What follows belongs to an exercise in optimizing a design on an open flow for small area; a production flow would make more cautious choices. At most, simulation tests tie the RTL to the original design; equivalence was not proved. The series may have gaps, and a smaller design here may also do less where the tests do not look. Function not checked in runs 4 to 7: the RTL went through the layout flow alone.

===== flow/constraint.sdc =====
create_clock -name core_clock -period 20.0 [get_ports {sys_clk}]
set_input_delay 4.0000 -clock core_clock [delete_from_list [all_inputs] [get_ports {sys_clk}]]
set_output_delay 4.0000 -clock core_clock [all_outputs]
set_load 0.01 [all_outputs]

===== flow/design.v =====
module key_debounce(
    input clk,
    input rst_n,
    input key,
    output reg key_filtered
);
    parameter CNT_MAX = 20'd40;    
    reg [19:0] cnt;
    reg key_d0;
    reg key_d1;
    always @(posedge clk or negedge rst_n) begin
        if (!rst_n) begin
            key_d0 <= 1'b1;
            key_d1 <= 1'b1;
        end
        else begin
            key_d0 <= key;
            key_d1 <= key_d0;
        end
    end
    always @(posedge clk or negedge rst_n) begin
        if (!rst_n) begin
            cnt <= 20'd0;
        end
        else begin
            if (key_d1 != key_d0) begin  
                cnt <= CNT_MAX;
            end
            else begin   
                if (cnt > 20'd0) begin
                    cnt <= cnt - 1'b1;
                end
                else begin
                    cnt <= 20'd0;
                end
            end
        end
    end
    always @(posedge clk or negedge rst_n) begin
        if (!rst_n) begin
            key_filtered <= 1'b1;
        end
        else if (cnt == 20'd1) begin
            key_filtered <= key_d1;
        end
        else begin
            key_filtered <= key_filtered;
        end
    end
endmodule
module batch_debounce(
    input clk,
    input rst_n,
    input [3:0] keys,
    output [3:0] neg_keys_filtered
);
    reg [3:0] keys_filter_d0;
    wire [3:0] keys_filtered;
    assign neg_keys_filtered = (~keys_filtered) & keys_filter_d0;
    always @(posedge clk or negedge rst_n) begin
        if (!rst_n) begin
            keys_filter_d0 <= 4'b1111;
        end
        else begin
            keys_filter_d0 <= keys_filtered;
        end
    end
    key_debounce u_key_debounce1(
        .clk(clk), 
        .rst_n(rst_n),
        .key(keys[0]),
        .key_filtered(keys_filtered[0])
    );
    key_debounce u_key_debounce2(
        .clk(clk), 
        .rst_n(rst_n),
        .key(keys[1]),
        .key_filtered(keys_filtered[1])
    );
    key_debounce u_key_debounce3(
        .clk(clk), 
        .rst_n(rst_n),
        .key(keys[2]),
        .key_filtered(keys_filtered[2])
    );
    key_debounce u_key_debounce4(
        .clk(clk), 
        .rst_n(rst_n),
        .key(keys[3]),
        .key_filtered(keys_filtered[3])
    );
endmodule
module cnt2time(
    input clk,
    input rst_n,
    input [19:0] cnt_i,
    output reg [19:0] data
);
    reg [5:0] seconds;
    reg [5:0] minutes;
    reg [5:0] hours;
    always @(posedge clk or negedge rst_n) begin
        if (!rst_n) begin
            data <= 20'b0;
        end
        else begin
            seconds = cnt_i % 60;
            minutes = cnt_i / 60 % 60;
            hours = cnt_i / 3600 % 24;
            data <= hours * 10000 + minutes * 100 + seconds;
        end
    end
endmodule
module cntalm2time(
    input clk,
    input rst_n,
    input [19:0] cnt_i,
    output reg [19:0] data
);
    reg [5:0] seconds;
    reg [5:0] minutes;
    reg [5:0] hours;
    always @(posedge clk or negedge rst_n) begin
        if (!rst_n) begin
            data <= 20'b0;
        end
        else begin
            seconds = cnt_i % 60;
            minutes = cnt_i / 60 % 60;
            hours = cnt_i / 3600 % 25;
            data <= hours * 10000 + minutes * 100 + seconds;
        end
    end
endmodule
module alarm(
    input clk,
    input rst_n,
    input [2:0] sys_status,
    input [19:0] offset,
    input [3:0] neg_keys_filtered,
    input [19:0] cnt_i,  
    output reg [19:0] cnt_alm,
    output reg reach_alarm_time
);
    parameter S_ALARMTUNING = 3'd5;
    parameter K_CONFIRM = 4'b1000;
    parameter OFFSET_INIT = 20'h7ffff;   
    localparam ALARM_OFF = 20'd86_400;    
    localparam SEC_PER_DAY = 20'd86400;  
    reg [19:0] abs_offset;
    reg [19:0] cnt_tmp;
    always @(posedge clk or negedge rst_n) begin
        if (!rst_n) begin
            abs_offset <= 20'b0;
        end
        else begin
            if (sys_status == S_ALARMTUNING) begin
                if (offset < OFFSET_INIT) begin  
                    abs_offset <= OFFSET_INIT - offset;
                end
                else begin   
                    abs_offset <= offset - OFFSET_INIT;
                end
            end
        end
    end
    always @(posedge clk or negedge rst_n) begin
        if (!rst_n) begin
            cnt_alm <= ALARM_OFF;
        end
        else begin
            if (sys_status == S_ALARMTUNING) begin
                if (offset < OFFSET_INIT) begin  
                    if (cnt_tmp < abs_offset) begin
                        cnt_alm <= ALARM_OFF;
                    end
                    else begin
                        cnt_alm <= cnt_tmp - abs_offset;
                    end
                end
                else begin   
                    if (cnt_tmp + abs_offset > SEC_PER_DAY) begin
                        cnt_alm <= ALARM_OFF;
                    end
                    else begin
                        cnt_alm <= cnt_tmp + abs_offset;
                    end
                end
            end
            else begin
                cnt_alm <= cnt_tmp;
            end
        end
    end
    always @(posedge clk or negedge rst_n) begin
        if (!rst_n) begin
            cnt_tmp <= ALARM_OFF;
        end
        else begin
            if (sys_status == S_ALARMTUNING && neg_keys_filtered == K_CONFIRM) begin
                cnt_tmp <= cnt_alm;
            end
        end
    end
    always @(posedge clk or negedge rst_n) begin
        if (!rst_n) begin
            reach_alarm_time <= 20'b0;
        end
        else begin
            if (cnt_i == cnt_alm) begin
                reach_alarm_time <= 20'b1;
            end
            else begin
                reach_alarm_time <= 20'b0;
            end
        end
    end
endmodule
module count(
    input clk,
    input rst_n,
    input [2:0] sys_status,
    input [19:0] offset,
    input [3:0] neg_keys_filtered,
    output [19:0] data,
    output reg [5:0] point,
    output reg en,
    output reg sign,
    output [19:0] alarm_data,
    output reach_alarm_time
    );
    parameter MAX_NUM = 26'd500;  
    parameter S_INIT = 3'd0;
    parameter S_NORM = 3'd1;
    parameter S_TUNESEL = 3'd2;
    parameter S_TUNING  = 3'd3;
    parameter S_TUNEALARM = 3'd4;
    parameter S_ALARMTUNING = 3'd5;
    parameter S_ALARMING = 3'd6;
    parameter K_CONFIRM = 4'b1000;
    parameter OFFSET_INIT = 20'h7ffff;   
    localparam SEC_PER_DAY = 20'd86400;  
    localparam RUNNING  = 1'b1;
    localparam STOPPING = 1'b0;
    reg [19:0] cnt_i;
    reg [25:0] cnt_100ms;
    reg cnt_100ms_flag;
    reg run;
    reg [19:0] abs_offset;
    reg [19:0] cnt_j;
    wire [19:0] cnt_alm;
    always @(posedge clk or negedge rst_n) begin
        if (!rst_n) begin
            run <= STOPPING;
        end
        else begin
            case (sys_status)
                S_INIT:        run <= STOPPING;
                S_NORM:        run <= RUNNING;
                S_TUNESEL:     run <= STOPPING;
                S_TUNING:      run <= STOPPING;
                S_TUNEALARM:   run <= RUNNING;
                S_ALARMTUNING: run <= RUNNING;
                S_ALARMING:    run <= RUNNING;
                default:       run <= run;
            endcase
        end
    end
    always @(posedge clk or negedge rst_n) begin
        if (!rst_n) begin
            cnt_100ms <= 26'b0;
            cnt_100ms_flag <= 1'b0;
        end
        else if (cnt_100ms < MAX_NUM - 1'b1) begin
            cnt_100ms <= cnt_100ms + 1'b1;
            cnt_100ms_flag <= 1'b0;
        end
        else begin
            cnt_100ms <= 26'b0;
            cnt_100ms_flag <= 1'b1;
        end
    end
    always @(posedge clk or negedge rst_n) begin
        if (!rst_n) begin
            abs_offset <= 20'b0;
        end
        else begin
            if (sys_status == S_TUNING) begin
                if (offset < OFFSET_INIT) begin  
                    abs_offset <= OFFSET_INIT - offset;
                end
                else begin   
                    abs_offset <= offset - OFFSET_INIT;
                end
            end
        end
    end
    always @(posedge clk or negedge rst_n) begin
        if (!rst_n) begin
            cnt_i <= 20'b0;
        end
        else begin
            if (cnt_100ms_flag) begin
                if (cnt_i < SEC_PER_DAY) begin
                    if (run == 1'b1) begin
                        cnt_i <= cnt_i + 1'b1;
                    end
                    else begin
                        cnt_i <= cnt_i;
                    end
                end
                else begin
                    cnt_i <= 20'b0;
                end
            end
            if (sys_status == S_TUNING && neg_keys_filtered == K_CONFIRM) begin
                cnt_i <= cnt_j;
            end
        end
    end
    always @(posedge clk or negedge rst_n) begin
        if (!rst_n) begin
            cnt_j <= 20'b0;
        end
        else begin
            if (sys_status == S_TUNING) begin
                if (offset < OFFSET_INIT) begin  
                    if (cnt_i < abs_offset) begin
                        cnt_j <= cnt_j;
                    end
                    else begin
                        cnt_j <= cnt_i - abs_offset;
                    end
                end
                else begin   
                    if (cnt_i + abs_offset > SEC_PER_DAY) begin
                        cnt_j <= cnt_j;
                    end
                    else begin
                        cnt_j <= cnt_i + abs_offset;
                    end
                end
            end
            else begin
                cnt_j <= cnt_i;
            end
        end
    end
    cnt2time u_cnt2time (
        .clk(clk),
        .rst_n(rst_n), 
        .cnt_i(cnt_j),
        .data(data)
    );
    alarm #(
        .S_ALARMTUNING(S_ALARMTUNING),
        .K_CONFIRM(K_CONFIRM),
        .OFFSET_INIT(OFFSET_INIT)
    ) u_alarm (
        .clk(clk),
        .rst_n(rst_n),
        .sys_status (sys_status),
        .offset (offset),
        .neg_keys_filtered (neg_keys_filtered),
        .cnt_i(cnt_j),
        .cnt_alm (cnt_alm),
        .reach_alarm_time (reach_alarm_time)
    );
    cntalm2time u_cntalm2time (
        .clk(clk),
        .rst_n(rst_n), 
        .cnt_i(cnt_alm),
        .data(alarm_data)
    );
    always @(posedge clk or negedge rst_n) begin
        if (!rst_n) begin
            point <= 6'b010100;
            en <= 1'b0;
            sign <= 1'b0;
        end
        else begin
            point <= 6'b010100;
            en <= 1'b1;
            sign <= 1'b0;
        end
    end
endmodule
module tune_offset(
    input clk,
    input rst_n,
    input [2:0] sys_status,
    input [1:0] tune_status,
    input [3:0] neg_keys_filtered,
    output reg [19:0] offset
);
    parameter S_TUNING  = 3'd3;
    parameter S_ALARMTUNING = 3'd5;
    parameter T_NONE = 2'd0;
    parameter T_HOUR = 2'd3;
    parameter T_MINUTE = 2'd2;
    parameter T_SECOND = 2'd1;
    parameter MV_LEFT  = 4'b0010;
    parameter MV_RIGHT = 4'b0100;
    parameter OFFSET_INIT = 20'h7ffff;
    always @(posedge clk or negedge rst_n) begin
        if (!rst_n) begin
            offset <= OFFSET_INIT;
        end
        else begin
            if (sys_status == S_TUNING || sys_status == S_ALARMTUNING) begin
                case (tune_status)
                    T_HOUR: begin
                        if (neg_keys_filtered == MV_LEFT) begin
                            if (offset < 3600) begin
                                offset <= offset;
                            end
                            else begin
                                offset <= offset - 3600;
                            end
                        end
                        else if (neg_keys_filtered == MV_RIGHT) begin
                            if (offset > 20'hfffff - 3600) begin
                                offset <= offset;
                            end
                            else begin
                                offset <= offset + 3600;
                            end
                        end
                    end
                    T_MINUTE: begin
                        if (neg_keys_filtered == MV_LEFT) begin
                            if (offset < 60) begin
                                offset <= offset;
                            end
                            else begin
                                offset <= offset - 60;
                            end
                        end
                        else if (neg_keys_filtered == MV_RIGHT) begin
                            if (offset > 20'hfffff - 60) begin
                                offset <= offset;
                            end
                            else begin
                                offset <= offset + 60;
                            end
                        end
                    end
                    T_SECOND: begin
                        if (neg_keys_filtered == MV_LEFT) begin
                            if (offset < 1) begin
                                offset <= offset;
                            end
                            else begin
                                offset <= offset - 1;
                            end
                        end
                        else if (neg_keys_filtered == MV_RIGHT) begin
                            if (offset > 20'hfffff - 1) begin
                                offset <= offset;
                            end
                            else begin
                                offset <= offset + 1;
                            end
                        end
                    end
                    default: begin
                        offset <= OFFSET_INIT;
                    end
                endcase
            end
            else begin
                offset <= OFFSET_INIT;
            end
        end
    end
endmodule
module sys_status_mgr(
    input clk,
    input rst_n, 
    input [3:0] neg_keys_filtered,
    input reach_alarm_time,
    output reg [2:0] sys_status
);
    parameter S_INIT = 3'd0;
    parameter S_NORM = 3'd1;
    parameter S_TUNESEL = 3'd2;
    parameter S_TUNING  = 3'd3;
    parameter S_TUNEALARM = 3'd4;
    parameter S_ALARMTUNING = 3'd5;
    parameter S_ALARMING = 3'd6;
    parameter K_CONFIRM = 4'b1000;
    parameter K_CANCEL  = 4'b0001;
    always @(posedge clk or negedge rst_n) begin
        if (!rst_n) begin
            sys_status <= 3'd0;
        end
        else begin
            case (sys_status)
                S_INIT: begin
                    if (neg_keys_filtered == 4'b0000) begin
                        sys_status <= S_NORM;
                    end
                    else begin
                        sys_status <= sys_status;
                    end
                end
                S_NORM: begin
                    if (neg_keys_filtered == 4'b1000) begin
                        sys_status <= S_TUNESEL;
                    end
                    else if (neg_keys_filtered == 4'b0001) begin
                        sys_status <= S_TUNEALARM;
                    end
                    else if (reach_alarm_time == 1'b1) begin
                        sys_status <= S_ALARMING;
                    end
                    else begin
                        sys_status <= sys_status;
                    end
                end
                S_TUNESEL: begin
                    if (neg_keys_filtered == K_CANCEL) begin
                        sys_status <= S_NORM;
                    end
                    else if (neg_keys_filtered == K_CONFIRM) begin
                        sys_status <= S_TUNING;
                    end
                    else begin
                        sys_status <= sys_status;
                    end
                end
                S_TUNING: begin
                    if (neg_keys_filtered == K_CANCEL) begin
                        sys_status <= S_TUNESEL;
                    end
                    else if (neg_keys_filtered == K_CONFIRM) begin
                        sys_status <= S_TUNESEL;
                    end
                    else begin
                        sys_status <= sys_status;
                    end
                end
                S_TUNEALARM: begin
                    if (neg_keys_filtered == K_CONFIRM) begin
                        sys_status <= S_ALARMTUNING;
                    end
                    else if (neg_keys_filtered == K_CANCEL) begin
                        sys_status <= S_NORM;
                    end
                    else begin
                        sys_status <= sys_status;
                    end
                end
                S_ALARMTUNING: begin
                    if (neg_keys_filtered == K_CANCEL) begin
                        sys_status <= S_TUNEALARM;
                    end
                    else if (neg_keys_filtered == K_CONFIRM) begin
                        sys_status <= S_TUNEALARM;
                    end
                    else begin
                        sys_status <= sys_status;
                    end
                end
                S_ALARMING: begin
                    if (|neg_keys_filtered) begin
                        sys_status <= S_NORM;
                    end
                    else begin
                        sys_status <= sys_status;
                    end
                end
                default: sys_status <= S_NORM;
            endcase
        end
    end
endmodule
module tune_status_mgr(
    input clk,
    input rst_n,
    input [3:0] neg_keys_filtered,
    input [2:0] sys_status,
    output reg [1:0] tune_status
);
    parameter T_NONE = 2'd0;
    parameter T_HOUR = 2'd3;
    parameter T_MINUTE = 2'd2;
    parameter T_SECOND = 2'd1;
    parameter S_TUNESEL = 3'd2;
    parameter S_TUNING = 3'd3;
    parameter S_TUNEALARM = 3'd4;
    parameter S_ALARMTUNING = 3'd5;
    parameter MV_LEFT = 4'b0010;
    parameter MV_RIGHT = 4'b0100;
    always @(posedge clk or negedge rst_n) begin
        if (!rst_n) begin
            tune_status <= T_NONE;
        end
        else if (sys_status == S_TUNESEL || sys_status == S_TUNEALARM) begin
            case (tune_status)
                T_NONE: tune_status <= T_SECOND;
                T_SECOND: begin
                    if (neg_keys_filtered == MV_LEFT) begin
                        tune_status <= T_MINUTE;
                    end
                    else if (neg_keys_filtered == MV_RIGHT) begin
                        tune_status <= T_HOUR;
                    end
                    else begin
                        tune_status <= tune_status;
                    end
                end
                T_MINUTE: begin
                    if (neg_keys_filtered == MV_LEFT) begin
                        tune_status <= T_HOUR;
                    end
                    else if (neg_keys_filtered == MV_RIGHT) begin
                        tune_status <= T_SECOND;
                    end
                    else begin
                        tune_status <= tune_status;
                    end
                end
                T_HOUR: begin
                    if (neg_keys_filtered == MV_LEFT) begin
                        tune_status <= T_SECOND;
                    end
                    else if (neg_keys_filtered == MV_RIGHT) begin
                        tune_status <= T_MINUTE;
                    end
                    else begin
                        tune_status <= tune_status;
                    end
                end
                default: tune_status <= T_NONE;
            endcase
        end
        else if (sys_status == S_TUNING || sys_status == S_ALARMTUNING) begin
            tune_status <= tune_status;
        end
        else begin
            tune_status <= T_NONE;
        end
    end
endmodule
module binary2bcd(
    input wire sys_clk,
    input wire sys_rst_n,
    input wire [19:0] data,
    output reg [23:0] bcd_data
    );
    parameter CNT_SHIFT_NUM = 7'd20;
    reg [6:0] cnt_shift;
    reg [43:0] data_shift;
    reg shift_flag;
    always @(posedge sys_clk or negedge sys_rst_n) begin
        if (!sys_rst_n) begin
            cnt_shift <= 7'd0;
        end
        else if ((cnt_shift == CNT_SHIFT_NUM + 1) && (shift_flag)) begin
            cnt_shift <= 7'd0;
        end
        else if (shift_flag) begin
            cnt_shift <= cnt_shift + 1'b1;
        end
        else begin
            cnt_shift <= cnt_shift;
        end
    end
    always @(posedge sys_clk or negedge sys_rst_n) begin
        if (!sys_rst_n) begin
            data_shift <= 44'd0;
        end
        else if (cnt_shift == 7'd0) begin
            data_shift <= {24'b0, data};
        end
        else if ((cnt_shift <= CNT_SHIFT_NUM) && (!shift_flag)) begin
            data_shift[23:20] <= (data_shift[23:20] > 4)
            ? (data_shift[23:20] + 2'd3):(data_shift[23:20]);
            data_shift[27:24] <= (data_shift[27:24] > 4)
            ? (data_shift[27:24] + 2'd3):(data_shift[27:24]);
            data_shift[31:28] <= (data_shift[31:28] > 4)
            ? (data_shift[31:28] + 2'd3):(data_shift[31:28]);
            data_shift[35:32] <= (data_shift[35:32] > 4)
            ? (data_shift[35:32] + 2'd3):(data_shift[35:32]);
            data_shift[39:36] <= (data_shift[39:36] > 4)
            ? (data_shift[39:36] + 2'd3):(data_shift[39:36]);
            data_shift[43:40] <= (data_shift[43:40] > 4)
            ? (data_shift[43:40] + 2'd3):(data_shift[43:40]);
        end
        else if ((cnt_shift <= CNT_SHIFT_NUM) && (shift_flag)) begin
            data_shift <= data_shift << 1;
        end
        else begin
            data_shift <= data_shift;
        end
    end
    always @(posedge sys_clk or negedge sys_rst_n) begin
        if (!sys_rst_n) begin
            shift_flag <= 1'b0;
        end
        else begin
            shift_flag <= ~shift_flag;
        end
    end
    always @(posedge sys_clk or negedge sys_rst_n) begin
        if (!sys_rst_n) begin
            bcd_data <= 24'd0;
        end
        else if (cnt_shift == CNT_SHIFT_NUM + 1) begin
            bcd_data <= data_shift[43:20];
        end
        else begin
            bcd_data <= bcd_data;
        end
    end
endmodule
module seg_data_sel(
    input clk,
    input rst_n,
    input [2:0] sys_status,
    input [19:0] data,
    input [19:0] alarm_data,
    output reg [19:0] seg_data
);
    parameter S_TUNEALARM = 3'd4;
    parameter S_ALARMTUNING = 3'd5;
    always @(posedge clk or negedge rst_n) begin
        if (!rst_n) begin
            seg_data <= 20'd0;
        end
        else begin
            case (sys_status)
                S_TUNEALARM:    seg_data <= alarm_data;
                S_ALARMTUNING:  seg_data <= alarm_data;
                default: seg_data <= data;
            endcase
        end
    end
endmodule
module seg_led(
    input clk,
    input rst_n,
    input [19:0] data,
    input [5:0] point,
    input en,
    input sign,
    output reg [5:0] seg_sel,
    output reg [7:0] seg_led
    );
    localparam MAX_NUM = 4;  
    reg [23:0] bcd_data_t;
    reg [15:0] cnt_1ms;
    reg cnt_1ms_flag;
    reg [2:0] cnt_sel;
    reg [3:0] bcd_data_disp;
    reg dot_disp;
    wire [23:0] bcd_data;
    always @(posedge clk or negedge rst_n) begin
        if (!rst_n) begin
            bcd_data_t <= 24'b0;
        end
        else begin
            if (bcd_data[23:20] || point[5]) begin   
                bcd_data_t <= bcd_data;
            end
            else if (bcd_data[19:16] || point[4]) begin  
                bcd_data_t[19:0] <= bcd_data[19:0];
                if (sign) begin
                    bcd_data_t[23:20] <= 4'd11;
                end
                else begin
                    bcd_data_t[23:20] <= 4'd10;
                end
            end
            else if (bcd_data[15:12] || point[3]) begin  
                bcd_data_t[15:0] <= bcd_data[15:0];
                bcd_data_t[23:20] <= 4'd10;
                if (sign) begin
                    bcd_data_t[19:16] <= 4'd11;
                end
                else begin
                    bcd_data_t[19:16] <= 4'd10;
                end
            end
            else if (bcd_data[11:8] || point[2]) begin  
                bcd_data_t[11:0] <= bcd_data[11:0];
                bcd_data_t[23:16] <= {2{4'd10}};
                if (sign) begin
                    bcd_data_t[15:12] <= 4'd11;
                end
                else begin
                    bcd_data_t[15:12] <= 4'd10;
                end
            end
            else if (bcd_data[7:4] || point[1]) begin  
                bcd_data_t[7:0] <= bcd_data[7:0];
                bcd_data_t[23:12] <= {3{4'd10}};
                if (sign) begin
                    bcd_data_t[11:8] <= 4'd11;
                end
                else begin
                    bcd_data_t[11:8] <= 4'd10;
                end
            end
            else begin
                bcd_data_t[3:0] <= bcd_data[3:0];
                bcd_data_t[23:8] <= {4{4'd10}};
                if (sign) begin
                    bcd_data_t[7:4] <= 4'd11;
                end
                else begin
                    bcd_data_t[7:4] <= 4'd10;
                end
            end
        end
    end
    always @(posedge clk or negedge rst_n) begin
        if (!rst_n) begin
            cnt_1ms <= 13'b0;
            cnt_1ms_flag <= 1'b0;
        end
        else if (cnt_1ms < MAX_NUM - 1'b1) begin
            cnt_1ms <= cnt_1ms + 1;
            cnt_1ms_flag <= 1'b0;
        end
        else begin
            cnt_1ms <= 13'b0;
            cnt_1ms_flag <= 1'b1;
        end
    end
    always @(posedge clk or negedge rst_n) begin
        if (!rst_n) begin
            cnt_sel <= 3'b0;
        end
        else if (cnt_1ms_flag) begin
            if (cnt_sel < 3'd5) begin
                cnt_sel <= cnt_sel + 1'b1;
            end
            else begin
                cnt_sel <= 3'b0;
            end
        end
        else begin
            cnt_sel <= cnt_sel;
        end
    end
    always @(posedge clk or negedge rst_n) begin
        if (!rst_n) begin
            seg_sel <= 6'b111111;
            bcd_data_disp <= 4'b0;
            dot_disp <= 1'b1;
        end
        else begin
            if (en) begin
                case (cnt_sel)
                    3'd0 : begin
                        seg_sel <= 6'b111110;
                        bcd_data_disp <= bcd_data_t[3:0];
                        dot_disp <= ~point[0];
                    end
                    3'd1 : begin
                        seg_sel <= 6'b111101;
                        bcd_data_disp <= bcd_data_t[7:4];
                        dot_disp <= ~point[1];
                    end
                    3'd2 : begin
                        seg_sel <= 6'b111011;
                        bcd_data_disp <= bcd_data_t[11:8];
                        dot_disp <= ~point[2];
                    end
                    3'd3 : begin
                        seg_sel <= 6'b110111;
                        bcd_data_disp <= bcd_data_t[15:12];
                        dot_disp <= ~point[3];
                    end
                    3'd4 : begin
                        seg_sel <= 6'b101111;
                        bcd_data_disp <= bcd_data_t[19:16];
                        dot_disp <= ~point[4];
                    end
                    3'd5 : begin
                        seg_sel <= 6'b011111;
                        bcd_data_disp <= bcd_data_t[23:20];
                        dot_disp <= ~point[5];
                    end
                    default : begin
                        seg_sel <= 6'b111111;
                        bcd_data_disp <= 4'b0;
                        dot_disp <= 1;
                    end
                endcase 
            end
            else begin   
                seg_sel <= 6'b111111;
                bcd_data_disp <= 4'b0;
                dot_disp <= 1;
            end
        end
    end
    always @(posedge clk or negedge rst_n) begin
        if (!rst_n) begin
            seg_led <= 8'hff;
        end
        else begin
            case (bcd_data_disp)
                4'd0 : seg_led <= {dot_disp,7'b1000000};
                4'd1 : seg_led <= {dot_disp,7'b1111001};
                4'd2 : seg_led <= {dot_disp,7'b0100100};
                4'd3 : seg_led <= {dot_disp,7'b0110000};
                4'd4 : seg_led <= {dot_disp,7'b0011001};
                4'd5 : seg_led <= {dot_disp,7'b0010010};
                4'd6 : seg_led <= {dot_disp,7'b0000010};
                4'd7 : seg_led <= {dot_disp,7'b1111000};
                4'd8 : seg_led <= {dot_disp,7'b0000000};
                4'd9 : seg_led <= {dot_disp,7'b0010000};
                4'd10: seg_led <= {dot_disp,7'b1000000};   
                4'd11: seg_led <= 8'b10111111;   
                default : seg_led <= 8'hff;
            endcase
        end
    end
    binary2bcd u_binary2bcd (
        .sys_clk (clk),
        .sys_rst_n (rst_n),
        .data (data),
        .bcd_data (bcd_data)
    );
endmodule
module led_ctrl (
    input clk,
    input rst_n,
    input [2:0] sys_status,
    input [1:0] tune_status,
    output reg [3:0] leds
);
    parameter S_INIT = 3'd0;
    parameter S_NORM = 3'd1;
    parameter S_TUNESEL = 3'd2;
    parameter S_TUNING  = 3'd3;
    parameter S_TUNEALARM = 3'd4;
    parameter S_ALARMTUNING = 3'd5;
    parameter S_ALARMING = 3'd6;
    parameter T_NONE = 2'd0;
    parameter T_HOUR = 2'd3;
    parameter T_MINUTE = 2'd2;
    parameter T_SECOND = 2'd1;
    localparam MAX_NUM = 26'd500 >> 3;  
    reg [25:0] cnt;
    reg cnt_flag;
    always @(posedge clk or negedge rst_n) begin
        if (!rst_n) begin
            cnt <= 26'b0;
            cnt_flag <= 1'b0;
        end
        else if (cnt < MAX_NUM - 1'b1) begin
            cnt <= cnt + 1'b1;
        end
        else begin
            cnt <= 26'b0;
            cnt_flag <= ~cnt_flag;
        end
    end
    always @(posedge clk or negedge rst_n) begin
        if (!rst_n) begin
            leds <= 4'b0001;
        end
        else begin
            case (sys_status)
                S_INIT: leds <= 4'b0001;
                S_NORM: leds <= 4'b0010;
                S_TUNESEL: begin
                    case (tune_status)
                        T_SECOND: leds <= 4'b1100;
                        T_MINUTE: leds <= 4'b1010;
                        T_HOUR:   leds <= 4'b1001;
                        default:  leds <= 4'b1000;
                    endcase
                end
                S_TUNING: leds <= 4'b1111;
                S_TUNEALARM: begin
                    case (tune_status)
                        T_SECOND: leds <= 4'b1100;
                        T_MINUTE: leds <= 4'b1010;
                        T_HOUR:   leds <= 4'b1001;
                        default:  leds <= 4'b1000;
                    endcase
                end
                S_ALARMTUNING: leds <= 4'b1111;
                S_ALARMING: begin
                    if (cnt_flag) begin
                        leds <= 4'b1100;
                    end
                    else begin
                        leds <= 4'b0011;
                    end
                end
                default: leds <= leds;
            endcase
        end
    end
endmodule
module seg_led_top(
    input sys_clk,
    input sys_rst_n,
    input [3:0] keys,
    output [3:0] leds,
    output [5:0] seg_sel,
    output [7:0] seg_led
);
    wire [19:0] data;
    wire [5:0] point;
    wire en;
    wire sign;
    wire [19:0] alarm_data;
    wire reach_alarm_time;
    wire [19:0] seg_data;
    wire [3:0] neg_keys_filtered;
    wire [2:0] sys_status;
    wire [1:0] tune_status;
    wire [19:0] offset;
    parameter MAX_NUM = 26'd500;  
    parameter OFFSET_INIT = 20'h7ffff;   
    parameter S_INIT = 3'd0;
    parameter S_NORM = 3'd1;
    parameter S_TUNESEL = 3'd2;
    parameter S_TUNING  = 3'd3; 
    parameter S_TUNEALARM = 3'd4;
    parameter S_ALARMTUNING = 3'd5;
    parameter S_ALARMING = 3'd6;
    parameter T_NONE = 2'd0;
    parameter T_HOUR = 2'd3;
    parameter T_MINUTE = 2'd2;
    parameter T_SECOND = 2'd1;
    parameter MV_LEFT  = 4'b0010;
    parameter MV_RIGHT = 4'b0100;
    parameter K_CONFIRM = 4'b1000;
    parameter K_CANCEL  = 4'b0001;
    count #(
        .MAX_NUM(MAX_NUM),
        .S_INIT(S_INIT),
        .S_NORM(S_NORM),
        .S_TUNESEL(S_TUNESEL),
        .S_TUNING(S_TUNING),
        .OFFSET_INIT(OFFSET_INIT)
    ) u_count (
        .clk (sys_clk),
        .rst_n (sys_rst_n),
        .sys_status (sys_status),
        .offset (offset),
        .neg_keys_filtered (neg_keys_filtered),
        .data (data),
        .point (point),
        .en (en),
        .sign (sign),
        .alarm_data (alarm_data),
        .reach_alarm_time (reach_alarm_time)
    );
    tune_offset #(
        .S_TUNING(S_TUNING),
        .T_NONE(T_NONE),
        .T_HOUR(T_HOUR),
        .T_MINUTE(T_MINUTE), 
        .T_SECOND(T_SECOND),
        .MV_LEFT(MV_LEFT),
        .MV_RIGHT(MV_RIGHT),
        .OFFSET_INIT(OFFSET_INIT)
    ) u_tune_offset (
        .clk (sys_clk),
        .rst_n (sys_rst_n),
        .neg_keys_filtered (neg_keys_filtered),
        .sys_status (sys_status),
        .tune_status (tune_status),
        .offset (offset)
    );
    seg_data_sel #(
        .S_TUNEALARM(S_TUNEALARM),
        .S_ALARMTUNING(S_ALARMTUNING)
    ) u_seg_data_sel (
        .clk (sys_clk),
        .rst_n (sys_rst_n),
        .sys_status (sys_status),
        .data (data),
        .alarm_data (alarm_data),
        .seg_data (seg_data)
    );
    seg_led u_seg_led (
        .clk (sys_clk),
        .rst_n (sys_rst_n),
        .data (seg_data),
        .point (point),
        .en (en),
        .sign (sign),
        .seg_sel (seg_sel),
        .seg_led (seg_led)
    );
    batch_debounce u_batch_debounce (
        .clk (sys_clk),
        .rst_n (sys_rst_n),
        .keys (keys),
        .neg_keys_filtered(neg_keys_filtered)
    );
    sys_status_mgr #(
        .S_INIT(S_INIT),
        .S_NORM(S_NORM),
        .S_TUNESEL(S_TUNESEL),
        .S_TUNING(S_TUNING),
        .K_CONFIRM(K_CONFIRM),
        .K_CANCEL(K_CANCEL)
    ) u_sys_status_mgr (
        .clk (sys_clk),
        .rst_n (sys_rst_n),
        .neg_keys_filtered (neg_keys_filtered),
        .reach_alarm_time (reach_alarm_time),
        .sys_status(sys_status)
    );
    tune_status_mgr #(
        .T_NONE(T_NONE),
        .T_HOUR(T_HOUR),
        .T_MINUTE(T_MINUTE), 
        .T_SECOND(T_SECOND),
        .S_TUNESEL(S_TUNESEL),
        .S_TUNING(S_TUNING),
        .MV_LEFT(MV_LEFT),
        .MV_RIGHT(MV_RIGHT)
    ) u_tune_status_mgr (
        .clk (sys_clk),
        .rst_n (sys_rst_n),
        .neg_keys_filtered (neg_keys_filtered),
        .sys_status (sys_status),
        .tune_status (tune_status)
    );
    led_ctrl #(
        .S_INIT(S_INIT),
        .S_NORM(S_NORM),
        .S_TUNESEL(S_TUNESEL),
        .S_TUNING(S_TUNING),
        .T_NONE(T_NONE),
        .T_HOUR(T_HOUR),
        .T_MINUTE(T_MINUTE), 
        .T_SECOND(T_SECOND)
    ) u_led_ctrl (
        .clk (sys_clk),
        .rst_n (sys_rst_n),
        .sys_status (sys_status),
        .tune_status (tune_status),
        .leds (leds)
    );
endmodule

===== flow/run.sh =====
#!/bin/bash
# synth_recipe.tcl (not shown) runs the flow's synth.tcl, then flattens the netlist and writes it again
# the make line also repeats each setting of config.mk as NAME=value (left out here)
make -C /OpenROAD-flow-scripts/flow DESIGN_CONFIG=/design/flow/config.mk WORK_HOME=/design/flow/orfs CLKGATE_MAP_FILE= SYNTH_SCRIPT=/design/flow/synth_recipe.tcl finish

===== flow/config.mk =====
export PLATFORM = sky130hd
export DESIGN_NAME = seg_led_top
export DESIGN_NICKNAME = seg_led_top
export VERILOG_FILES = /design/flow/design.v
export SDC_FILE = /design/flow/constraint.sdc
export NUM_CORES = 4
export LEC_CHECK = 0
export CAP_MARGIN = 20
export CORE_MARGIN = 2
export CORE_UTILIZATION = 40
export SLEW_MARGIN = 20

### Zoomed window, run 1

The bar under the picture is 20 µm long. Region (210, 210) to (260, 260) µm. Cells in gray, sequential cells in the stronger gray; small squares are vias.
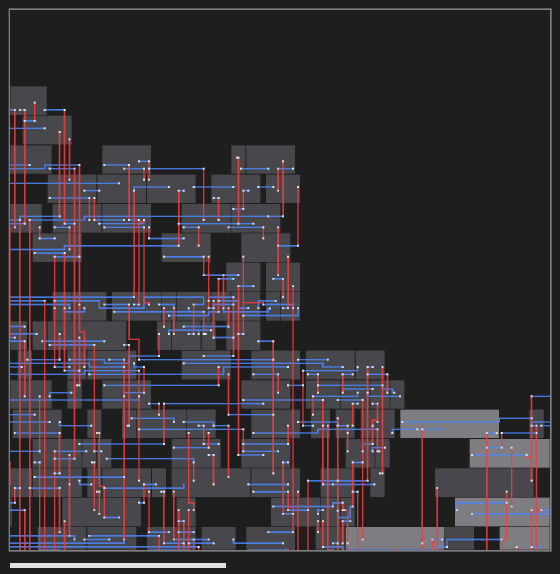
Red shows M2. Blue shows M1.
Most frequent: ha_1 (38), inv_1 (16), a21oi_1 (9). 95 logic cells have their middle in the window. Netlist names of flops here include u_count.cnt_100ms (3), u_count.u_cnt2time.data (2). Sequential cells in the window: 5.

### Flops by top-level scope, run 1

The bar under the picture is 100 µm long. Other sequential cells in the stronger gray, the rest of the logic in the fainter gray.
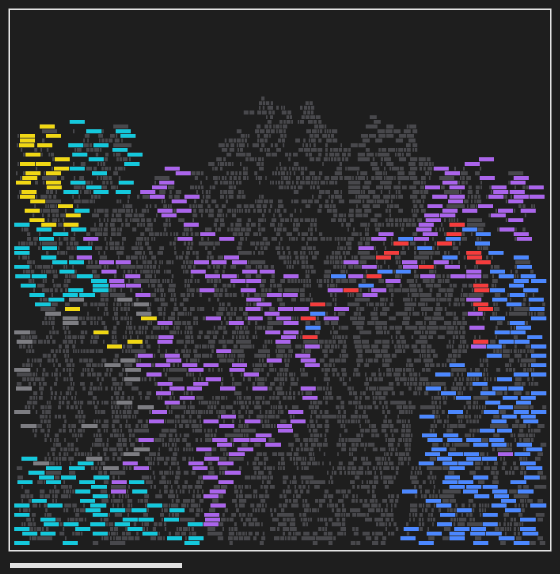
Purple shows u_count, flops 190. Blue shows u_seg_led, flops 139. Yellow shows u_led_ctrl, flops 31. Cyan shows u_batch_debounce, flops 96, where a column on the left. Red shows u_seg_data_sel, flops 20, where right middle.
Another 25 sequential cells are not colored.
Non-Filler Instances: 5,768
Die ar.: 98,530 µm²

==> out/qor.csv, run 1 <==
metric,value,unit
fmax,0.07043,GHz
biggest regs,"u_seg_led.u_binary2bcd.data_shift x44, u_count.cnt_100ms x26, u_led_ctrl.cnt x26",
Syn Std Cell Area,38410,µm²
Post-Synth XOR/XNOR Area,7.970,%
setup ws final,5.802,ns
Worst Hold Launch,u_batch_debounce.u_key_debounce1.key_d0,
sequential share of cell area,30.15,%
setup_tns,0,ns
"top cells by count, synth","nand2_1, dfrtp_1, nor2_1",
Inverters,253,
RSZ-0062 raised after global routing,false,
average routed wire per standard cell,16.46,µm
worst-path fanout max,21,
hold depth,0,
antenna diode count,0,
Tot GR Track Use,19.22,%
multi-input gates,3587,
r2r setup slk,5.80,ns
synth unique cells,126,
drt first-iter violations,2256,
adder-cell share of the synthesized area,10.40,%
crit path capture,u_count.u_cnt2time.data[18],
Hold Slack,0.3691,ns
port bufs,23,
# Max-Cap Violations,0,
Buf/Inv on CP,6,
Multi-input gate area,24210,µm²
Post-Route WL,94930,µm
Clock buf/inv share,4.680,%
Nets,4755,
slowest CP cell,or4_1,
Worst Hold End,u_batch_debounce.u_key_debounce1.key_d1,
Post-synth EDFFs,0,
design area,41840,µm²
CTS tree,yes,
Rel. slew slack,34.10,%
First-pass DRT Iterations,6,
R2R Path End,u_count.u_cnt2time.data[18],
Worst path depth,51,
Yosys top cell area share,28.66,%
Worst EP required,20.47,ns
DR DRC count,0,
"Core Util, Final",43.97,%
Finish-stage setup viols,0,
Synth Area in Compound Gates,21.39,%
GP Congestion,0.9030,
# IOs,24,
CTS Buffer Depth,3,
crit-path max cell delay,0.71,ns
total number of H-tree levels,2,
post-cts sizing count,0,
clkbuf count,72,
vias in the first global route,30580,
Biggest Area Class,multi-input combinational cells,
CP Capture Type,flop,
leading area contributor after synthesis,dfrtp_1,
Slew Limit Fails,0,
Crit path arrival time,14.66,ns
sequential area share after synthesis,32.84,%
fill count,9331,
"top cells by area, synth","dfrtp_1, ha_1, xnor2_1",
Die Width,313.9,µm
status,timing/DRC/antenna clean,
post-synthesis mux area share,4.065,%
FF/Latch Area,12610,µm²
Seq cells,501,
TritonCTS buffer count,55,
DP Cell Count,5665,
Final period util,70.99,%
HPWL Detailed,69370,µm
Hold Fails Final Rpt,0,
critical path class,flop to flop,
number of setup buffers added after CTS,0,
Antenna Violating Nets Remaining,0,
hold buffers post-CTS,0,
Initial Utilization,40.37,%
Yosys warnings,13,
reg2reg path depth,51,
Area growth syn-to-layout,8.915,%
Worst setup startpoint,u_count.cnt_j[14],
CTS sink count,501,
most numerous cell in the Yosys netlist,nand2_1,
Top delay family on crit path,compound AO/OA/AOI/OAI gates,
Metal-1 WL,44000,µm
Non-clock buffers,59,
Root Driver,clkbuf_16,
grt ovf,0,
Clock Pin Slew Worst Setup and Hold Paths,0.07,ns
largest net degree at the start of global routing,141,
share of layout cells above drive strength 1,8.350,%
Syn Area/Cell,8.536,µm²
Mapped Cells,4500,
core footprint,95150,µm²
met3 WL,3651,µm
Reg2Reg Launch Point,u_count.cnt_j[14],
Setup WS pre-CTS,5.874,ns
die height,313.9,µm
num rows,113,
Top Layer Used,met4,
max FFs per register,44,
Via Count,32060,
Yosys reg bits,501,
fin crit period,14.20,ns
Worst Setup Start Kind,flop,
simple-gate share of the synthesized area,18.62,%
Area after DPL,39880,µm²
Synth async-reset ratio,100.0,%
multi-input combinational area share,57.87,%
Slew @ Worst Pin,0.9885,ns
Tap Count,1265,
initial antenna violation count,0,
Hold/Removal Path Class,flop to flop,
dominant synthesized flop cell,dfrtp_1,
buffering overhead,1.238,%
met2 WL,44250,µm
first-pass GRT wire length,158700,µm
main combinational cell family by area after synthesis,compound AO/OA/AOI/OAI gates,
Via-to-Cell Ratio,5.557,
largest register by flop count,u_seg_led.u_binary2bcd.data_shift,
### Clock distribution, run 1

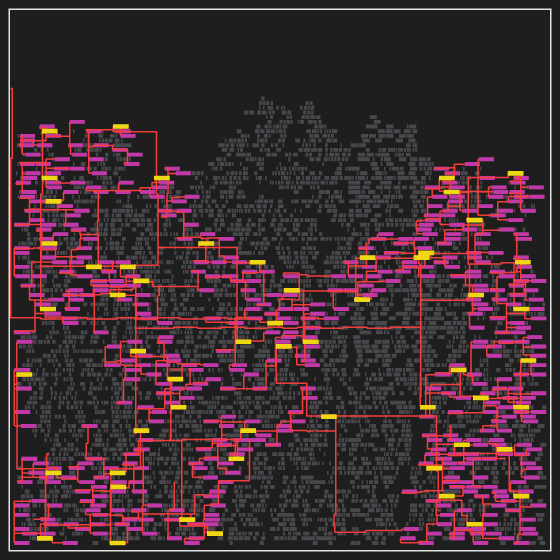
Magenta shows flip-flops, count 501. Red shows clock wires, length 7,280 µm. Yellow shows clock-net drivers, count 55.
There are 56 routed clock nets.
Clock Latency Late Sink: 0.63 ns
clk_skew: 0.02955 ns

run 1: layer usage:
layer  GRT usage (%)  vias to the layer above
li1                -                    15910
met1           26.27                    15360
met2           31.65                      638
met3           2.078                      144
met4           6.568                        0
met5               0                        -
run 1: placed cells by master (no fill, tap or decap), drive strengths merged, types with 31 or more instances in the layout:
cell type / instances
mux2: 75
buf: 37
o211ai: 34
nor3: 117
xnor2: 252
dfrtp: 440
xor2: 95
mux2i: 70
nand4: 41
clkbuf: 72
and2: 46
dfstp: 61
conb: 51
and3: 50
a211oi: 39
nor2b: 35
o31ai: 33
o22ai: 32
a31oi: 46
a21oi: 299
a21o: 70
nand2: 465
nand2b: 36
ha: 264
nor4: 58
or3: 31
o21bai: 77
inv: 251
nand3: 106
o21ai: 344
nor2: 402
## Run 2: files that changed since run 1, shown whole
==> flow/design.v <==
module key_debounce(
    input clk,
    input rst_n,
    input key,
    output reg ev
);
    localparam [5:0] S40 = 6'b101000;
    localparam [5:0] S1  = 6'b100000;
    reg key_d0;
    reg key_d1;
    reg key_filtered;
    reg [5:0] lfsr;
    wire hit = (lfsr == S1);
    always @(posedge clk or negedge rst_n) begin
        if (!rst_n) begin
            key_d0 <= 1'b1;
            key_d1 <= 1'b1;
            key_filtered <= 1'b1;
            lfsr <= 6'd0;
            ev <= 1'b0;
        end
        else begin
            key_d0 <= key;
            key_d1 <= key_d0;
            lfsr <= (key_d1 != key_d0) ? S40 : {lfsr[4:0], lfsr[5] ^ lfsr[4]};
            if (hit)
                key_filtered <= key_d1;
            ev <= hit & key_filtered & ~key_d1;
        end
    end
endmodule
module seg_led_top(
    input sys_clk,
    input sys_rst_n,
    input [3:0] keys,
    output reg [3:0] leds,
    output reg [5:0] seg_sel,
    output reg [7:0] seg_led
);
    localparam [2:0] S_INIT        = 3'd0;
    localparam [2:0] S_NORM        = 3'd1;
    localparam [2:0] S_TUNESEL     = 3'd2;
    localparam [2:0] S_TUNING      = 3'd3;
    localparam [2:0] S_TUNEALARM   = 3'd4;
    localparam [2:0] S_ALARMTUNING = 3'd5;
    localparam [2:0] S_ALARMING    = 3'd6;
    localparam [1:0] T_NONE   = 2'd0;
    localparam [1:0] T_SECOND = 2'd1;
    localparam [1:0] T_MINUTE = 2'd2;
    localparam [1:0] T_HOUR   = 2'd3;
    localparam [16:0] MIDNIGHT = {5'd24, 6'd0, 6'd0};    
    wire clk = sys_clk;
    wire rst_n = sys_rst_n;
    function [19:0] fadd;
        input [19:0] a;
        input [19:0] b;
        reg [6:0] s;
        reg [6:0] m;
        reg c1, c2;
        begin
            s = {1'b0, a[5:0]} + {1'b0, b[5:0]};
            c1 = (s >= 7'd60);
            if (c1) s = s - 7'd60;
            m = {1'b0, a[11:6]} + {1'b0, b[11:6]} + {6'd0, c1};
            c2 = (m >= 7'd60);
            if (c2) m = m - 7'd60;
            fadd = {a[19:12] + b[19:12] + {7'd0, c2}, m[5:0], s[5:0]};
        end
    endfunction
    function [19:0] fsub;
        input [19:0] a;
        input [19:0] b;
        reg [6:0] s;
        reg [6:0] m;
        reg b1, b2;
        begin
            s = {1'b0, a[5:0]} - {1'b0, b[5:0]};
            b1 = s[6];
            if (b1) s = s + 7'd60;
            m = {1'b0, a[11:6]} - {1'b0, b[11:6]} - {6'd0, b1};
            b2 = m[6];
            if (b2) m = m + 7'd60;
            fsub = {a[19:12] - b[19:12] - {7'd0, b2}, m[5:0], s[5:0]};
        end
    endfunction
    function [16:0] finc;
        input [16:0] a;
        reg cs, cm;
        begin
            cs = (a[5:0] == 6'd59);
            cm = cs & (a[11:6] == 6'd59);
            finc[5:0]   = cs ? 6'd0 : a[5:0] + 6'd1;
            finc[11:6]  = cs ? (cm ? 6'd0 : a[11:6] + 6'd1) : a[11:6];
            finc[16:12] = cm ? a[16:12] + 5'd1 : a[16:12];
        end
    endfunction
    wire [3:0] ev;
    key_debounce u_key0 (.clk(clk), .rst_n(rst_n), .key(keys[0]), .ev(ev[0]));
    key_debounce u_key1 (.clk(clk), .rst_n(rst_n), .key(keys[1]), .ev(ev[1]));
    key_debounce u_key2 (.clk(clk), .rst_n(rst_n), .key(keys[2]), .ev(ev[2]));
    key_debounce u_key3 (.clk(clk), .rst_n(rst_n), .key(keys[3]), .ev(ev[3]));
    wire k_cancel  = (ev == 4'b0001);
    wire k_left    = (ev == 4'b0010);
    wire k_right   = (ev == 4'b0100);
    wire k_confirm = (ev == 4'b1000);
    wire k_any     = |ev;
    reg [2:0] st;
    reg [2:0] st_nx;
    reg [1:0] tune;
    reg run;
    reg reach;
    always @(*) begin
        st_nx = st;
        case (st)
            S_INIT:        if (!k_any) st_nx = S_NORM;
            S_NORM:        if (k_confirm) st_nx = S_TUNESEL;
                           else if (k_cancel) st_nx = S_TUNEALARM;
                           else if (reach) st_nx = S_ALARMING;
            S_TUNESEL:     if (k_cancel) st_nx = S_NORM;
                           else if (k_confirm) st_nx = S_TUNING;
            S_TUNING:      if (k_cancel | k_confirm) st_nx = S_TUNESEL;
            S_TUNEALARM:   if (k_confirm) st_nx = S_ALARMTUNING;
                           else if (k_cancel) st_nx = S_NORM;
            S_ALARMTUNING: if (k_cancel | k_confirm) st_nx = S_TUNEALARM;
            S_ALARMING:    if (k_any) st_nx = S_NORM;
            default:       st_nx = S_NORM;
        endcase
    end
    wire in_tuning = (st == S_TUNING);
    wire in_atuning = (st == S_ALARMTUNING);
    always @(posedge clk or negedge rst_n) begin
        if (!rst_n) begin
            st <= S_INIT;
            tune <= T_NONE;
            run <= 1'b0;
        end
        else begin
            st <= st_nx;
            if (st == S_TUNESEL || st == S_TUNEALARM) begin
                case (tune)
                    T_NONE:   tune <= T_SECOND;
                    T_SECOND: if (k_left) tune <= T_MINUTE; else if (k_right) tune <= T_HOUR;
                    T_MINUTE: if (k_left) tune <= T_HOUR;   else if (k_right) tune <= T_SECOND;
                    default:  if (k_left) tune <= T_SECOND; else if (k_right) tune <= T_MINUTE;
                endcase
            end
            else if (!(in_tuning || in_atuning))
                tune <= T_NONE;
            case (st)
                S_INIT, S_TUNESEL, S_TUNING: run <= 1'b0;
                S_NORM, S_TUNEALARM, S_ALARMTUNING, S_ALARMING: run <= 1'b1;
                default: run <= run;
            endcase
        end
    end
    reg [1:0] c4;
    reg [3:0] c11;
    reg [6:0] c125;
    reg [4:0] l31;
    reg blink;
    reg en;
    localparam [4:0] L30 = 5'b10000;    
    wire tick = (c4 == 2'd0) && (c125 == 7'd0);            
    wire p43  = (c4 == 2'd3) && (c11 == 4'd10);            
    wire p0   = (c4 == 2'd0) && (c11 == 4'd0) && en;       
    always @(posedge clk or negedge rst_n) begin
        if (!rst_n) begin
            c4 <= 2'd0;
            c11 <= 4'd0;
            c125 <= 7'd0;
            l31 <= 5'b00001;
            blink <= 1'b0;
            en <= 1'b0;
        end
        else begin
            c4 <= c4 + 2'd1;
            c11 <= (c11 == 4'd10) ? 4'd0 : c11 + 4'd1;
            c125 <= (c125 == 7'd124) ? 7'd0 : c125 + 7'd1;
            l31 <= {l31[3:0], l31[4] ^ l31[2]};
            if (c4[0] && l31 == L30)
                blink <= ~blink;
            en <= 1'b1;
        end
    end
    reg e_neg;
    reg [19:0] e_mag;
    reg [19:0] k_val;
    reg [19:0] sat_l;
    reg [19:0] sat_r;
    always @(*) begin
        case (tune)
            T_HOUR: begin
                k_val = {8'd1, 6'd0, 6'd0};
                sat_l = {8'd144, 6'd38, 6'd8};
                sat_r = {8'd144, 6'd38, 6'd9};
            end
            T_MINUTE: begin
                k_val = {8'd0, 6'd1, 6'd0};
                sat_l = {8'd145, 6'd37, 6'd8};
                sat_r = {8'd145, 6'd37, 6'd9};
            end
            default: begin
                k_val = {8'd0, 6'd0, 6'd1};
                sat_l = {8'd145, 6'd38, 6'd7};
                sat_r = {8'd145, 6'd38, 6'd8};
            end
        endcase
    end
    wire away = k_right ? ~e_neg : e_neg;
    wire mag_ge_k = (e_mag >= k_val);
    wire [19:0] mag_add = fadd(e_mag, k_val);
    wire [19:0] mag_sub = fsub(e_mag, k_val);
    wire [19:0] mag_neg = fsub(k_val, e_mag);
    wire hold_l = e_neg & (e_mag >= sat_l);
    wire hold_r = ~e_neg & (e_mag >= sat_r);
    always @(posedge clk or negedge rst_n) begin
        if (!rst_n) begin
            e_neg <= 1'b0;
            e_mag <= 20'd0;
        end
        else if ((in_tuning || in_atuning) && tune != T_NONE) begin
            if ((k_left && !hold_l) || (k_right && !hold_r)) begin
                if (away) begin
                    e_mag <= mag_add;
                end
                else if (mag_ge_k) begin
                    e_mag <= mag_sub;
                    if (mag_sub == 20'd0) e_neg <= 1'b0;
                end
                else begin
                    e_mag <= mag_neg;
                    e_neg <= ~e_neg;
                end
            end
        end
        else begin
            e_neg <= 1'b0;
            e_mag <= 20'd0;
        end
    end
    reg [17:0] abs_c;
    reg [17:0] abs_a;
    wire [17:0] mag_clamp = {|e_mag[19:17], e_mag[16:0]};
    always @(posedge clk or negedge rst_n) begin
        if (!rst_n) begin
            abs_c <= 18'd0;
            abs_a <= 18'd0;
        end
        else begin
            if (in_tuning) abs_c <= mag_clamp;
            if (in_atuning) abs_a <= mag_clamp;
        end
    end
    reg [16:0] cnt_i;
    reg [16:0] cnt_j;
    reg [16:0] cnt_tmp;
    reg [16:0] cnt_alm;
    wire [19:0] ti = {3'd0, cnt_i};
    wire [19:0] ac = {3'd0, abs_c[16:0]};
    wire [19:0] j_add = fadd(ti, ac);
    wire [19:0] j_sub = fsub(ti, ac);
    wire j_add_bad = abs_c[17] | (j_add > {3'd0, MIDNIGHT});
    wire j_sub_bad = abs_c[17] | (ti < ac);
    wire [19:0] ta = {3'd0, cnt_tmp};
    wire [19:0] aa = {3'd0, abs_a[16:0]};
    wire [19:0] a_add = fadd(ta, aa);
    wire [19:0] a_sub = fsub(ta, aa);
    wire a_add_bad = abs_a[17] | (a_add > {3'd0, MIDNIGHT});
    wire a_sub_bad = abs_a[17] | (ta < aa);
    always @(posedge clk or negedge rst_n) begin
        if (!rst_n) begin
            cnt_i <= 17'd0;
            cnt_j <= 17'd0;
            cnt_tmp <= MIDNIGHT;
            cnt_alm <= MIDNIGHT;
            reach <= 1'b0;
        end
        else begin
            if (tick) begin
                if (cnt_i != MIDNIGHT) begin
                    if (run) cnt_i <= finc(cnt_i);
                end
                else
                    cnt_i <= 17'd0;
            end
            if (in_tuning && k_confirm)
                cnt_i <= cnt_j;
            if (in_tuning) begin
                if (e_neg) begin
                    if (!j_sub_bad) cnt_j <= j_sub[16:0];
                end
                else begin
                    if (!j_add_bad) cnt_j <= j_add[16:0];
                end
            end
            else
                cnt_j <= cnt_i;
            if (in_atuning) begin
                if (e_neg)
                    cnt_alm <= a_sub_bad ? MIDNIGHT : a_sub[16:0];
                else
                    cnt_alm <= a_add_bad ? MIDNIGHT : a_add[16:0];
            end
            else
                cnt_alm <= cnt_tmp;
            if (in_atuning && k_confirm)
                cnt_tmp <= cnt_alm;
            reach <= (cnt_j == cnt_alm);
        end
    end
    reg [16:0] samp;
    reg [16:0] disp;
    wire alarm_next = (st_nx == S_TUNEALARM) || (st_nx == S_ALARMTUNING);
    wire [16:0] v = alarm_next ? cnt_alm : ((cnt_j == MIDNIGHT) ? 17'd0 : cnt_j);
    wire sel_s = ~seg_sel[0] | ~seg_sel[1];
    wire sel_m = ~seg_sel[2] | ~seg_sel[3];
    wire sel_h = ~seg_sel[4] | ~seg_sel[5];
    wire sel_tens = ~seg_sel[1] | ~seg_sel[3] | ~seg_sel[5];
    wire [5:0] fld = sel_s ? disp[5:0] : sel_m ? disp[11:6] : sel_h ? {1'b0, disp[16:12]} : 6'd0;
    wire [3:0] digit = sel_tens ? fld / 6'd10 : fld % 6'd10;
    wire dot = seg_sel[2] & seg_sel[4];
    reg [6:0] pat;
    always @(*) begin
        case (digit)
            4'd0: pat = 7'b1000000;
            4'd1: pat = 7'b1111001;
            4'd2: pat = 7'b0100100;
            4'd3: pat = 7'b0110000;
            4'd4: pat = 7'b0011001;
            4'd5: pat = 7'b0010010;
            4'd6: pat = 7'b0000010;
            4'd7: pat = 7'b1111000;
            4'd8: pat = 7'b0000000;
            default: pat = 7'b0010000;
        endcase
    end
    always @(posedge clk or negedge rst_n) begin
        if (!rst_n) begin
            samp <= 17'd0;
            disp <= 17'd0;
            seg_sel <= 6'b111111;
            seg_led <= 8'hff;
        end
        else begin
            if (p43) begin
                samp <= v;
                disp <= samp;
            end
            if (c4 == 2'd1)
                seg_sel <= {seg_sel[4:0], seg_sel[5] & ~(&seg_sel[4:0])};
            if (!p0)
                seg_led <= {dot, pat};
        end
    end
    always @(posedge clk or negedge rst_n) begin
        if (!rst_n) begin
            leds <= 4'b0001;
        end
        else begin
            case (st)
                S_INIT: leds <= 4'b0001;
                S_NORM: leds <= 4'b0010;
                S_TUNESEL, S_TUNEALARM: begin
                    case (tune)
                        T_SECOND: leds <= 4'b1100;
                        T_MINUTE: leds <= 4'b1010;
                        T_HOUR:   leds <= 4'b1001;
                        default:  leds <= 4'b1000;
                    endcase
                end
                S_TUNING, S_ALARMTUNING: leds <= 4'b1111;
                S_ALARMING: leds <= blink ? 4'b1100 : 4'b0011;
                default: leds <= leds;
            endcase
        end
    end
endmodule
==> run 2 against run 1 <==
Setup slack better by 6.6 ns; sequential share of layout area up 0.27 points; utilization up 0.46 points.
==> out/qor.csv, run 2 <==
metric,value,unit
status,timing/DRC/antenna clean,
"top cells by area, synth","dfrtp_1, ha_1, dfstp_2",
Syn Area/Cell,8.989,µm²
Antenna Violating Nets Remaining,0,
Syn Std Cell Area,18460,µm²
buffering overhead,1.889,%
R2R Path End,cnt_j[1],
FF/Latch Area,6146,µm²
Hold Slack,0.3703,ns
DP Cell Count,2613,
fmax,0.1322,GHz
# Max-Cap Violations,0,
Slew @ Worst Pin,0.9438,ns
CTS sink count,244,
Multi-input gate area,11360,µm²
grt ovf,0,
dominant synthesized flop cell,dfrtp_1,
largest net degree at the start of global routing,107,
Area growth syn-to-layout,9.434,%
"most common cell after layout, fill and taps aside",dfrtp_1,
Tot GR Track Use,20.35,%
Worst path depth,28,
die height,218.8,µm
Die Width,218.8,µm
multi-input gates,1558,
Hold/Removal Path Class,flop to flop,
average routed wire per standard cell,18.09,µm
CTS tree,yes,
leading area contributor after synthesis,dfrtp_1,
Worst EP required,20.42,ns
Worst Hold End,u_key2.key_d1,
Crit path arrival time,7.98,ns
Synth async-reset ratio,100.0,%
Setup WS pre-CTS,12.53,ns
Worst Setup Start Kind,flop,
CTS Buffer Depth,3,
biggest regs,"e_mag x20, abs_a x18, abs_c x18",
setup ws final,12.44,ns
num rows,78,
Via-to-Cell Ratio,5.600,
crit-path max cell delay,0.51,ns
TritonCTS buffer count,29,
crit path capture,cnt_j[1],
fill count,4458,
design area,20200,µm²
Top delay family on crit path,adder cells,
reg2reg path depth,28,
antenna diode count,0,
post-cts sizing count,0,
hold buffers post-CTS,0,
number of setup buffers added after CTS,0,
setup_tns,0,ns
Worst Hold Launch,u_key2.key_d0,
HPWL Detailed,35750,µm
Tap Count,600,
Hold Fails Final Rpt,0,
GP Congestion,0.8971,
Inverters,169,
Buf/Inv on CP,2,
initial antenna violation count,2,
sequential share of cell area,30.42,%
Yosys top cell area share,28.73,%
Yosys reg bits,244,
synth unique cells,98,
Area after DPL,19270,µm²
critical path class,flop to flop,
Finish-stage setup viols,0,
core footprint,45480,µm²
Biggest Area Class,multi-input combinational cells,
max FFs per register,20,
Slew Limit Fails,0,
Worst setup startpoint,cnt_i[2],
Root Driver,clkbuf_16,
Nets,2255,
Reg2Reg Launch Point,cnt_i[2],
hold depth,0,
drt first-iter violations,1014,
Final period util,37.82,%
fin crit period,7.563,ns
Clock buf/inv share,4.614,%
most numerous cell in the Yosys netlist,dfrtp_1,
Clock Pin Slew Worst Setup and Hold Paths,0.06,ns
slowest CP cell,o31ai_4,
First-pass DRT Iterations,5,
share of layout cells above drive strength 1,9.482,%
largest register by flop count,e_mag,
Yosys warnings,2,
sequential area share after synthesis,33.29,%
CP Capture Type,flop,
total number of H-tree levels,1,
r2r setup slk,12.44,ns
"top cells by count, synth","dfrtp_1, ha_1, nand2_1",
RSZ-0062 raised after global routing,false,
Post-synth EDFFs,0,
multi-input combinational area share,56.22,%
vias in the first global route,14450,
port bufs,23,
most frequent cells in the layout,"dfrtp_1, ha_1, nand2_1",
Via Count,14930,
first-pass GRT wire length,78230,µm
Rel. slew slack,36.56,%
Seq cells,244,
Initial Utilization,40.60,%
worst-path fanout max,15,
Non-clock buffers,42,
Die ar.,47890,µm²
clkbuf count,39,
Mapped Cells,2054,
DR DRC count,0,
-- run 2: changes by cell type after synthesis, sizes merged, moves of 80 or more --
cell / delta
nand2: -288
nor2: -249
dfrtp: -228
o21ai: -206
a21oi: -169
xnor2: -164
clkbuf: -93
ha: -84
inv: -80
-- run 2: routing by layer --
metal | track usage [%] | wire length, µm
met4 | 5.833 | 1457
met3 | 2.814 | 2001
met5 | 0 | 18
met1 | 28.13 | 22410
met2 | 33.25 | 22360
-- run 2: kinds of logic (layout without fill, tap and decap cells) --
| family | count (synthesis) | after routing | synth area share (%) |
|---|---|---|---|
| and+or+nand+nor | 615 | 615 | 16.47 |
| DFF | 244 | 244 | 33.29 |
| xor gates and xnor gates | 128 | 128 | 6.113 |
| AOI/OAI and AO/OA | 502 | 502 | 17.69 |
| other | 1 | 1 | 0.02031 |
| buffers and inverters | 252 | 265 | 5.354 |
| adders and majority gates | 205 | 205 | 14.91 |
| muxes | 107 | 107 | 6.153 |
### Finished layout with every layer on, run 2

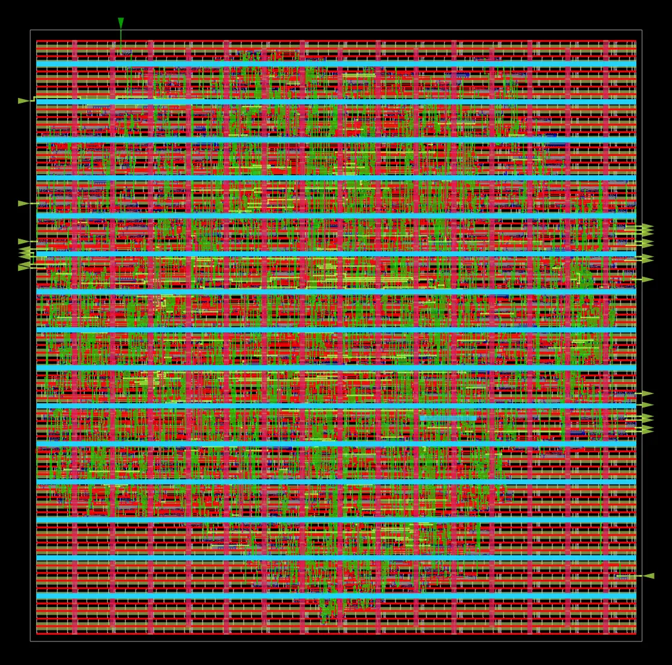
Non-Filler Instances: 2,667
Post-Route WL: 48,250 µm
Core Util, Final: 44.43%
# IOs: 24

### Clock distribution, run 2

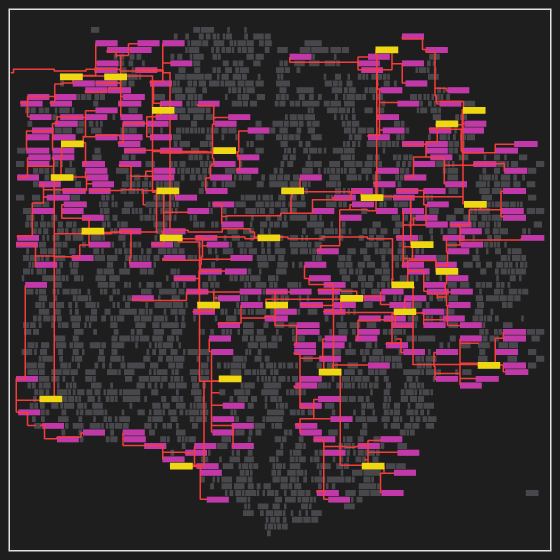
Yellow shows clock-net drivers, count 29. Red shows clock wires, length 3,600 µm. Magenta shows flip-flops, count 244.
Position of the flops: spread over the die.
clk_skew: 0.01888 ns
Clock Latency Late Sink: 0.57 ns

## Run 3: files that changed since run 2, shown whole
==> flow/design.v <==
module key_debounce(
    input clk,
    input rst_n,
    input key,
    output reg ev
);
    localparam [5:0] S40 = 6'b101000;
    localparam [5:0] S1  = 6'b100000;
    reg key_d0;
    reg key_d1;
    reg key_filtered;
    reg [5:0] lfsr;
    wire hit = (lfsr == S1);
    always @(posedge clk or negedge rst_n) begin
        if (!rst_n) begin
            key_d0 <= 1'b1;
            key_d1 <= 1'b1;
            key_filtered <= 1'b1;
            lfsr <= 6'd0;
            ev <= 1'b0;
        end
        else begin
            key_d0 <= key;
            key_d1 <= key_d0;
            lfsr <= (key_d1 != key_d0) ? S40 : {lfsr[4:0], lfsr[5] ^ lfsr[4]};
            if (hit)
                key_filtered <= key_d1;
            ev <= hit & key_filtered & ~key_d1;
        end
    end
endmodule
module cnt2time(
    input clk,
    input rst_n,
    input in_tuning,
    input in_atuning,
    input [8:0] eh,
    input [5:0] em,
    input [5:0] es,
    output reg [17:0] abs_c,
    output reg [17:0] abs_a
);
    wire hi = ~eh[8] & (|eh[7:5]);
    wire lo = eh[8] & ~(&eh[7:5]);
    wire [5:0] hc = hi ? 6'd31 : lo ? 6'd32 : eh[5:0];
    wire [17:0] ec = {hc, em, es};
    always @(posedge clk or negedge rst_n) begin
        if (!rst_n) begin
            abs_c <= 18'd0;
            abs_a <= 18'd0;
        end
        else begin
            if (in_tuning) abs_c <= ec;
            if (in_atuning) abs_a <= ec;
        end
    end
endmodule
module alarm(
    input [16:0] x,
    input [17:0] a,
    input sub,
    output [16:0] r,
    output bad
);
    wire [4:0] xh = x[16:12];
    wire [5:0] xm = x[11:6];
    wire [5:0] xs = x[5:0];
    wire [7:0] ah = {{2{a[17]}}, a[17:12]};
    wire [5:0] am = a[11:6];
    wire [5:0] as = a[5:0];
    reg [6:0] s7;
    reg [6:0] m7;
    reg c1, c2;
    reg [7:0] rh;
    always @(*) begin
        if (!sub) begin
            s7 = {1'b0, xs} + {1'b0, as};
            c1 = (s7 >= 7'd60);
            if (c1) s7 = s7 - 7'd60;
            m7 = {1'b0, xm} + {1'b0, am} + {6'd0, c1};
            c2 = (m7 >= 7'd60);
            if (c2) m7 = m7 - 7'd60;
            rh = {3'd0, xh} + ah + {7'd0, c2};
        end
        else begin
            s7 = {1'b0, xs} - {1'b0, as};
            c1 = s7[6];
            if (c1) s7 = s7 + 7'd60;
            m7 = {1'b0, xm} - {1'b0, am} - {6'd0, c1};
            c2 = m7[6];
            if (c2) m7 = m7 + 7'd60;
            rh = {3'd0, xh} - ah - {7'd0, c2};
        end
    end
    assign r = {rh[4:0], m7[5:0], s7[5:0]};
    assign bad = rh[7] | (rh > 8'd24) | ((rh == 8'd24) & (|{m7[5:0], s7[5:0]}));
endmodule
module count(
    input clk,
    input rst_n,
    input tick,              
    input run,
    input in_tuning,
    input in_atuning,
    input k_confirm,
    input e_neg,             
    input [17:0] abs_c,      
    input [17:0] abs_a,      
    output reg [16:0] cnt_j,
    output reg [16:0] cnt_alm,
    output reg reach
);
    localparam [16:0] MIDNIGHT = {5'd24, 6'd0, 6'd0};
    reg [16:0] cnt_i;
    reg [16:0] cnt_tmp;
    wire [16:0] x = in_tuning ? cnt_i : cnt_tmp;
    wire [17:0] a = in_tuning ? abs_c : abs_a;
    wire [16:0] r;
    wire bad;
    alarm u_add (.x(x), .a(a), .sub(e_neg ^ a[17]), .r(r), .bad(bad));
    wire cs = (cnt_i[5:0] == 6'd59);
    wire cm = cs & (cnt_i[11:6] == 6'd59);
    wire [16:0] cnt_inc = {cm ? cnt_i[16:12] + 5'd1 : cnt_i[16:12],
                           cs ? (cm ? 6'd0 : cnt_i[11:6] + 6'd1) : cnt_i[11:6],
                           cs ? 6'd0 : cnt_i[5:0] + 6'd1};
    wire at_mid = (cnt_i[16:12] == 5'd24);
    always @(posedge clk or negedge rst_n) begin
        if (!rst_n) begin
            cnt_i <= 17'd0;
            cnt_j <= 17'd0;
            cnt_tmp <= MIDNIGHT;
            cnt_alm <= MIDNIGHT;
            reach <= 1'b0;
        end
        else begin
            if (in_tuning && k_confirm)
                cnt_i <= cnt_j;
            else if (tick) begin
                if (at_mid)
                    cnt_i <= 17'd0;
                else if (run)
                    cnt_i <= cnt_inc;
            end
            if (!in_tuning)
                cnt_j <= cnt_i;
            else if (!bad)
                cnt_j <= r;
            if (!in_atuning)
                cnt_alm <= cnt_tmp;
            else
                cnt_alm <= bad ? MIDNIGHT : r;
            if (in_atuning && k_confirm)
                cnt_tmp <= cnt_alm;
            reach <= (cnt_j == cnt_alm);
        end
    end
endmodule
module tune_offset(
    input clk,
    input rst_n,
    input active,            
    input [1:0] tune,        
    input k_left,
    input k_right,
    output reg [8:0] eh,
    output reg [5:0] em,
    output reg [5:0] es
);
    wire [20:0] e = {eh, em, es};
    reg [20:0] lim_l;
    reg [20:0] lim_r;
    always @(*) begin
        case (tune)
            2'd3: begin
                lim_l = {9'h16f, 6'd21, 6'd52};    
                lim_r = {9'd144, 6'd38, 6'd9};     
            end
            2'd2: begin
                lim_l = {9'h16e, 6'd22, 6'd52};    
                lim_r = {9'd145, 6'd37, 6'd9};     
            end
            default: begin
                lim_l = {9'h16e, 6'd21, 6'd53};    
                lim_r = {9'd145, 6'd38, 6'd8};     
            end
        endcase
    end
    wire hold_l = ({~e[20], e[19:0]} <= {~lim_l[20], lim_l[19:0]});
    wire hold_r = ({~e[20], e[19:0]} >= {~lim_r[20], lim_r[19:0]});
    wire step = (k_left & ~hold_l) | (k_right & ~hold_r);
    wire up = k_right;
    wire s_step = (tune == 2'd1);
    wire s_wrap = up ? (es == 6'd59) : (es == 6'd0);
    wire m_step = (tune == 2'd2) | (s_step & s_wrap);
    wire m_wrap = up ? (em == 6'd59) : (em == 6'd0);
    wire h_step = (tune == 2'd3) | (m_step & m_wrap);
    always @(posedge clk or negedge rst_n) begin
        if (!rst_n) begin
            eh <= 9'd0;
            em <= 6'd0;
            es <= 6'd0;
        end
        else if (!active || tune == 2'd0) begin
            eh <= 9'd0;
            em <= 6'd0;
            es <= 6'd0;
        end
        else if (step) begin
            if (s_step)
                es <= s_wrap ? (up ? 6'd0 : 6'd59) : (up ? es + 6'd1 : es - 6'd1);
            if (m_step)
                em <= m_wrap ? (up ? 6'd0 : 6'd59) : (up ? em + 6'd1 : em - 6'd1);
            if (h_step)
                eh <= up ? eh + 9'd1 : eh - 9'd1;
        end
    end
endmodule
module sys_status_mgr(
    input clk,
    input rst_n,
    input [3:0] ev,
    input reach,
    output reg [2:0] st,
    output reg [2:0] st_nx,
    output reg [1:0] tune,
    output reg run
);
    localparam [2:0] S_INIT        = 3'd0;
    localparam [2:0] S_NORM        = 3'd1;
    localparam [2:0] S_TUNESEL     = 3'd2;
    localparam [2:0] S_TUNING      = 3'd3;
    localparam [2:0] S_TUNEALARM   = 3'd4;
    localparam [2:0] S_ALARMTUNING = 3'd5;
    localparam [2:0] S_ALARMING    = 3'd6;
    wire k_cancel  = (ev == 4'b0001);
    wire k_left    = (ev == 4'b0010);
    wire k_right   = (ev == 4'b0100);
    wire k_confirm = (ev == 4'b1000);
    wire k_any     = |ev;
    always @(*) begin
        st_nx = st;
        case (st)
            S_INIT:        if (!k_any) st_nx = S_NORM;
            S_NORM:        if (k_confirm) st_nx = S_TUNESEL;
                           else if (k_cancel) st_nx = S_TUNEALARM;
                           else if (reach) st_nx = S_ALARMING;
            S_TUNESEL:     if (k_cancel) st_nx = S_NORM;
                           else if (k_confirm) st_nx = S_TUNING;
            S_TUNING:      if (k_cancel | k_confirm) st_nx = S_TUNESEL;
            S_TUNEALARM:   if (k_confirm) st_nx = S_ALARMTUNING;
                           else if (k_cancel) st_nx = S_NORM;
            S_ALARMTUNING: if (k_cancel | k_confirm) st_nx = S_TUNEALARM;
            S_ALARMING:    if (k_any) st_nx = S_NORM;
            default:       st_nx = S_NORM;
        endcase
    end
    always @(posedge clk or negedge rst_n) begin
        if (!rst_n) begin
            st <= S_INIT;
            tune <= 2'd0;
            run <= 1'b0;
        end
        else begin
            st <= st_nx;
            if (st == S_TUNESEL || st == S_TUNEALARM) begin
                case (tune)
                    2'd0: tune <= 2'd1;
                    2'd1: if (k_left) tune <= 2'd2; else if (k_right) tune <= 2'd3;
                    2'd2: if (k_left) tune <= 2'd3; else if (k_right) tune <= 2'd1;
                    default: if (k_left) tune <= 2'd1; else if (k_right) tune <= 2'd2;
                endcase
            end
            else if (!(st == S_TUNING || st == S_ALARMTUNING))
                tune <= 2'd0;
            case (st)
                S_INIT, S_TUNESEL, S_TUNING: run <= 1'b0;
                S_NORM, S_TUNEALARM, S_ALARMTUNING, S_ALARMING: run <= 1'b1;
                default: run <= run;
            endcase
        end
    end
endmodule
module binary2bcd(
    input clk,
    input rst_n,
    output tick,             
    output p43,              
    output p0,               
    output rot,              
    output reg blink         
);
    localparam [4:0] L30 = 5'b10000;    
    reg [1:0] c4;
    reg [3:0] c11;
    reg [6:0] c125;
    reg [4:0] l31;
    reg en;
    assign tick = (c4 == 2'd0) && (c125 == 7'd0);
    assign p43  = (c4 == 2'd3) && (c11 == 4'd10);
    assign p0   = (c4 == 2'd0) && (c11 == 4'd0) && en;
    assign rot  = (c4 == 2'd1);
    always @(posedge clk or negedge rst_n) begin
        if (!rst_n) begin
            c4 <= 2'd0;
            c11 <= 4'd0;
            c125 <= 7'd0;
            l31 <= 5'b00001;
            blink <= 1'b0;
            en <= 1'b0;
        end
        else begin
            c4 <= c4 + 2'd1;
            c11 <= (c11 == 4'd10) ? 4'd0 : c11 + 4'd1;
            c125 <= (c125 == 7'd124) ? 7'd0 : c125 + 7'd1;
            l31 <= {l31[3:0], l31[4] ^ l31[2]};
            if (c4[0] && l31 == L30)
                blink <= ~blink;
            en <= 1'b1;
        end
    end
endmodule
module seg_led(
    input clk,
    input rst_n,
    input p43,
    input p0,
    input rot,
    input alarm_next,
    input [16:0] cnt_j,
    input [16:0] cnt_alm,
    output reg [5:0] seg_sel,
    output reg [7:0] seg_led
);
    reg [16:0] samp;
    reg [16:0] disp;
    wire [4:0] jh = (cnt_j[16:12] == 5'd24) ? 5'd0 : cnt_j[16:12];
    wire [16:0] v = alarm_next ? cnt_alm : {jh, cnt_j[11:0]};
    wire sel_s = ~seg_sel[0] | ~seg_sel[1];
    wire sel_m = ~seg_sel[2] | ~seg_sel[3];
    wire sel_h = ~seg_sel[4] | ~seg_sel[5];
    wire sel_tens = ~seg_sel[1] | ~seg_sel[3] | ~seg_sel[5];
    wire [5:0] fld = sel_s ? disp[5:0] : sel_m ? disp[11:6] : sel_h ? {1'b0, disp[16:12]} : 6'd0;
    wire [3:0] digit = sel_tens ? fld / 6'd10 : fld % 6'd10;
    wire dot = seg_sel[2] & seg_sel[4];
    reg [6:0] pat;
    always @(*) begin
        case (digit)
            4'd0: pat = 7'b1000000;
            4'd1: pat = 7'b1111001;
            4'd2: pat = 7'b0100100;
            4'd3: pat = 7'b0110000;
            4'd4: pat = 7'b0011001;
            4'd5: pat = 7'b0010010;
            4'd6: pat = 7'b0000010;
            4'd7: pat = 7'b1111000;
            4'd8: pat = 7'b0000000;
            default: pat = 7'b0010000;
        endcase
    end
    always @(posedge clk or negedge rst_n) begin
        if (!rst_n) begin
            samp <= 17'd0;
            disp <= 17'd0;
            seg_sel <= 6'b111111;
            seg_led <= 8'hff;
        end
        else begin
            if (p43) begin
                samp <= v;
                disp <= samp;
            end
            if (rot)
                seg_sel <= {seg_sel[4:0], seg_sel[5] & ~(&seg_sel[4:0])};
            if (!p0)
                seg_led <= {dot, pat};
        end
    end
endmodule
module led_ctrl(
    input clk,
    input rst_n,
    input [2:0] st,
    input [1:0] tune,
    input blink,
    output reg [3:0] leds
);
    always @(posedge clk or negedge rst_n) begin
        if (!rst_n) begin
            leds <= 4'b0001;
        end
        else begin
            case (st)
                3'd0: leds <= 4'b0001;
                3'd1: leds <= 4'b0010;
                3'd2, 3'd4: begin
                    case (tune)
                        2'd1: leds <= 4'b1100;
                        2'd2: leds <= 4'b1010;
                        2'd3: leds <= 4'b1001;
                        default: leds <= 4'b1000;
                    endcase
                end
                3'd3, 3'd5: leds <= 4'b1111;
                3'd6: leds <= blink ? 4'b1100 : 4'b0011;
                default: leds <= leds;
            endcase
        end
    end
endmodule
module seg_led_top(
    input sys_clk,
    input sys_rst_n,
    input [3:0] keys,
    output [3:0] leds,
    output [5:0] seg_sel,
    output [7:0] seg_led
);
    wire clk = sys_clk;
    wire rst_n = sys_rst_n;
    wire [3:0] ev;
    key_debounce u_key0 (.clk(clk), .rst_n(rst_n), .key(keys[0]), .ev(ev[0]));
    key_debounce u_key1 (.clk(clk), .rst_n(rst_n), .key(keys[1]), .ev(ev[1]));
    key_debounce u_key2 (.clk(clk), .rst_n(rst_n), .key(keys[2]), .ev(ev[2]));
    key_debounce u_key3 (.clk(clk), .rst_n(rst_n), .key(keys[3]), .ev(ev[3]));
    wire k_left    = (ev == 4'b0010);
    wire k_right   = (ev == 4'b0100);
    wire k_confirm = (ev == 4'b1000);
    wire [2:0] st;
    wire [2:0] st_nx;
    wire [1:0] tune;
    wire run;
    wire reach;
    sys_status_mgr u_status (
        .clk(clk), .rst_n(rst_n), .ev(ev), .reach(reach),
        .st(st), .st_nx(st_nx), .tune(tune), .run(run)
    );
    wire in_tuning  = (st == 3'd3);
    wire in_atuning = (st == 3'd5);
    wire tick, p43, p0, rot, blink;
    binary2bcd u_time_base (
        .clk(clk), .rst_n(rst_n),
        .tick(tick), .p43(p43), .p0(p0), .rot(rot), .blink(blink)
    );
    wire [8:0] eh;
    wire [5:0] em;
    wire [5:0] es;
    tune_offset u_offset (
        .clk(clk), .rst_n(rst_n), .active(in_tuning | in_atuning), .tune(tune),
        .k_left(k_left), .k_right(k_right),
        .eh(eh), .em(em), .es(es)
    );
    wire [17:0] abs_c;
    wire [17:0] abs_a;
    cnt2time u_offsets (
        .clk(clk), .rst_n(rst_n), .in_tuning(in_tuning), .in_atuning(in_atuning),
        .eh(eh), .em(em), .es(es),
        .abs_c(abs_c), .abs_a(abs_a)
    );
    wire [16:0] cnt_j;
    wire [16:0] cnt_alm;
    count u_count (
        .clk(clk), .rst_n(rst_n), .tick(tick), .run(run),
        .in_tuning(in_tuning), .in_atuning(in_atuning), .k_confirm(k_confirm),
        .e_neg(eh[8]), .abs_c(abs_c), .abs_a(abs_a),
        .cnt_j(cnt_j), .cnt_alm(cnt_alm), .reach(reach)
    );
    seg_led u_display (
        .clk(clk), .rst_n(rst_n), .p43(p43), .p0(p0), .rot(rot),
        .alarm_next(st_nx == 3'd4 || st_nx == 3'd5),
        .cnt_j(cnt_j), .cnt_alm(cnt_alm),
        .seg_sel(seg_sel), .seg_led(seg_led)
    );
    led_ctrl u_leds (
        .clk(clk), .rst_n(rst_n), .st(st), .tune(tune), .blink(blink),
        .leds(leds)
    );
endmodule
==> run 3 against run 2 <==
Critical endpoint is now u_count.cnt_j[11]; maximum frequency is 15% lower; die area is 16% lower; highest routed layer is now met4; worst hold slack better by 0.00065 ns; cell area is 15% lower; sequential share of layout area is 5.4 points higher; final cell count is 17% lower.
==> out/qor.csv, run 3 <==
metric,value,unit
synth unique cells,99,
Hold/Removal Path Class,flop to flop,
port bufs,23,
Worst Hold Launch,u_key0.key_d0,
RSZ-0062 raised after global routing,false,
# IOs,24,
Antenna Violating Nets Remaining,0,
critical path class,flop to flop,
design area,17150,µm²
Rel. slew slack,36.62,%
First-pass DRT Iterations,7,
dominant synthesized flop cell,dfrtp_1,
vias in the first global route,11990,
post-cts sizing count,0,
Initial Utilization,40.30,%
Hold Fails Final Rpt,0,
largest net degree at the start of global routing,132,
CTS tree,yes,
"top cells by count, synth","nand2_1, dfrtp_1, nor2_1",
reg2reg path depth,30,
initial antenna violation count,0,
Yosys warnings,9,
Synth Area in Compound Gates,16.64,%
Yosys reg bits,244,
fin crit period,8.902,ns
Mapped Cells,1689,
status,timing/DRC/antenna clean,
sequential area share after synthesis,39.74,%
simple-gate share of the synthesized area,20.53,%
Via-to-Cell Ratio,5.501,
Clock Latency Late Sink,0.57,ns
Area after DPL,16130,µm²
r2r setup slk,11.10,ns
leading area contributor after synthesis,dfrtp_1,
Slew @ Worst Pin,0.9507,ns
main combinational cell family by area after synthesis,simple AND/OR/NAND/NOR gates,
CTS Buffer Depth,3,
setup ws final,11.10,ns
first-pass GRT wire length,63670,µm
Synth async-reset ratio,100.0,%
Root Driver,clkbuf_16,
worst-path fanout max,49,
Via Count,12240,
DR DRC count,0,
Worst EP required,20.42,ns
Tot GR Track Use,19.12,%
adder-cell share of the synthesized area,8.333,%
Finish-stage setup viols,0,
biggest regs,"u_offsets.abs_a x18, u_offsets.abs_c x18",
CP Capture Type,flop,
crit-path max cell delay,0.72,ns
num rows,72,
Worst setup startpoint,u_status.st[0],
Top delay family on crit path,compound AO/OA/AOI/OAI gates,
most frequent cells in the layout,"nand2_1, dfrtp_1, nor2_1",
die height,200.6,µm
Slew Limit Fails,0,
average routed wire per standard cell,17.31,µm
Worst path depth,30,
Clock Pin Slew Worst Setup and Hold Paths,0.06,ns
Die Width,200.6,µm
grt ovf,0,
GP Congestion,0.8525,
Syn Area/Cell,9.156,µm²
Worst Setup Start Kind,flop,
fmax,0.1123,GHz
drt first-iter violations,881,
# Max-Cap Violations,0,
R2R Path End,u_count.cnt_j[11],
Nets,1786,
Die ar.,40250,µm²
hold depth,0,
Area growth syn-to-layout,10.87,%
total number of H-tree levels,1,
share of layout cells above drive strength 1,12.01,%
TritonCTS buffer count,28,
Crit path arrival time,9.32,ns
core footprint,38380,µm²
post-synthesis mux area share,6.739,%
setup_tns,0,ns
antenna diode count,0,
CTS sink count,244,
HPWL Detailed,27720,µm
number of setup buffers added after CTS,0,
Post-Route WL,38520,µm
Post-Synth XOR/XNOR Area,3.689,%
Final period util,44.51,%
crit path capture,u_count.cnt_j[11],
Yosys top cell area share,34.30,%
Worst Hold End,u_key0.key_d1,
Reg2Reg Launch Point,u_status.st[0],
most numerous cell in the Yosys netlist,nand2_1,
hold buffers post-CTS,0,
Buf/Inv on CP,2,
Syn Std Cell Area,15460,µm²
Post-synth EDFFs,0,
Setup WS pre-CTS,11.25,ns
slowest CP cell,dfrtp_1,
"top cells by area, synth","dfrtp_1, ha_1, nand2_1",
run 3: changes by cell type in the layout (fill, tap and decap cells not counted), moves of 11 or more:
cell      change
fa_1         -13
ha_1         -97
a21oi_1      -41
o21bai_1     -11
xnor2_1      -58
o21ai_0      -29
nor2_1       -40
o21a_1       -13
mux2i_1      -21
nand2_1      +86
inv_1        -77
run 3: per-stage QoR:
step | hold WS, ns | instances | utilization [%]
2_1_floorplan | 0.3466 | 1689 | -
3_3_place_gp | 0.3599 | 2170 | 42.01
3_5_place_dp | 0.3605 | 2171 | 42.04
4_1_cts | 0.3734 | 2223 | 44.57
5_1_grt | 0.3768 | 2225 | 44.68
6_report | 0.3709 | 2225 | 44.68
run 3: cell type report:
cell class / count / area (µm²)
Clock buffer: 40 / 805.8
Inverter: 92 / 345.3
Timing Repair Buffer: 37 / 364.1
Sequential cell: 244 / 6146
Fill cell: 3793 / 21230
Clock inverter: 12 / 165.2
Tap cell: 518 / 648.1
Multi-Input combinational cell: 1282 / 8671
run 3: per-layer routing:
layer,share of wire (%),wire (µm),GRT usage [%]
met5,0,0,0
met4,1.9,732,4.233
met3,4.1,1575,2.419
met2,47,18120,31.44
met1,47,18100,27.04
### Logic cells by family, run 3

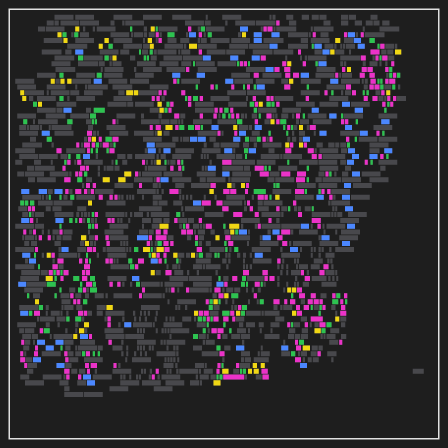
Yellow shows and/or cells, cells 81. Magenta shows aoi and oai cells, cells 335. Green shows nor cells, cells 213. Blue shows mux cells, cells 96, where spread over the die.
Non-Filler Instances: 2,225
most common cell after layout, fill and taps aside: nand2_1
multi-input combinational area share: 50.57%

### Clock distribution, run 3

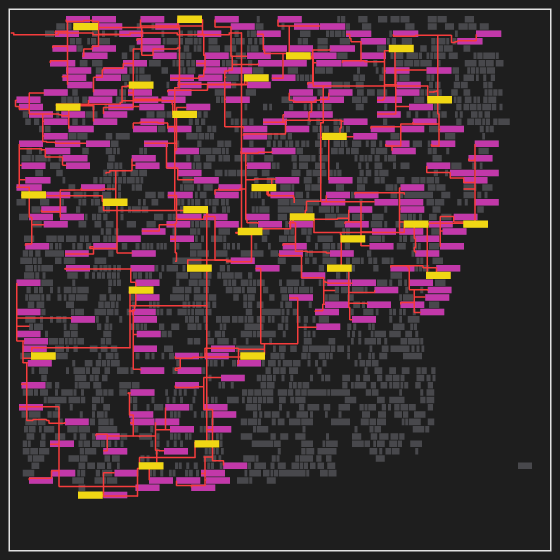
Magenta shows flip-flops, count 244. Yellow shows clock-net drivers, count 28. Red shows clock wires, length 3,390 µm.
Position of the flops: spread over the die. There are 29 routed clock nets.
clk_skew: 0.04485 ns

## Run 4: what changed since run 3
--- a/flow/design.v
+++ b/flow/design.v
@@ -63,36 +63,17 @@
     output bad
 );
-    wire [4:0] xh = x[16:12];
-    wire [5:0] xm = x[11:6];
-    wire [5:0] xs = x[5:0];
-    wire [7:0] ah = {{2{a[17]}}, a[17:12]};
-    wire [5:0] am = a[11:6];
-    wire [5:0] as = a[5:0];
-    reg [6:0] s7;
-    reg [6:0] m7;
-    reg c1, c2;
-    reg [7:0] rh;
-    always @(*) begin
-        if (!sub) begin
-            s7 = {1'b0, xs} + {1'b0, as};
-            c1 = (s7 >= 7'd60);
-            if (c1) s7 = s7 - 7'd60;
-            m7 = {1'b0, xm} + {1'b0, am} + {6'd0, c1};
-            c2 = (m7 >= 7'd60);
-            if (c2) m7 = m7 - 7'd60;
-            rh = {3'd0, xh} + ah + {7'd0, c2};
-        end
-        else begin
-            s7 = {1'b0, xs} - {1'b0, as};
-            c1 = s7[6];
-            if (c1) s7 = s7 + 7'd60;
-            m7 = {1'b0, xm} - {1'b0, am} - {6'd0, c1};
-            c2 = m7[6];
-            if (c2) m7 = m7 + 7'd60;
-            rh = {3'd0, xh} - ah - {7'd0, c2};
-        end
-    end
-    assign r = {rh[4:0], m7[5:0], s7[5:0]};
-    assign bad = rh[7] | (rh > 8'd24) | ((rh == 8'd24) & (|{m7[5:0], s7[5:0]}));
+    wire [6:0] ts = {1'b0, x[5:0]} + {1'b0, a[5:0] ^ {6{sub}}} + {6'd0, sub};
+    wire add_ovf_s = ts[6] | (&ts[5:2]);
+    wire fix_s = sub ? ~ts[6] : add_ovf_s;
+    wire cin_m = sub ? ts[6] : add_ovf_s;
+    wire [3:0] us = ts[5:2] + (fix_s ? {sub, sub, sub, 1'b1} : 4'd0);
+    wire [6:0] tm = {1'b0, x[11:6]} + {1'b0, a[11:6] ^ {6{sub}}} + {6'd0, cin_m};
+    wire add_ovf_m = tm[6] | (&tm[5:2]);
+    wire fix_m = sub ? ~tm[6] : add_ovf_m;
+    wire cin_h = sub ? tm[6] : add_ovf_m;
+    wire [3:0] um = tm[5:2] + (fix_m ? {sub, sub, sub, 1'b1} : 4'd0);
+    wire [7:0] rh = {3'd0, x[16:12]} + ({{2{a[17]}}, a[17:12]} ^ {8{sub}}) + {7'd0, cin_h};
+    assign r = {rh[4:0], um, tm[1:0], us, ts[1:0]};
+    assign bad = rh[7] | (rh[6:0] > 7'd24) | ((rh[6:0] == 7'd24) & (|{um, tm[1:0], us, ts[1:0]}));
 endmodule
 module count(
@@ -114,6 +95,6 @@
     reg [16:0] cnt_i;
     reg [16:0] cnt_tmp;
-    wire [16:0] x = in_tuning ? cnt_i : cnt_tmp;
-    wire [17:0] a = in_tuning ? abs_c : abs_a;
+    wire [16:0] x = ({17{in_tuning}} & cnt_i) | ({17{in_atuning}} & cnt_tmp);
+    wire [17:0] a = ({18{in_tuning}} & abs_c) | ({18{in_atuning}} & abs_a);
     wire [16:0] r;
     wire bad;
@@ -167,25 +148,27 @@
     output reg [5:0] es
 );
-    wire [20:0] e = {eh, em, es};
-    reg [20:0] lim_l;
-    reg [20:0] lim_r;
+    wire [11:0] ms = {em, es};
+    wire h_m146 = (eh == 9'h16e);    
+    wire h_m145 = (eh == 9'h16f);    
+    wire h_144  = (eh == 9'd144);
+    wire h_145  = (eh == 9'd145);
+    reg hold_l;
+    reg hold_r;
     always @(*) begin
         case (tune)
             2'd3: begin
-                lim_l = {9'h16f, 6'd21, 6'd52};    
-                lim_r = {9'd144, 6'd38, 6'd9};     
+                hold_l = h_m146 | (h_m145 & (ms <= {6'd21, 6'd52}));    
+                hold_r = h_145 | (h_144 & (ms >= {6'd38, 6'd9}));       
             end
             2'd2: begin
-                lim_l = {9'h16e, 6'd22, 6'd52};    
-                lim_r = {9'd145, 6'd37, 6'd9};     
+                hold_l = h_m146 & (ms <= {6'd22, 6'd52});               
+                hold_r = h_145 & (ms >= {6'd37, 6'd9});                 
             end
             default: begin
-                lim_l = {9'h16e, 6'd21, 6'd53};    
-                lim_r = {9'd145, 6'd38, 6'd8};     
+                hold_l = h_m146 & (ms <= {6'd21, 6'd53});               
+                hold_r = h_145 & (ms >= {6'd38, 6'd8});                 
             end
         endcase
     end
-    wire hold_l = ({~e[20], e[19:0]} <= {~lim_l[20], lim_l[19:0]});
-    wire hold_r = ({~e[20], e[19:0]} >= {~lim_r[20], lim_r[19:0]});
     wire step = (k_left & ~hold_l) | (k_right & ~hold_r);
     wire up = k_right;
@@ -195,4 +178,7 @@
     wire m_wrap = up ? (em == 6'd59) : (em == 6'd0);
     wire h_step = (tune == 2'd3) | (m_step & m_wrap);
+    wire [5:0] es_n = s_wrap ? {~up, ~up, ~up, 1'b0, ~up, ~up} : es + {{5{~up}}, 1'b1};
+    wire [5:0] em_n = m_wrap ? {~up, ~up, ~up, 1'b0, ~up, ~up} : em + {{5{~up}}, 1'b1};
+    wire [8:0] eh_n = eh + {{8{~up}}, 1'b1};
     always @(posedge clk or negedge rst_n) begin
         if (!rst_n) begin
@@ -207,10 +193,7 @@
         end
         else if (step) begin
-            if (s_step)
-                es <= s_wrap ? (up ? 6'd0 : 6'd59) : (up ? es + 6'd1 : es - 6'd1);
-            if (m_step)
-                em <= m_wrap ? (up ? 6'd0 : 6'd59) : (up ? em + 6'd1 : em - 6'd1);
-            if (h_step)
-                eh <= up ? eh + 9'd1 : eh - 9'd1;
+            if (s_step) es <= es_n;
+            if (m_step) em <= em_n;
+            if (h_step) eh <= eh_n;
         end
     end
@@ -290,31 +273,32 @@
     output reg blink         
 );
-    localparam [4:0] L30 = 5'b10000;    
+    localparam [3:0] C11_LAST  = 4'b0111;       
+    localparam [6:0] C125_LAST = 7'b1110000;    
+    localparam [4:0] L30       = 5'b10000;      
     reg [1:0] c4;
     reg [3:0] c11;
     reg [6:0] c125;
     reg [4:0] l31;
-    reg en;
-    assign tick = (c4 == 2'd0) && (c125 == 7'd0);
-    assign p43  = (c4 == 2'd3) && (c11 == 4'd10);
-    assign p0   = (c4 == 2'd0) && (c11 == 4'd0) && en;
+    wire c11_last = (c11 == C11_LAST);
+    wire c125_last = (c125 == C125_LAST);
+    assign tick = (c4 == 2'd0) && (c125 == 7'd1);
+    assign p43  = (c4 == 2'd3) && c11_last;
+    assign p0   = (c4 == 2'd0) && (c11 == 4'd1);
     assign rot  = (c4 == 2'd1);
     always @(posedge clk or negedge rst_n) begin
         if (!rst_n) begin
             c4 <= 2'd0;
-            c11 <= 4'd0;
-            c125 <= 7'd0;
+            c11 <= 4'd1;
+            c125 <= 7'd1;
             l31 <= 5'b00001;
             blink <= 1'b0;
-            en <= 1'b0;
         end
         else begin
             c4 <= c4 + 2'd1;
-            c11 <= (c11 == 4'd10) ? 4'd0 : c11 + 4'd1;
-            c125 <= (c125 == 7'd124) ? 7'd0 : c125 + 7'd1;
+            c11 <= c11_last ? 4'd1 : {c11[2:0], c11[3] ^ c11[2]};
+            c125 <= c125_last ? 7'd1 : {c125[5:0], c125[6] ^ c125[5]};
             l31 <= {l31[3:0], l31[4] ^ l31[2]};
             if (c4[0] && l31 == L30)
                 blink <= ~blink;
-            en <= 1'b1;
         end
     end
@@ -330,8 +314,10 @@
     input [16:0] cnt_alm,
     output reg [5:0] seg_sel,
-    output reg [7:0] seg_led
+    output [7:0] seg_led
 );
     reg [16:0] samp;
     reg [16:0] disp;
+    reg [3:0] dig;
+    reg dot;
     wire [4:0] jh = (cnt_j[16:12] == 5'd24) ? 5'd0 : cnt_j[16:12];
     wire [16:0] v = alarm_next ? cnt_alm : {jh, cnt_j[11:0]};
@@ -340,10 +326,10 @@
     wire sel_h = ~seg_sel[4] | ~seg_sel[5];
     wire sel_tens = ~seg_sel[1] | ~seg_sel[3] | ~seg_sel[5];
-    wire [5:0] fld = sel_s ? disp[5:0] : sel_m ? disp[11:6] : sel_h ? {1'b0, disp[16:12]} : 6'd0;
+    wire [5:0] fld = ({6{sel_s}} & disp[5:0]) | ({6{sel_m}} & disp[11:6]) | ({6{sel_h}} & {1'b0, disp[16:12]});
     wire [3:0] digit = sel_tens ? fld / 6'd10 : fld % 6'd10;
-    wire dot = seg_sel[2] & seg_sel[4];
+    wire started = ~(&seg_sel);      
     reg [6:0] pat;
     always @(*) begin
-        case (digit)
+        case (dig)
             4'd0: pat = 7'b1000000;
             4'd1: pat = 7'b1111001;
@@ -355,7 +341,9 @@
             4'd7: pat = 7'b1111000;
             4'd8: pat = 7'b0000000;
-            default: pat = 7'b0010000;
+            4'd9: pat = 7'b0010000;
+            default: pat = 7'b1111111;
         endcase
     end
+    assign seg_led = {dot, pat};
     always @(posedge clk or negedge rst_n) begin
         if (!rst_n) begin
@@ -363,5 +351,6 @@
             disp <= 17'd0;
             seg_sel <= 6'b111111;
-            seg_led <= 8'hff;
+            dig <= 4'hf;
+            dot <= 1'b1;
         end
         else begin
@@ -371,7 +360,9 @@
             end
             if (rot)
-                seg_sel <= {seg_sel[4:0], seg_sel[5] & ~(&seg_sel[4:0])};
-            if (!p0)
-                seg_led <= {dot, pat};
+                seg_sel <= {seg_sel[4:0], seg_sel[5] & started};
+            if (!(p0 && started)) begin
+                dig <= digit;
+                dot <= seg_sel[2] & seg_sel[4];
+            end
         end
     end
--- a/flow/config.mk
+++ b/flow/config.mk
@@ -9,3 +9,4 @@
 export CORE_MARGIN = 2
 export CORE_UTILIZATION = 40
+export CTS_BUF_LIST = sky130_fd_sc_hd__clkbuf_4
 export SLEW_MARGIN = 20
==> run 4 against run 3 <==
Cell area fell by 12%; first-iteration DRC count is 18% lower; register-to-register slack gained 0.32 ns; routed wire length fell by 17%; utilization grew 0.53 points; worst hold slack worse by 0.00056 ns; largest cell class unchanged; maximum frequency increased by 3.7%; final cell count decreased by 13%; area after synthesis shrank 13%; critical endpoint is now u_count.cnt_alm[3]; clock skew rose by 0.013 ns.
==> out/qor.csv, run 4 <==
metric,value,unit
Rel. slew slack,33.18,%
Worst Hold End,u_time_base.c125[2],
Clock buf/inv share,6.453,%
worst-path fanout max,27,
TritonCTS buffer count,70,
Mapped Cells,1385,
Via-to-Cell Ratio,5.414,
average routed wire per standard cell,16.58,µm
Worst Setup Start Kind,flop,
first-pass GRT wire length,53350,µm
port bufs,23,
initial antenna violation count,1,
Slew Limit Fails,0,
Initial Utilization,40.42,%
Via Count,10440,
multi-input gates,1021,
Hold Fails Final Rpt,0,
fmax,0.1165,GHz
clk_skew,0.05757,ns
Synth async-reset ratio,100.0,%
CTS Buffer Depth,3,
"most common cell after layout, fill and taps aside",dfrtp_1,
antenna diode count,1,
First-pass DRT Iterations,7,
slowest CP cell,dfrtp_1,
crit-path max cell delay,0.86,ns
Worst setup startpoint,u_status.st[2],
Hold Slack,0.3704,ns
sequential area share after synthesis,44.94,%
largest net degree at the start of global routing,98,
Post-Route WL,31980,µm
Finish-stage setup viols,0,
Worst Hold Launch,u_time_base.c125[1],
CTS sink count,240,
Clock Latency Late Sink,0.71,ns
clkbuf count,105,
fill count,3243,
DP Cell Count,1800,
Biggest Area Class,multi-input combinational cells,
most frequent cells in the layout,"dfrtp_1, nand2_1, clkbuf_4",
"top cells by count, synth","dfrtp_1, nand2_1, o21ai_0",
Yosys warnings,8,
critical path class,flop to flop,
Area after DPL,14060,µm²
Syn Area/Cell,9.711,µm²
num rows,67,
FF/Latch Area,6045,µm²
HPWL Detailed,22370,µm
Post-synth EDFFs,0,
Tap Count,448,
post-cts sizing count,0,
# IOs,24,
dominant synthesized flop cell,dfrtp_1,
Hold/Removal Path Class,flop to flop,
status,timing/DRC/antenna clean,
Inverters,57,
Die Width,187.4,µm
RSZ-0062 raised after global routing,false,
Crit path arrival time,9.20,ns
GP Congestion,0.8610,
synth unique cells,87,
Antenna Violating Nets Remaining,0,
drt first-iter violations,724,
hold depth,0,
r2r setup slk,11.42,ns
setup ws final,11.42,ns
core footprint,33280,µm²
design area,15050,µm²
hold buffers post-CTS,0,
share of layout cells above drive strength 1,15.95,%
number of setup buffers added after CTS,0,
setup_tns,0,ns
Worst EP required,20.61,ns
die height,187.4,µm
CP Capture Type,flop,
total number of H-tree levels,3,
Final period util,42.91,%
reg2reg path depth,28,
sequential share of cell area,40.17,%
Clock Pin Slew Worst Setup and Hold Paths,0.06,ns
buffering overhead,2.170,%
Reg2Reg Launch Point,u_status.st[2],
most numerous cell in the Yosys netlist,dfrtp_1,
Nets,1497,
Multi-input gate area,6927,µm²
CTS tree,yes,
Setup WS pre-CTS,11.48,ns
grt ovf,0,
Non-clock buffers,35,
DR DRC count,0,
biggest regs,"u_offsets.abs_a x18, u_offsets.abs_c x18",
# Max-Cap Violations,0,
fin crit period,8.583,ns
multi-input combinational area share,46.04,%
-- run 4: changes by cell type in the layout (fill, tap and decap cells not counted), sizes merged, moves of 17 or more --
cell | before | now
nand2 | 263 | 186
clkbuf | 41 | 106
ha | 83 | 56
a21oi | 90 | 73
a22o | 2 | 24
xnor2 | 30 | 50
nor2 | 113 | 72
inv | 90 | 56
-- run 4: critical path: cells and delay by family (launching register included) --
kind                     cells  cell delay [ns]
AO/OA/AOI/OAI                9             1.76
XOR/XNOR                     1             0.33
adder cells (fa/ha/maj)      5             2.10
flip-flops                   1             0.86
AND/OR/NAND/NOR             13             3.46
-- run 4: cells by family (layout without fill, tap and decap cells) --
family	Yosys count	after routing	synth area share [%]
and+or+nand+nor	444	444	16.27
AOI/OAI and AO/OA	364	364	17.56
DFF	240	240	44.94
buffers and inverters	124	219	3.712
muxes	75	75	6.009
xor gates and xnor gates	71	71	4.735
adders and majority gates	67	67	6.772
other	0	1	0
-- run 4: routing by layer --
metal	track usage, %	part of all wire (%)	vias up	routed length (µm)
li1	-	-	5057	-
met4	6.814	2.3	0	721
met3	3.921	5.0	51	1595
met5	0	0	-	0
met2	29.35	47	250	14890
met1	25.46	46	5085	14770
### Zoomed window, run 4

The bar under the picture is 20 µm long. Region (116, 116) to (166, 166) µm. Cells in gray, sequential cells in the stronger gray; small squares are vias.
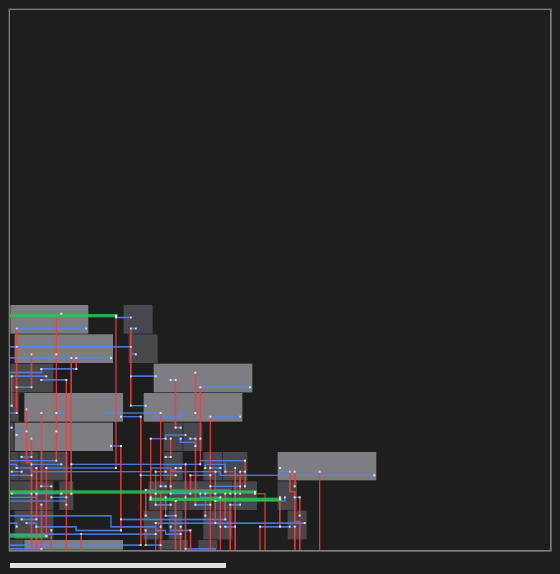
Green shows M3. Red shows M2. Blue shows M1.
Netlist names of flops here include u_count.cnt_i (3), u_count.cnt_j (2), u_count.cnt_tmp (2). Most frequent: dfrtp_1 (7), o21ai_0 (5). 32 logic cells have their middle in the window. Sequential cells in the window: 7.

### Finished layout with every layer on, run 4

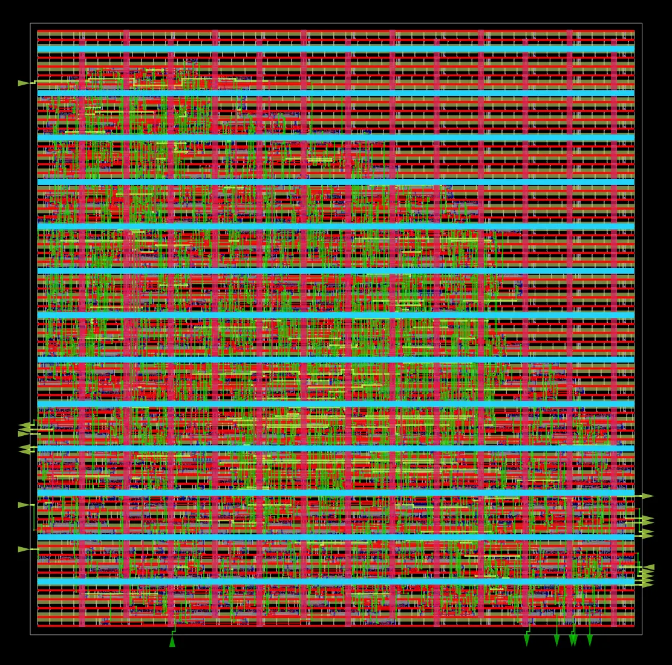
Core Util, Final: 45.21%
Non-Filler Instances: 1,929
Die ar.: 35,110 µm²

## Run 5: what changed since run 4
--- a/flow/config.mk
+++ b/flow/config.mk
@@ -9,4 +9,5 @@
 export CORE_MARGIN = 2
 export CORE_UTILIZATION = 40
-export CTS_BUF_LIST = sky130_fd_sc_hd__clkbuf_4
+export CTS_BUF_LIST = sky130_fd_sc_hd__clkbuf_2 sky130_fd_sc_hd__clkbuf_4 sky130_fd_sc_hd__clkbuf_8
+export CTS_CLUSTER_SIZE = 40
 export SLEW_MARGIN = 20
==> run 5 against run 4 <==
Area after synthesis unchanged; clock-buffer cell count is 35 lower; clock skew decreased by 0.012 ns; critical endpoint is now u_count.cnt_alm[8].
==> out/qor.csv, run 5 <==
metric,value,unit
reg2reg path depth,28,
Hold/Removal Path Class,flop to flop,
RSZ-0062 raised after global routing,false,
sequential area share after synthesis,44.94,%
CTS tree,yes,
Worst EP required,20.50,ns
Worst Setup Start Kind,flop,
post-cts sizing count,0,
GP Congestion,0.8610,
leading area contributor after synthesis,dfrtp_1,
Rel. slew slack,33.74,%
dominant synthesized flop cell,dfrtp_1,
Yosys warnings,8,
CTS Buffer Depth,3,
crit path capture,u_count.cnt_alm[8],
status,timing/DRC/antenna clean,
fill count,3227,
Metal-1 WL,15190,µm
Syn Area/Cell,9.711,µm²
core footprint,33280,µm²
met3 WL,1304,µm
r2r setup slk,11.36,ns
Post-synth EDFFs,0,
Via-to-Cell Ratio,5.435,
Worst path depth,28,
Slew @ Worst Pin,0.9873,ns
biggest regs,"u_offsets.abs_a x18, u_offsets.abs_c x18",
Nets,1469,
largest net degree at the start of global routing,98,
Via Count,10200,
# IOs,24,
Top Layer Used,met4,
die height,187.4,µm
"top cells by area, synth","dfrtp_1, dfstp_2, ha_1",
most frequent cells in the layout,"dfrtp_1, nand2_1, o21ai_0",
Worst Hold Launch,u_key0.key_d0,
First-pass DRT Iterations,5,
post-synthesis mux area share,6.009,%
Hold Fails Final Rpt,0,
CP Capture Type,flop,
total number of H-tree levels,2,
Die Width,187.4,µm
Area growth syn-to-layout,11.71,%
"top cells by count, synth","dfrtp_1, nand2_1, o21ai_0",
simple-gate share of the synthesized area,16.27,%
initial antenna violation count,0,
hold depth,0,
adder-cell share of the synthesized area,6.772,%
Final period util,43.21,%
Buf/Inv on CP,0,
Finish-stage setup viols,0,
DP Cell Count,1800,
slowest CP cell,dfrtp_1,
Mapped Cells,1385,
Root Driver,clkbuf_8,
Crit path arrival time,9.14,ns
HPWL Detailed,22370,µm
==> run 5: layout make-up <==
| cell class | count | area (µm²) | share of cell area (%) |
|---|---|---|---|
| clock buffer | 70 | 869.6 | 5.787 |
| clock inverter | 6 | 83.83 | 0.5579 |
| inverter | 57 | 214.0 | 1.424 |
| multi-input combinational | 1021 | 6927 | 46.10 |
| sequential | 240 | 6045 | 40.23 |
| tap | 448 | 560.5 | 3.731 |
| timing repair buffer | 35 | 326.6 | 2.173 |
==> run 5: through the flow <==
stage,setup WS [ns],hold WS (ns),area (µm²)
global placement,11.64,0.3558,14060
floorplan,12.59,0.3466,13450
global route,10.71,0.3793,15030
finish,11.36,0.3681,15030
detailed placement,11.48,0.3602,14060
CTS,11.38,0.3713,15010
==> run 5: metal layers <==
metal | global-route usage, % | vias up
met5 | 0 | -
met4 | 5.603 | 0
met3 | 2.833 | 51
met2 | 29.25 | 195
met1 | 26.16 | 5005
li1 | - | 4951
### Finished layout with every layer on, run 5

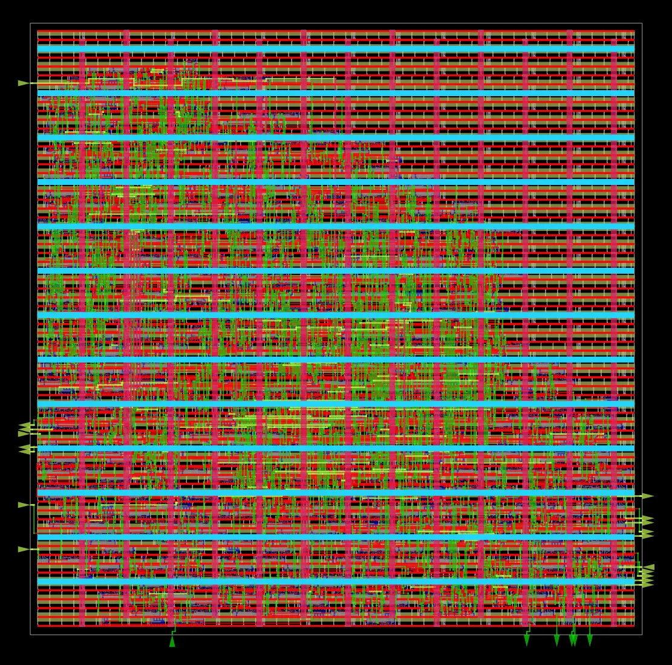
Non-Filler Instances: 1,877
Post-Route WL: 31,960 µm
num rows: 67

### Flops by top-level scope, run 5

The bar under the picture is 50 µm long. Other sequential cells in the stronger gray, the rest of the logic in the fainter gray.
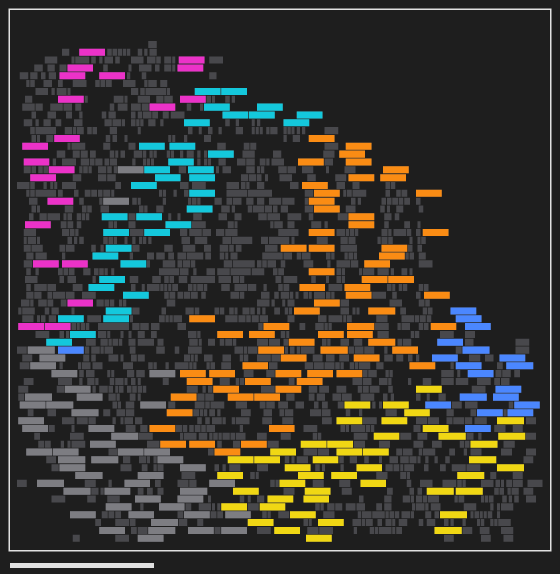
Yellow shows u_display, flops 45. Cyan shows u_offsets, flops 36. Blue shows u_time_base, flops 19. Magenta shows u_offset, flops 21. Orange shows u_count, flops 69.
Core Util, Final: 45.15%

## Run 6: what changed since run 5
--- a/flow/config.mk
+++ b/flow/config.mk
@@ -9,5 +9,6 @@
 export CORE_MARGIN = 2
 export CORE_UTILIZATION = 40
-export CTS_BUF_LIST = sky130_fd_sc_hd__clkbuf_2 sky130_fd_sc_hd__clkbuf_4 sky130_fd_sc_hd__clkbuf_8
-export CTS_CLUSTER_SIZE = 40
+export CTS_BUF_LIST = sky130_fd_sc_hd__clkbuf_8 sky130_fd_sc_hd__clkbuf_16
+export CTS_CLUSTER_DIAMETER = 70
+export CTS_CLUSTER_SIZE = 16
 export SLEW_MARGIN = 20
==> run 6 against run 5 <==
Non-clock buffer count did not move; register-to-register slack improved by 0.05 ns; global-route usage fell by 0.37 points; flip-flop and latch count did not move; critical path type unchanged.
==> out/qor.csv, run 6 <==
metric,value,unit
antenna diode count,0,
TritonCTS buffer count,21,
design area,14730,µm²
hold buffers post-CTS,0,
status,timing/DRC/antenna clean,
CTS Buffer Depth,3,
Via Count,10090,
Root Driver,clkbuf_16,
Post-synth EDFFs,0,
Crit path arrival time,9.04,ns
fmax,0.1163,GHz
average routed wire per standard cell,17.07,µm
Slew @ Worst Pin,0.9854,ns
worst-path fanout max,27,
Worst Setup Start Kind,flop,
share of layout cells above drive strength 1,10.86,%
setup ws final,11.40,ns
Antenna Violating Nets Remaining,0,
Syn Area/Cell,9.711,µm²
Synth async-reset ratio,100.0,%
DP Cell Count,1800,
clk_skew,0.03243,ns
most numerous cell in the Yosys netlist,dfrtp_1,
crit-path max cell delay,0.86,ns
Yosys warnings,8,
leading area contributor after synthesis,dfrtp_1,
Via-to-Cell Ratio,5.488,
Finish-stage setup viols,0,
critical path class,flop to flop,
slowest CP cell,dfrtp_1,
post-synthesis mux area share,6.009,%
initial antenna violation count,0,
Rel. slew slack,33.86,%
Hold Slack,0.3676,ns
grt ovf,0,
Hold Fails Final Rpt,0,
Tot GR Track Use,18.10,%
Die Width,187.4,µm
# Max-Cap Violations,0,
setup_tns,0,ns
die height,187.4,µm
RSZ-0062 raised after global routing,false,
HPWL Detailed,22370,µm
Worst EP required,20.45,ns
"top cells by count, synth","dfrtp_1, nand2_1, o21ai_0",
Slew Limit Fails,0,
Initial Utilization,40.42,%
Yosys top cell area share,38.88,%
GP Congestion,0.8610,
Clock Pin Slew Worst Setup and Hold Paths,0.08,ns
synth unique cells,87,
Nets,1448,
CTS sink count,240,
num rows,67,
Post-Synth XOR/XNOR Area,4.735,%
Area after DPL,14060,µm²
CTS tree,yes,
largest net degree at the start of global routing,98,
"top cells by area, synth","dfrtp_1, dfstp_2, ha_1",
Clock Latency Late Sink,0.52,ns
Mapped Cells,1385,
Hold/Removal Path Class,flop to flop,
Yosys reg bits,240,
main combinational cell family by area after synthesis,compound AO/OA/AOI/OAI gates,
Post-Route WL,31390,µm
most frequent cells in the layout,"dfrtp_1, nand2_1, o21ai_0",
Synth Area in Compound Gates,17.56,%
CP Capture Type,flop,
Setup WS pre-CTS,11.48,ns
biggest regs,"u_offsets.abs_a x18, u_offsets.abs_c x18",
first-pass GRT wire length,52410,µm
dominant synthesized flop cell,dfrtp_1,
vias in the first global route,9746,
Syn Std Cell Area,13450,µm²
simple-gate share of the synthesized area,16.27,%
Final period util,42.98,%
Die ar.,35110,µm²
port bufs,23,
DR DRC count,0,
fin crit period,8.596,ns
run 6: worst max-delay path, delay by kind of cell, from the launching register on:
family / cells / cell delay (ns)
fa+ha+maj: 5 / 2.09
simple gates: 13 / 3.48
xor+xnor: 1 / 0.33
compound gates: 9 / 1.75
flops: 1 / 0.86
run 6: metal layers:
layer	GRT usage (%)	wire length, µm	part of all wire, %
met4	4.452	732	2.3
met5	0	0	0
met3	2.702	1512	4.8
met2	28.92	14430	46
met1	25.88	14720	47
run 6: worst paths after layout:
check	start	to	slack (ns)	cells after the start
worst max-delay path	u_status.st[2]	u_count.cnt_alm[11]	11.40	28
worst min-delay path	u_key0.key_d0	u_key0.key_d1	0.37	0
worst max register to register	u_status.st[2]	u_count.cnt_alm[11]	11.40	28
worst min register to register	u_key0.key_d0	u_key0.key_d1	0.37	0
max in group asynchronous	sys_rst_n	u_key3.ev	15.23	2
min in group asynchronous	sys_rst_n	u_time_base.c11[2]	3.51	1
run 6: cell type report:
type / instances / area [µm²]
flip-flops and latches: 240 / 6045
clock inverters: 14 / 92.59
fillers: 3213 / 18550
well taps: 448 / 560.5
clock buffers: 24 / 566.8
inverters: 57 / 214.0
multi-input cells: 1021 / 6927
repair buffers: 35 / 326.6
### Logic cells by family, run 6

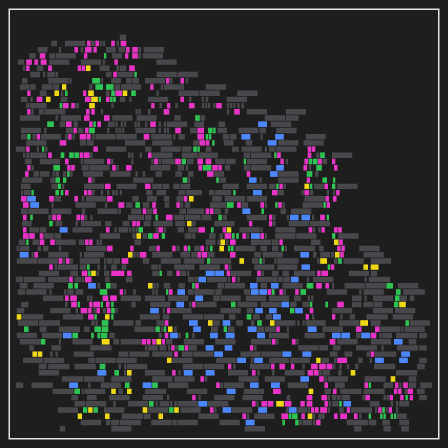
Yellow shows and/or cells, cells 51, where spread over the die. Blue shows mux cells, cells 75. Magenta shows aoi and oai cells, cells 290, where spread over the die. Green shows nor cells, cells 145, where spread over the die.
multi-input combinational area share: 47.02%
most common cell after layout, fill and taps aside: dfrtp_1

### Flops by top-level scope, run 6

The bar under the picture is 50 µm long. Other sequential cells in the stronger gray, the rest of the logic in the fainter gray.
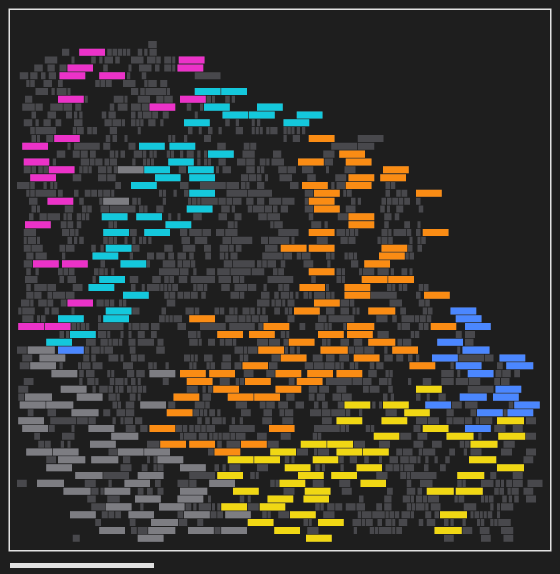
Cyan shows u_offsets, flops 36. Orange shows u_count, flops 69. Blue shows u_time_base, flops 19. Yellow shows u_display, flops 45. Magenta shows u_offset, flops 21.
Non-Filler Instances: 1,839
Core Util, Final: 44.26%

## Run 7: what changed since run 6
--- a/flow/config.mk
+++ b/flow/config.mk
@@ -9,6 +9,6 @@
 export CORE_MARGIN = 2
 export CORE_UTILIZATION = 40
-export CTS_BUF_LIST = sky130_fd_sc_hd__clkbuf_8 sky130_fd_sc_hd__clkbuf_16
-export CTS_CLUSTER_DIAMETER = 70
-export CTS_CLUSTER_SIZE = 16
+export CTS_BUF_LIST = sky130_fd_sc_hd__clkbuf_16
+export CTS_CLUSTER_DIAMETER = 90
+export CTS_CLUSTER_SIZE = 20
 export SLEW_MARGIN = 20
==> run 7 against run 6 <==
Routed wire length rose by 0.24%; flip-flop and latch count did not move; setup slack lost 0.015 ns; synthesized cell count unchanged; first-iteration DRC count shrank 1.4%; area after synthesis is the same; global-route usage fell by 0.073 points; final cell count down 0.54%; clock-buffer cell count decreased by 7; worst hold slack worse by 0.0035 ns.
==> out/qor.csv, run 7 <==
metric,value,unit
DR DRC count,0,
Synth async-reset ratio,100.0,%
DP Cell Count,1800,
met3 WL,1478,µm
CTS tree,yes,
Nets,1443,
grt ovf,0,
biggest regs,"u_offsets.abs_a x18, u_offsets.abs_c x18",
Mapped Cells,1385,
Via Count,10110,
Crit path arrival time,9.05,ns
met2 usage,29.08,%
Worst EP required,20.44,ns
Root Driver,clkbuf_16,
Final period util,43.05,%
vias in the first global route,9743,
fin crit period,8.611,ns
"top cells by area, synth","dfrtp_1, dfstp_2, ha_1",
Syn Std Cell Area,13450,µm²
Inverters,57,
die height,187.4,µm
largest net degree at the start of global routing,98,
initial antenna violation count,0,
TritonCTS buffer count,16,
First-pass DRT Iterations,5,
Hold Fails Final Rpt,0,
clkbuf count,17,
# IOs,24,
Die ar.,35110,µm²
CP dominant cell by count,fa_1,
"top cells by count, synth","dfrtp_1, nand2_1, o21ai_0",
multi-input combinational area share,47.58,%
slowest CP cell,dfrtp_1,
Finish-stage setup viols,0,
clk_skew,0.02040,ns
CTS Buffer Depth,3,
hold buffers post-CTS,0,
sequential area share after synthesis,44.94,%
# Max-Cap Violations,0,
Yosys reg bits,240,
Metal-1 WL,14700,µm
core footprint,33280,µm²
fill count,3244,
fmax,0.1161,GHz
buffering overhead,2.243,%
synth unique cells,87,
sequential share of cell area,41.52,%
dominant synthesized flop cell,dfrtp_1,
Die Width,187.4,µm
critical path class,flop to flop,
"most common cell after layout, fill and taps aside",dfrtp_1,
num rows,67,
Area growth syn-to-layout,8.224,%
Syn Area/Cell,9.711,µm²
crit-path max cell delay,0.88,ns
GP Congestion,0.8610,
Slew Limit Fails,0,
RSZ-0062 raised after global routing,false,
setup ws final,11.39,ns
Clock Pin Slew Worst Setup and Hold Paths,0.09,ns
Slew @ Worst Pin,0.9859,ns
post-cts sizing count,0,
HPWL Detailed,22370,µm
average routed wire per standard cell,17.20,µm
Rel. slew slack,33.83,%
Non-Filler Instances,1829,
worst-path fanout max,27,
total number of H-tree levels,1,
Tot GR Track Use,18.02,%
Initial Utilization,40.42,%
"Most Used Layer, Global Route",met2,
M1 GR Usage,25.55,%
met3 global-route usage,2.702,%
Yosys warnings,8,
FF/Latch Area,6045,µm²
number of setup buffers added after CTS,0,
Seq cells,240,
Worst Setup Start Kind,flop,
drt first-iter violations,692,
hold depth,0,
Via-to-Cell Ratio,5.527,
leading area contributor after synthesis,dfrtp_1,
Tap Count,448,
CP Capture Type,flop,
first-pass GRT wire length,52160,µm
status,timing/DRC/antenna clean,
Hold/Removal Path Class,flop to flop,
antenna diode count,0,
Top Layer Used,met4,
most numerous cell in the Yosys netlist,dfrtp_1,
met2 WL,14590,µm
CTS sink count,240,
port bufs,23,
Setup WS pre-CTS,11.48,ns
multi-input gates,1021,
most frequent cells in the layout,"dfrtp_1, nand2_1, o21ai_0",
Area after DPL,14060,µm²
Post-synth EDFFs,0,
Hold Slack,0.3641,ns
Biggest Area Class,multi-input combinational cells,
Non-clock buffers,35,
design area,14560,µm²
reg2reg path depth,28,
share of layout cells above drive strength 1,10.14,%
Antenna Violating Nets Remaining,0,
Clock buf/inv share,3.326,%
Yosys top cell area share,38.88,%
Multi-input gate area,6927,µm²
setup_tns,0,ns
run 7: cell counts after synthesis:
Identical to the previous run, type by type.
run 7: critical path: cells and delay by family, from the launching register on:
family / cells / cell delay, ns
AND/OR/NAND/NOR: 13 / 3.49
adder cells (fa/ha/maj): 5 / 2.09
AO/OA/AOI/OAI: 9 / 1.75
flip-flops: 1 / 0.88
XOR/XNOR: 1 / 0.33
run 7: cell families after synthesis:
group,synth area share (%)
compound gates,17.56
fa+ha+maj,6.772
mux,6.009
buf+inv,3.712
flops,44.94
simple gates,16.27
xor+xnor,4.735
run 7: worst paths after layout:
kind	end	from	slack [ns]
setup / recovery	u_count.cnt_alm[11]	u_status.st[2]	11.39
hold / removal	u_key1.key_d1	u_key1.key_d0	0.36
setup reg to reg	u_count.cnt_alm[11]	u_status.st[2]	11.39
hold reg to reg	u_key1.key_d1	u_key1.key_d0	0.36
max in group asynchronous	u_key3.lfsr[2]	sys_rst_n	15.21
min in group asynchronous	u_display.samp[15]	sys_rst_n	3.52
### Finished layout with every layer on, run 7

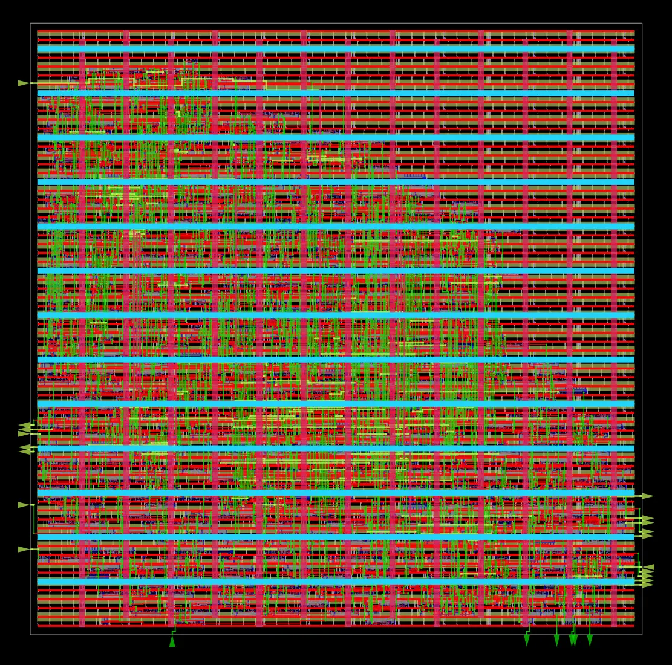
Post-Route WL: 31,470 µm
Core Util, Final: 43.74%

### Clock distribution, run 7

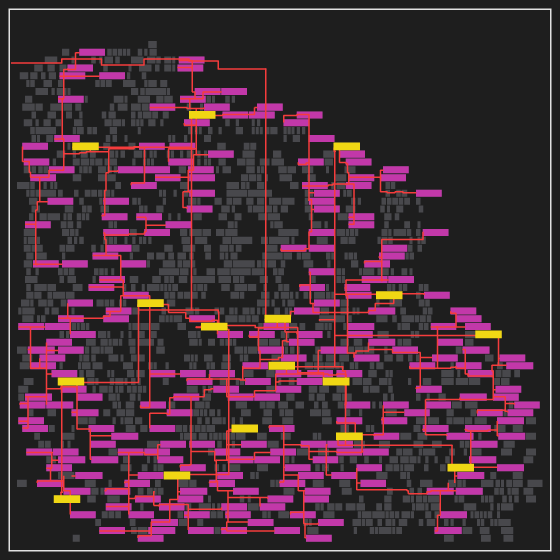
Yellow shows clock-net drivers, count 16. Red shows clock wires, length 2,970 µm. Magenta shows flip-flops, count 240.
There are 17 routed clock nets. Position of the flops: spread over the die.
Clock Latency Late Sink: 0.51 ns


==> gallery <==
Finished layout with every layer on.
panel A
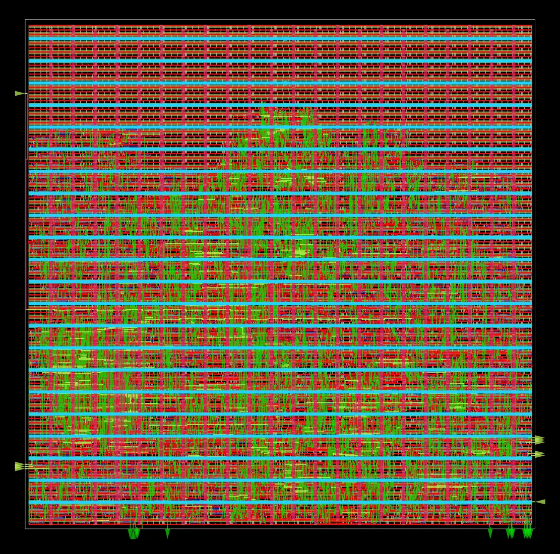
panel B
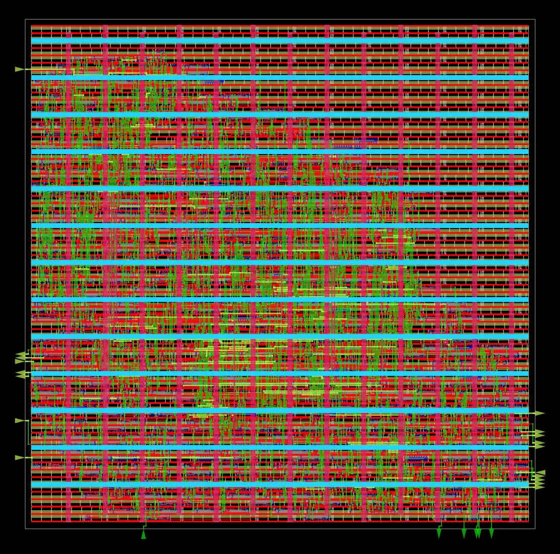
panel C
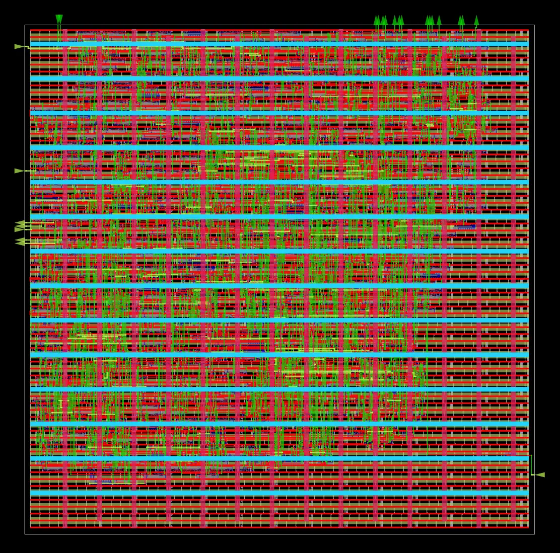
- panel B = run 6
- panel A = run 1
- panel C = run 3

## separate check: timing with driven ports
How much do the figures lean on ideal ports? The routed layouts below were timed once more, with nothing changed but the port constraints.
Step 1 (the two cells are an assumption about what drives the block):
set clk [get_ports {sys_clk}]
set_driving_cell -lib_cell sky130_fd_sc_hd__clkbuf_16 $clk
set_driving_cell -lib_cell sky130_fd_sc_hd__buf_2 [delete_from_list [all_inputs] $clk]
Step 2 moves the port delays by t, midway between the first and last clock arrival at a register: inputs arrive t later, outputs are due t later. That takes back most of the time a late clock gives input paths.
Three values: ideal, step 1, step 2; two values: the first two.
run | shift t [ns] | slack for setup (ns) | cell pins on the clock port's net
run 1 | 0.678 | 5.802 / 5.802 / 5.802 | 1
run 2 | 0.610 | 12.437 / 12.437 / 12.437 | 1
run 3 | 0.603 | 11.098 / 11.098 / 11.098 | 1
run 4 | 0.731 | 11.417 / 11.417 / 11.417 | 1
run 5 | 0.626 | 11.358 / 11.358 / 11.358 | 1
run 6 | 0.560 | 11.404 / 11.404 / 11.404 | 1
run 7 | 0.553 | 11.389 / 11.389 / 11.389 | 1
After both steps every run listed still meets setup and hold.
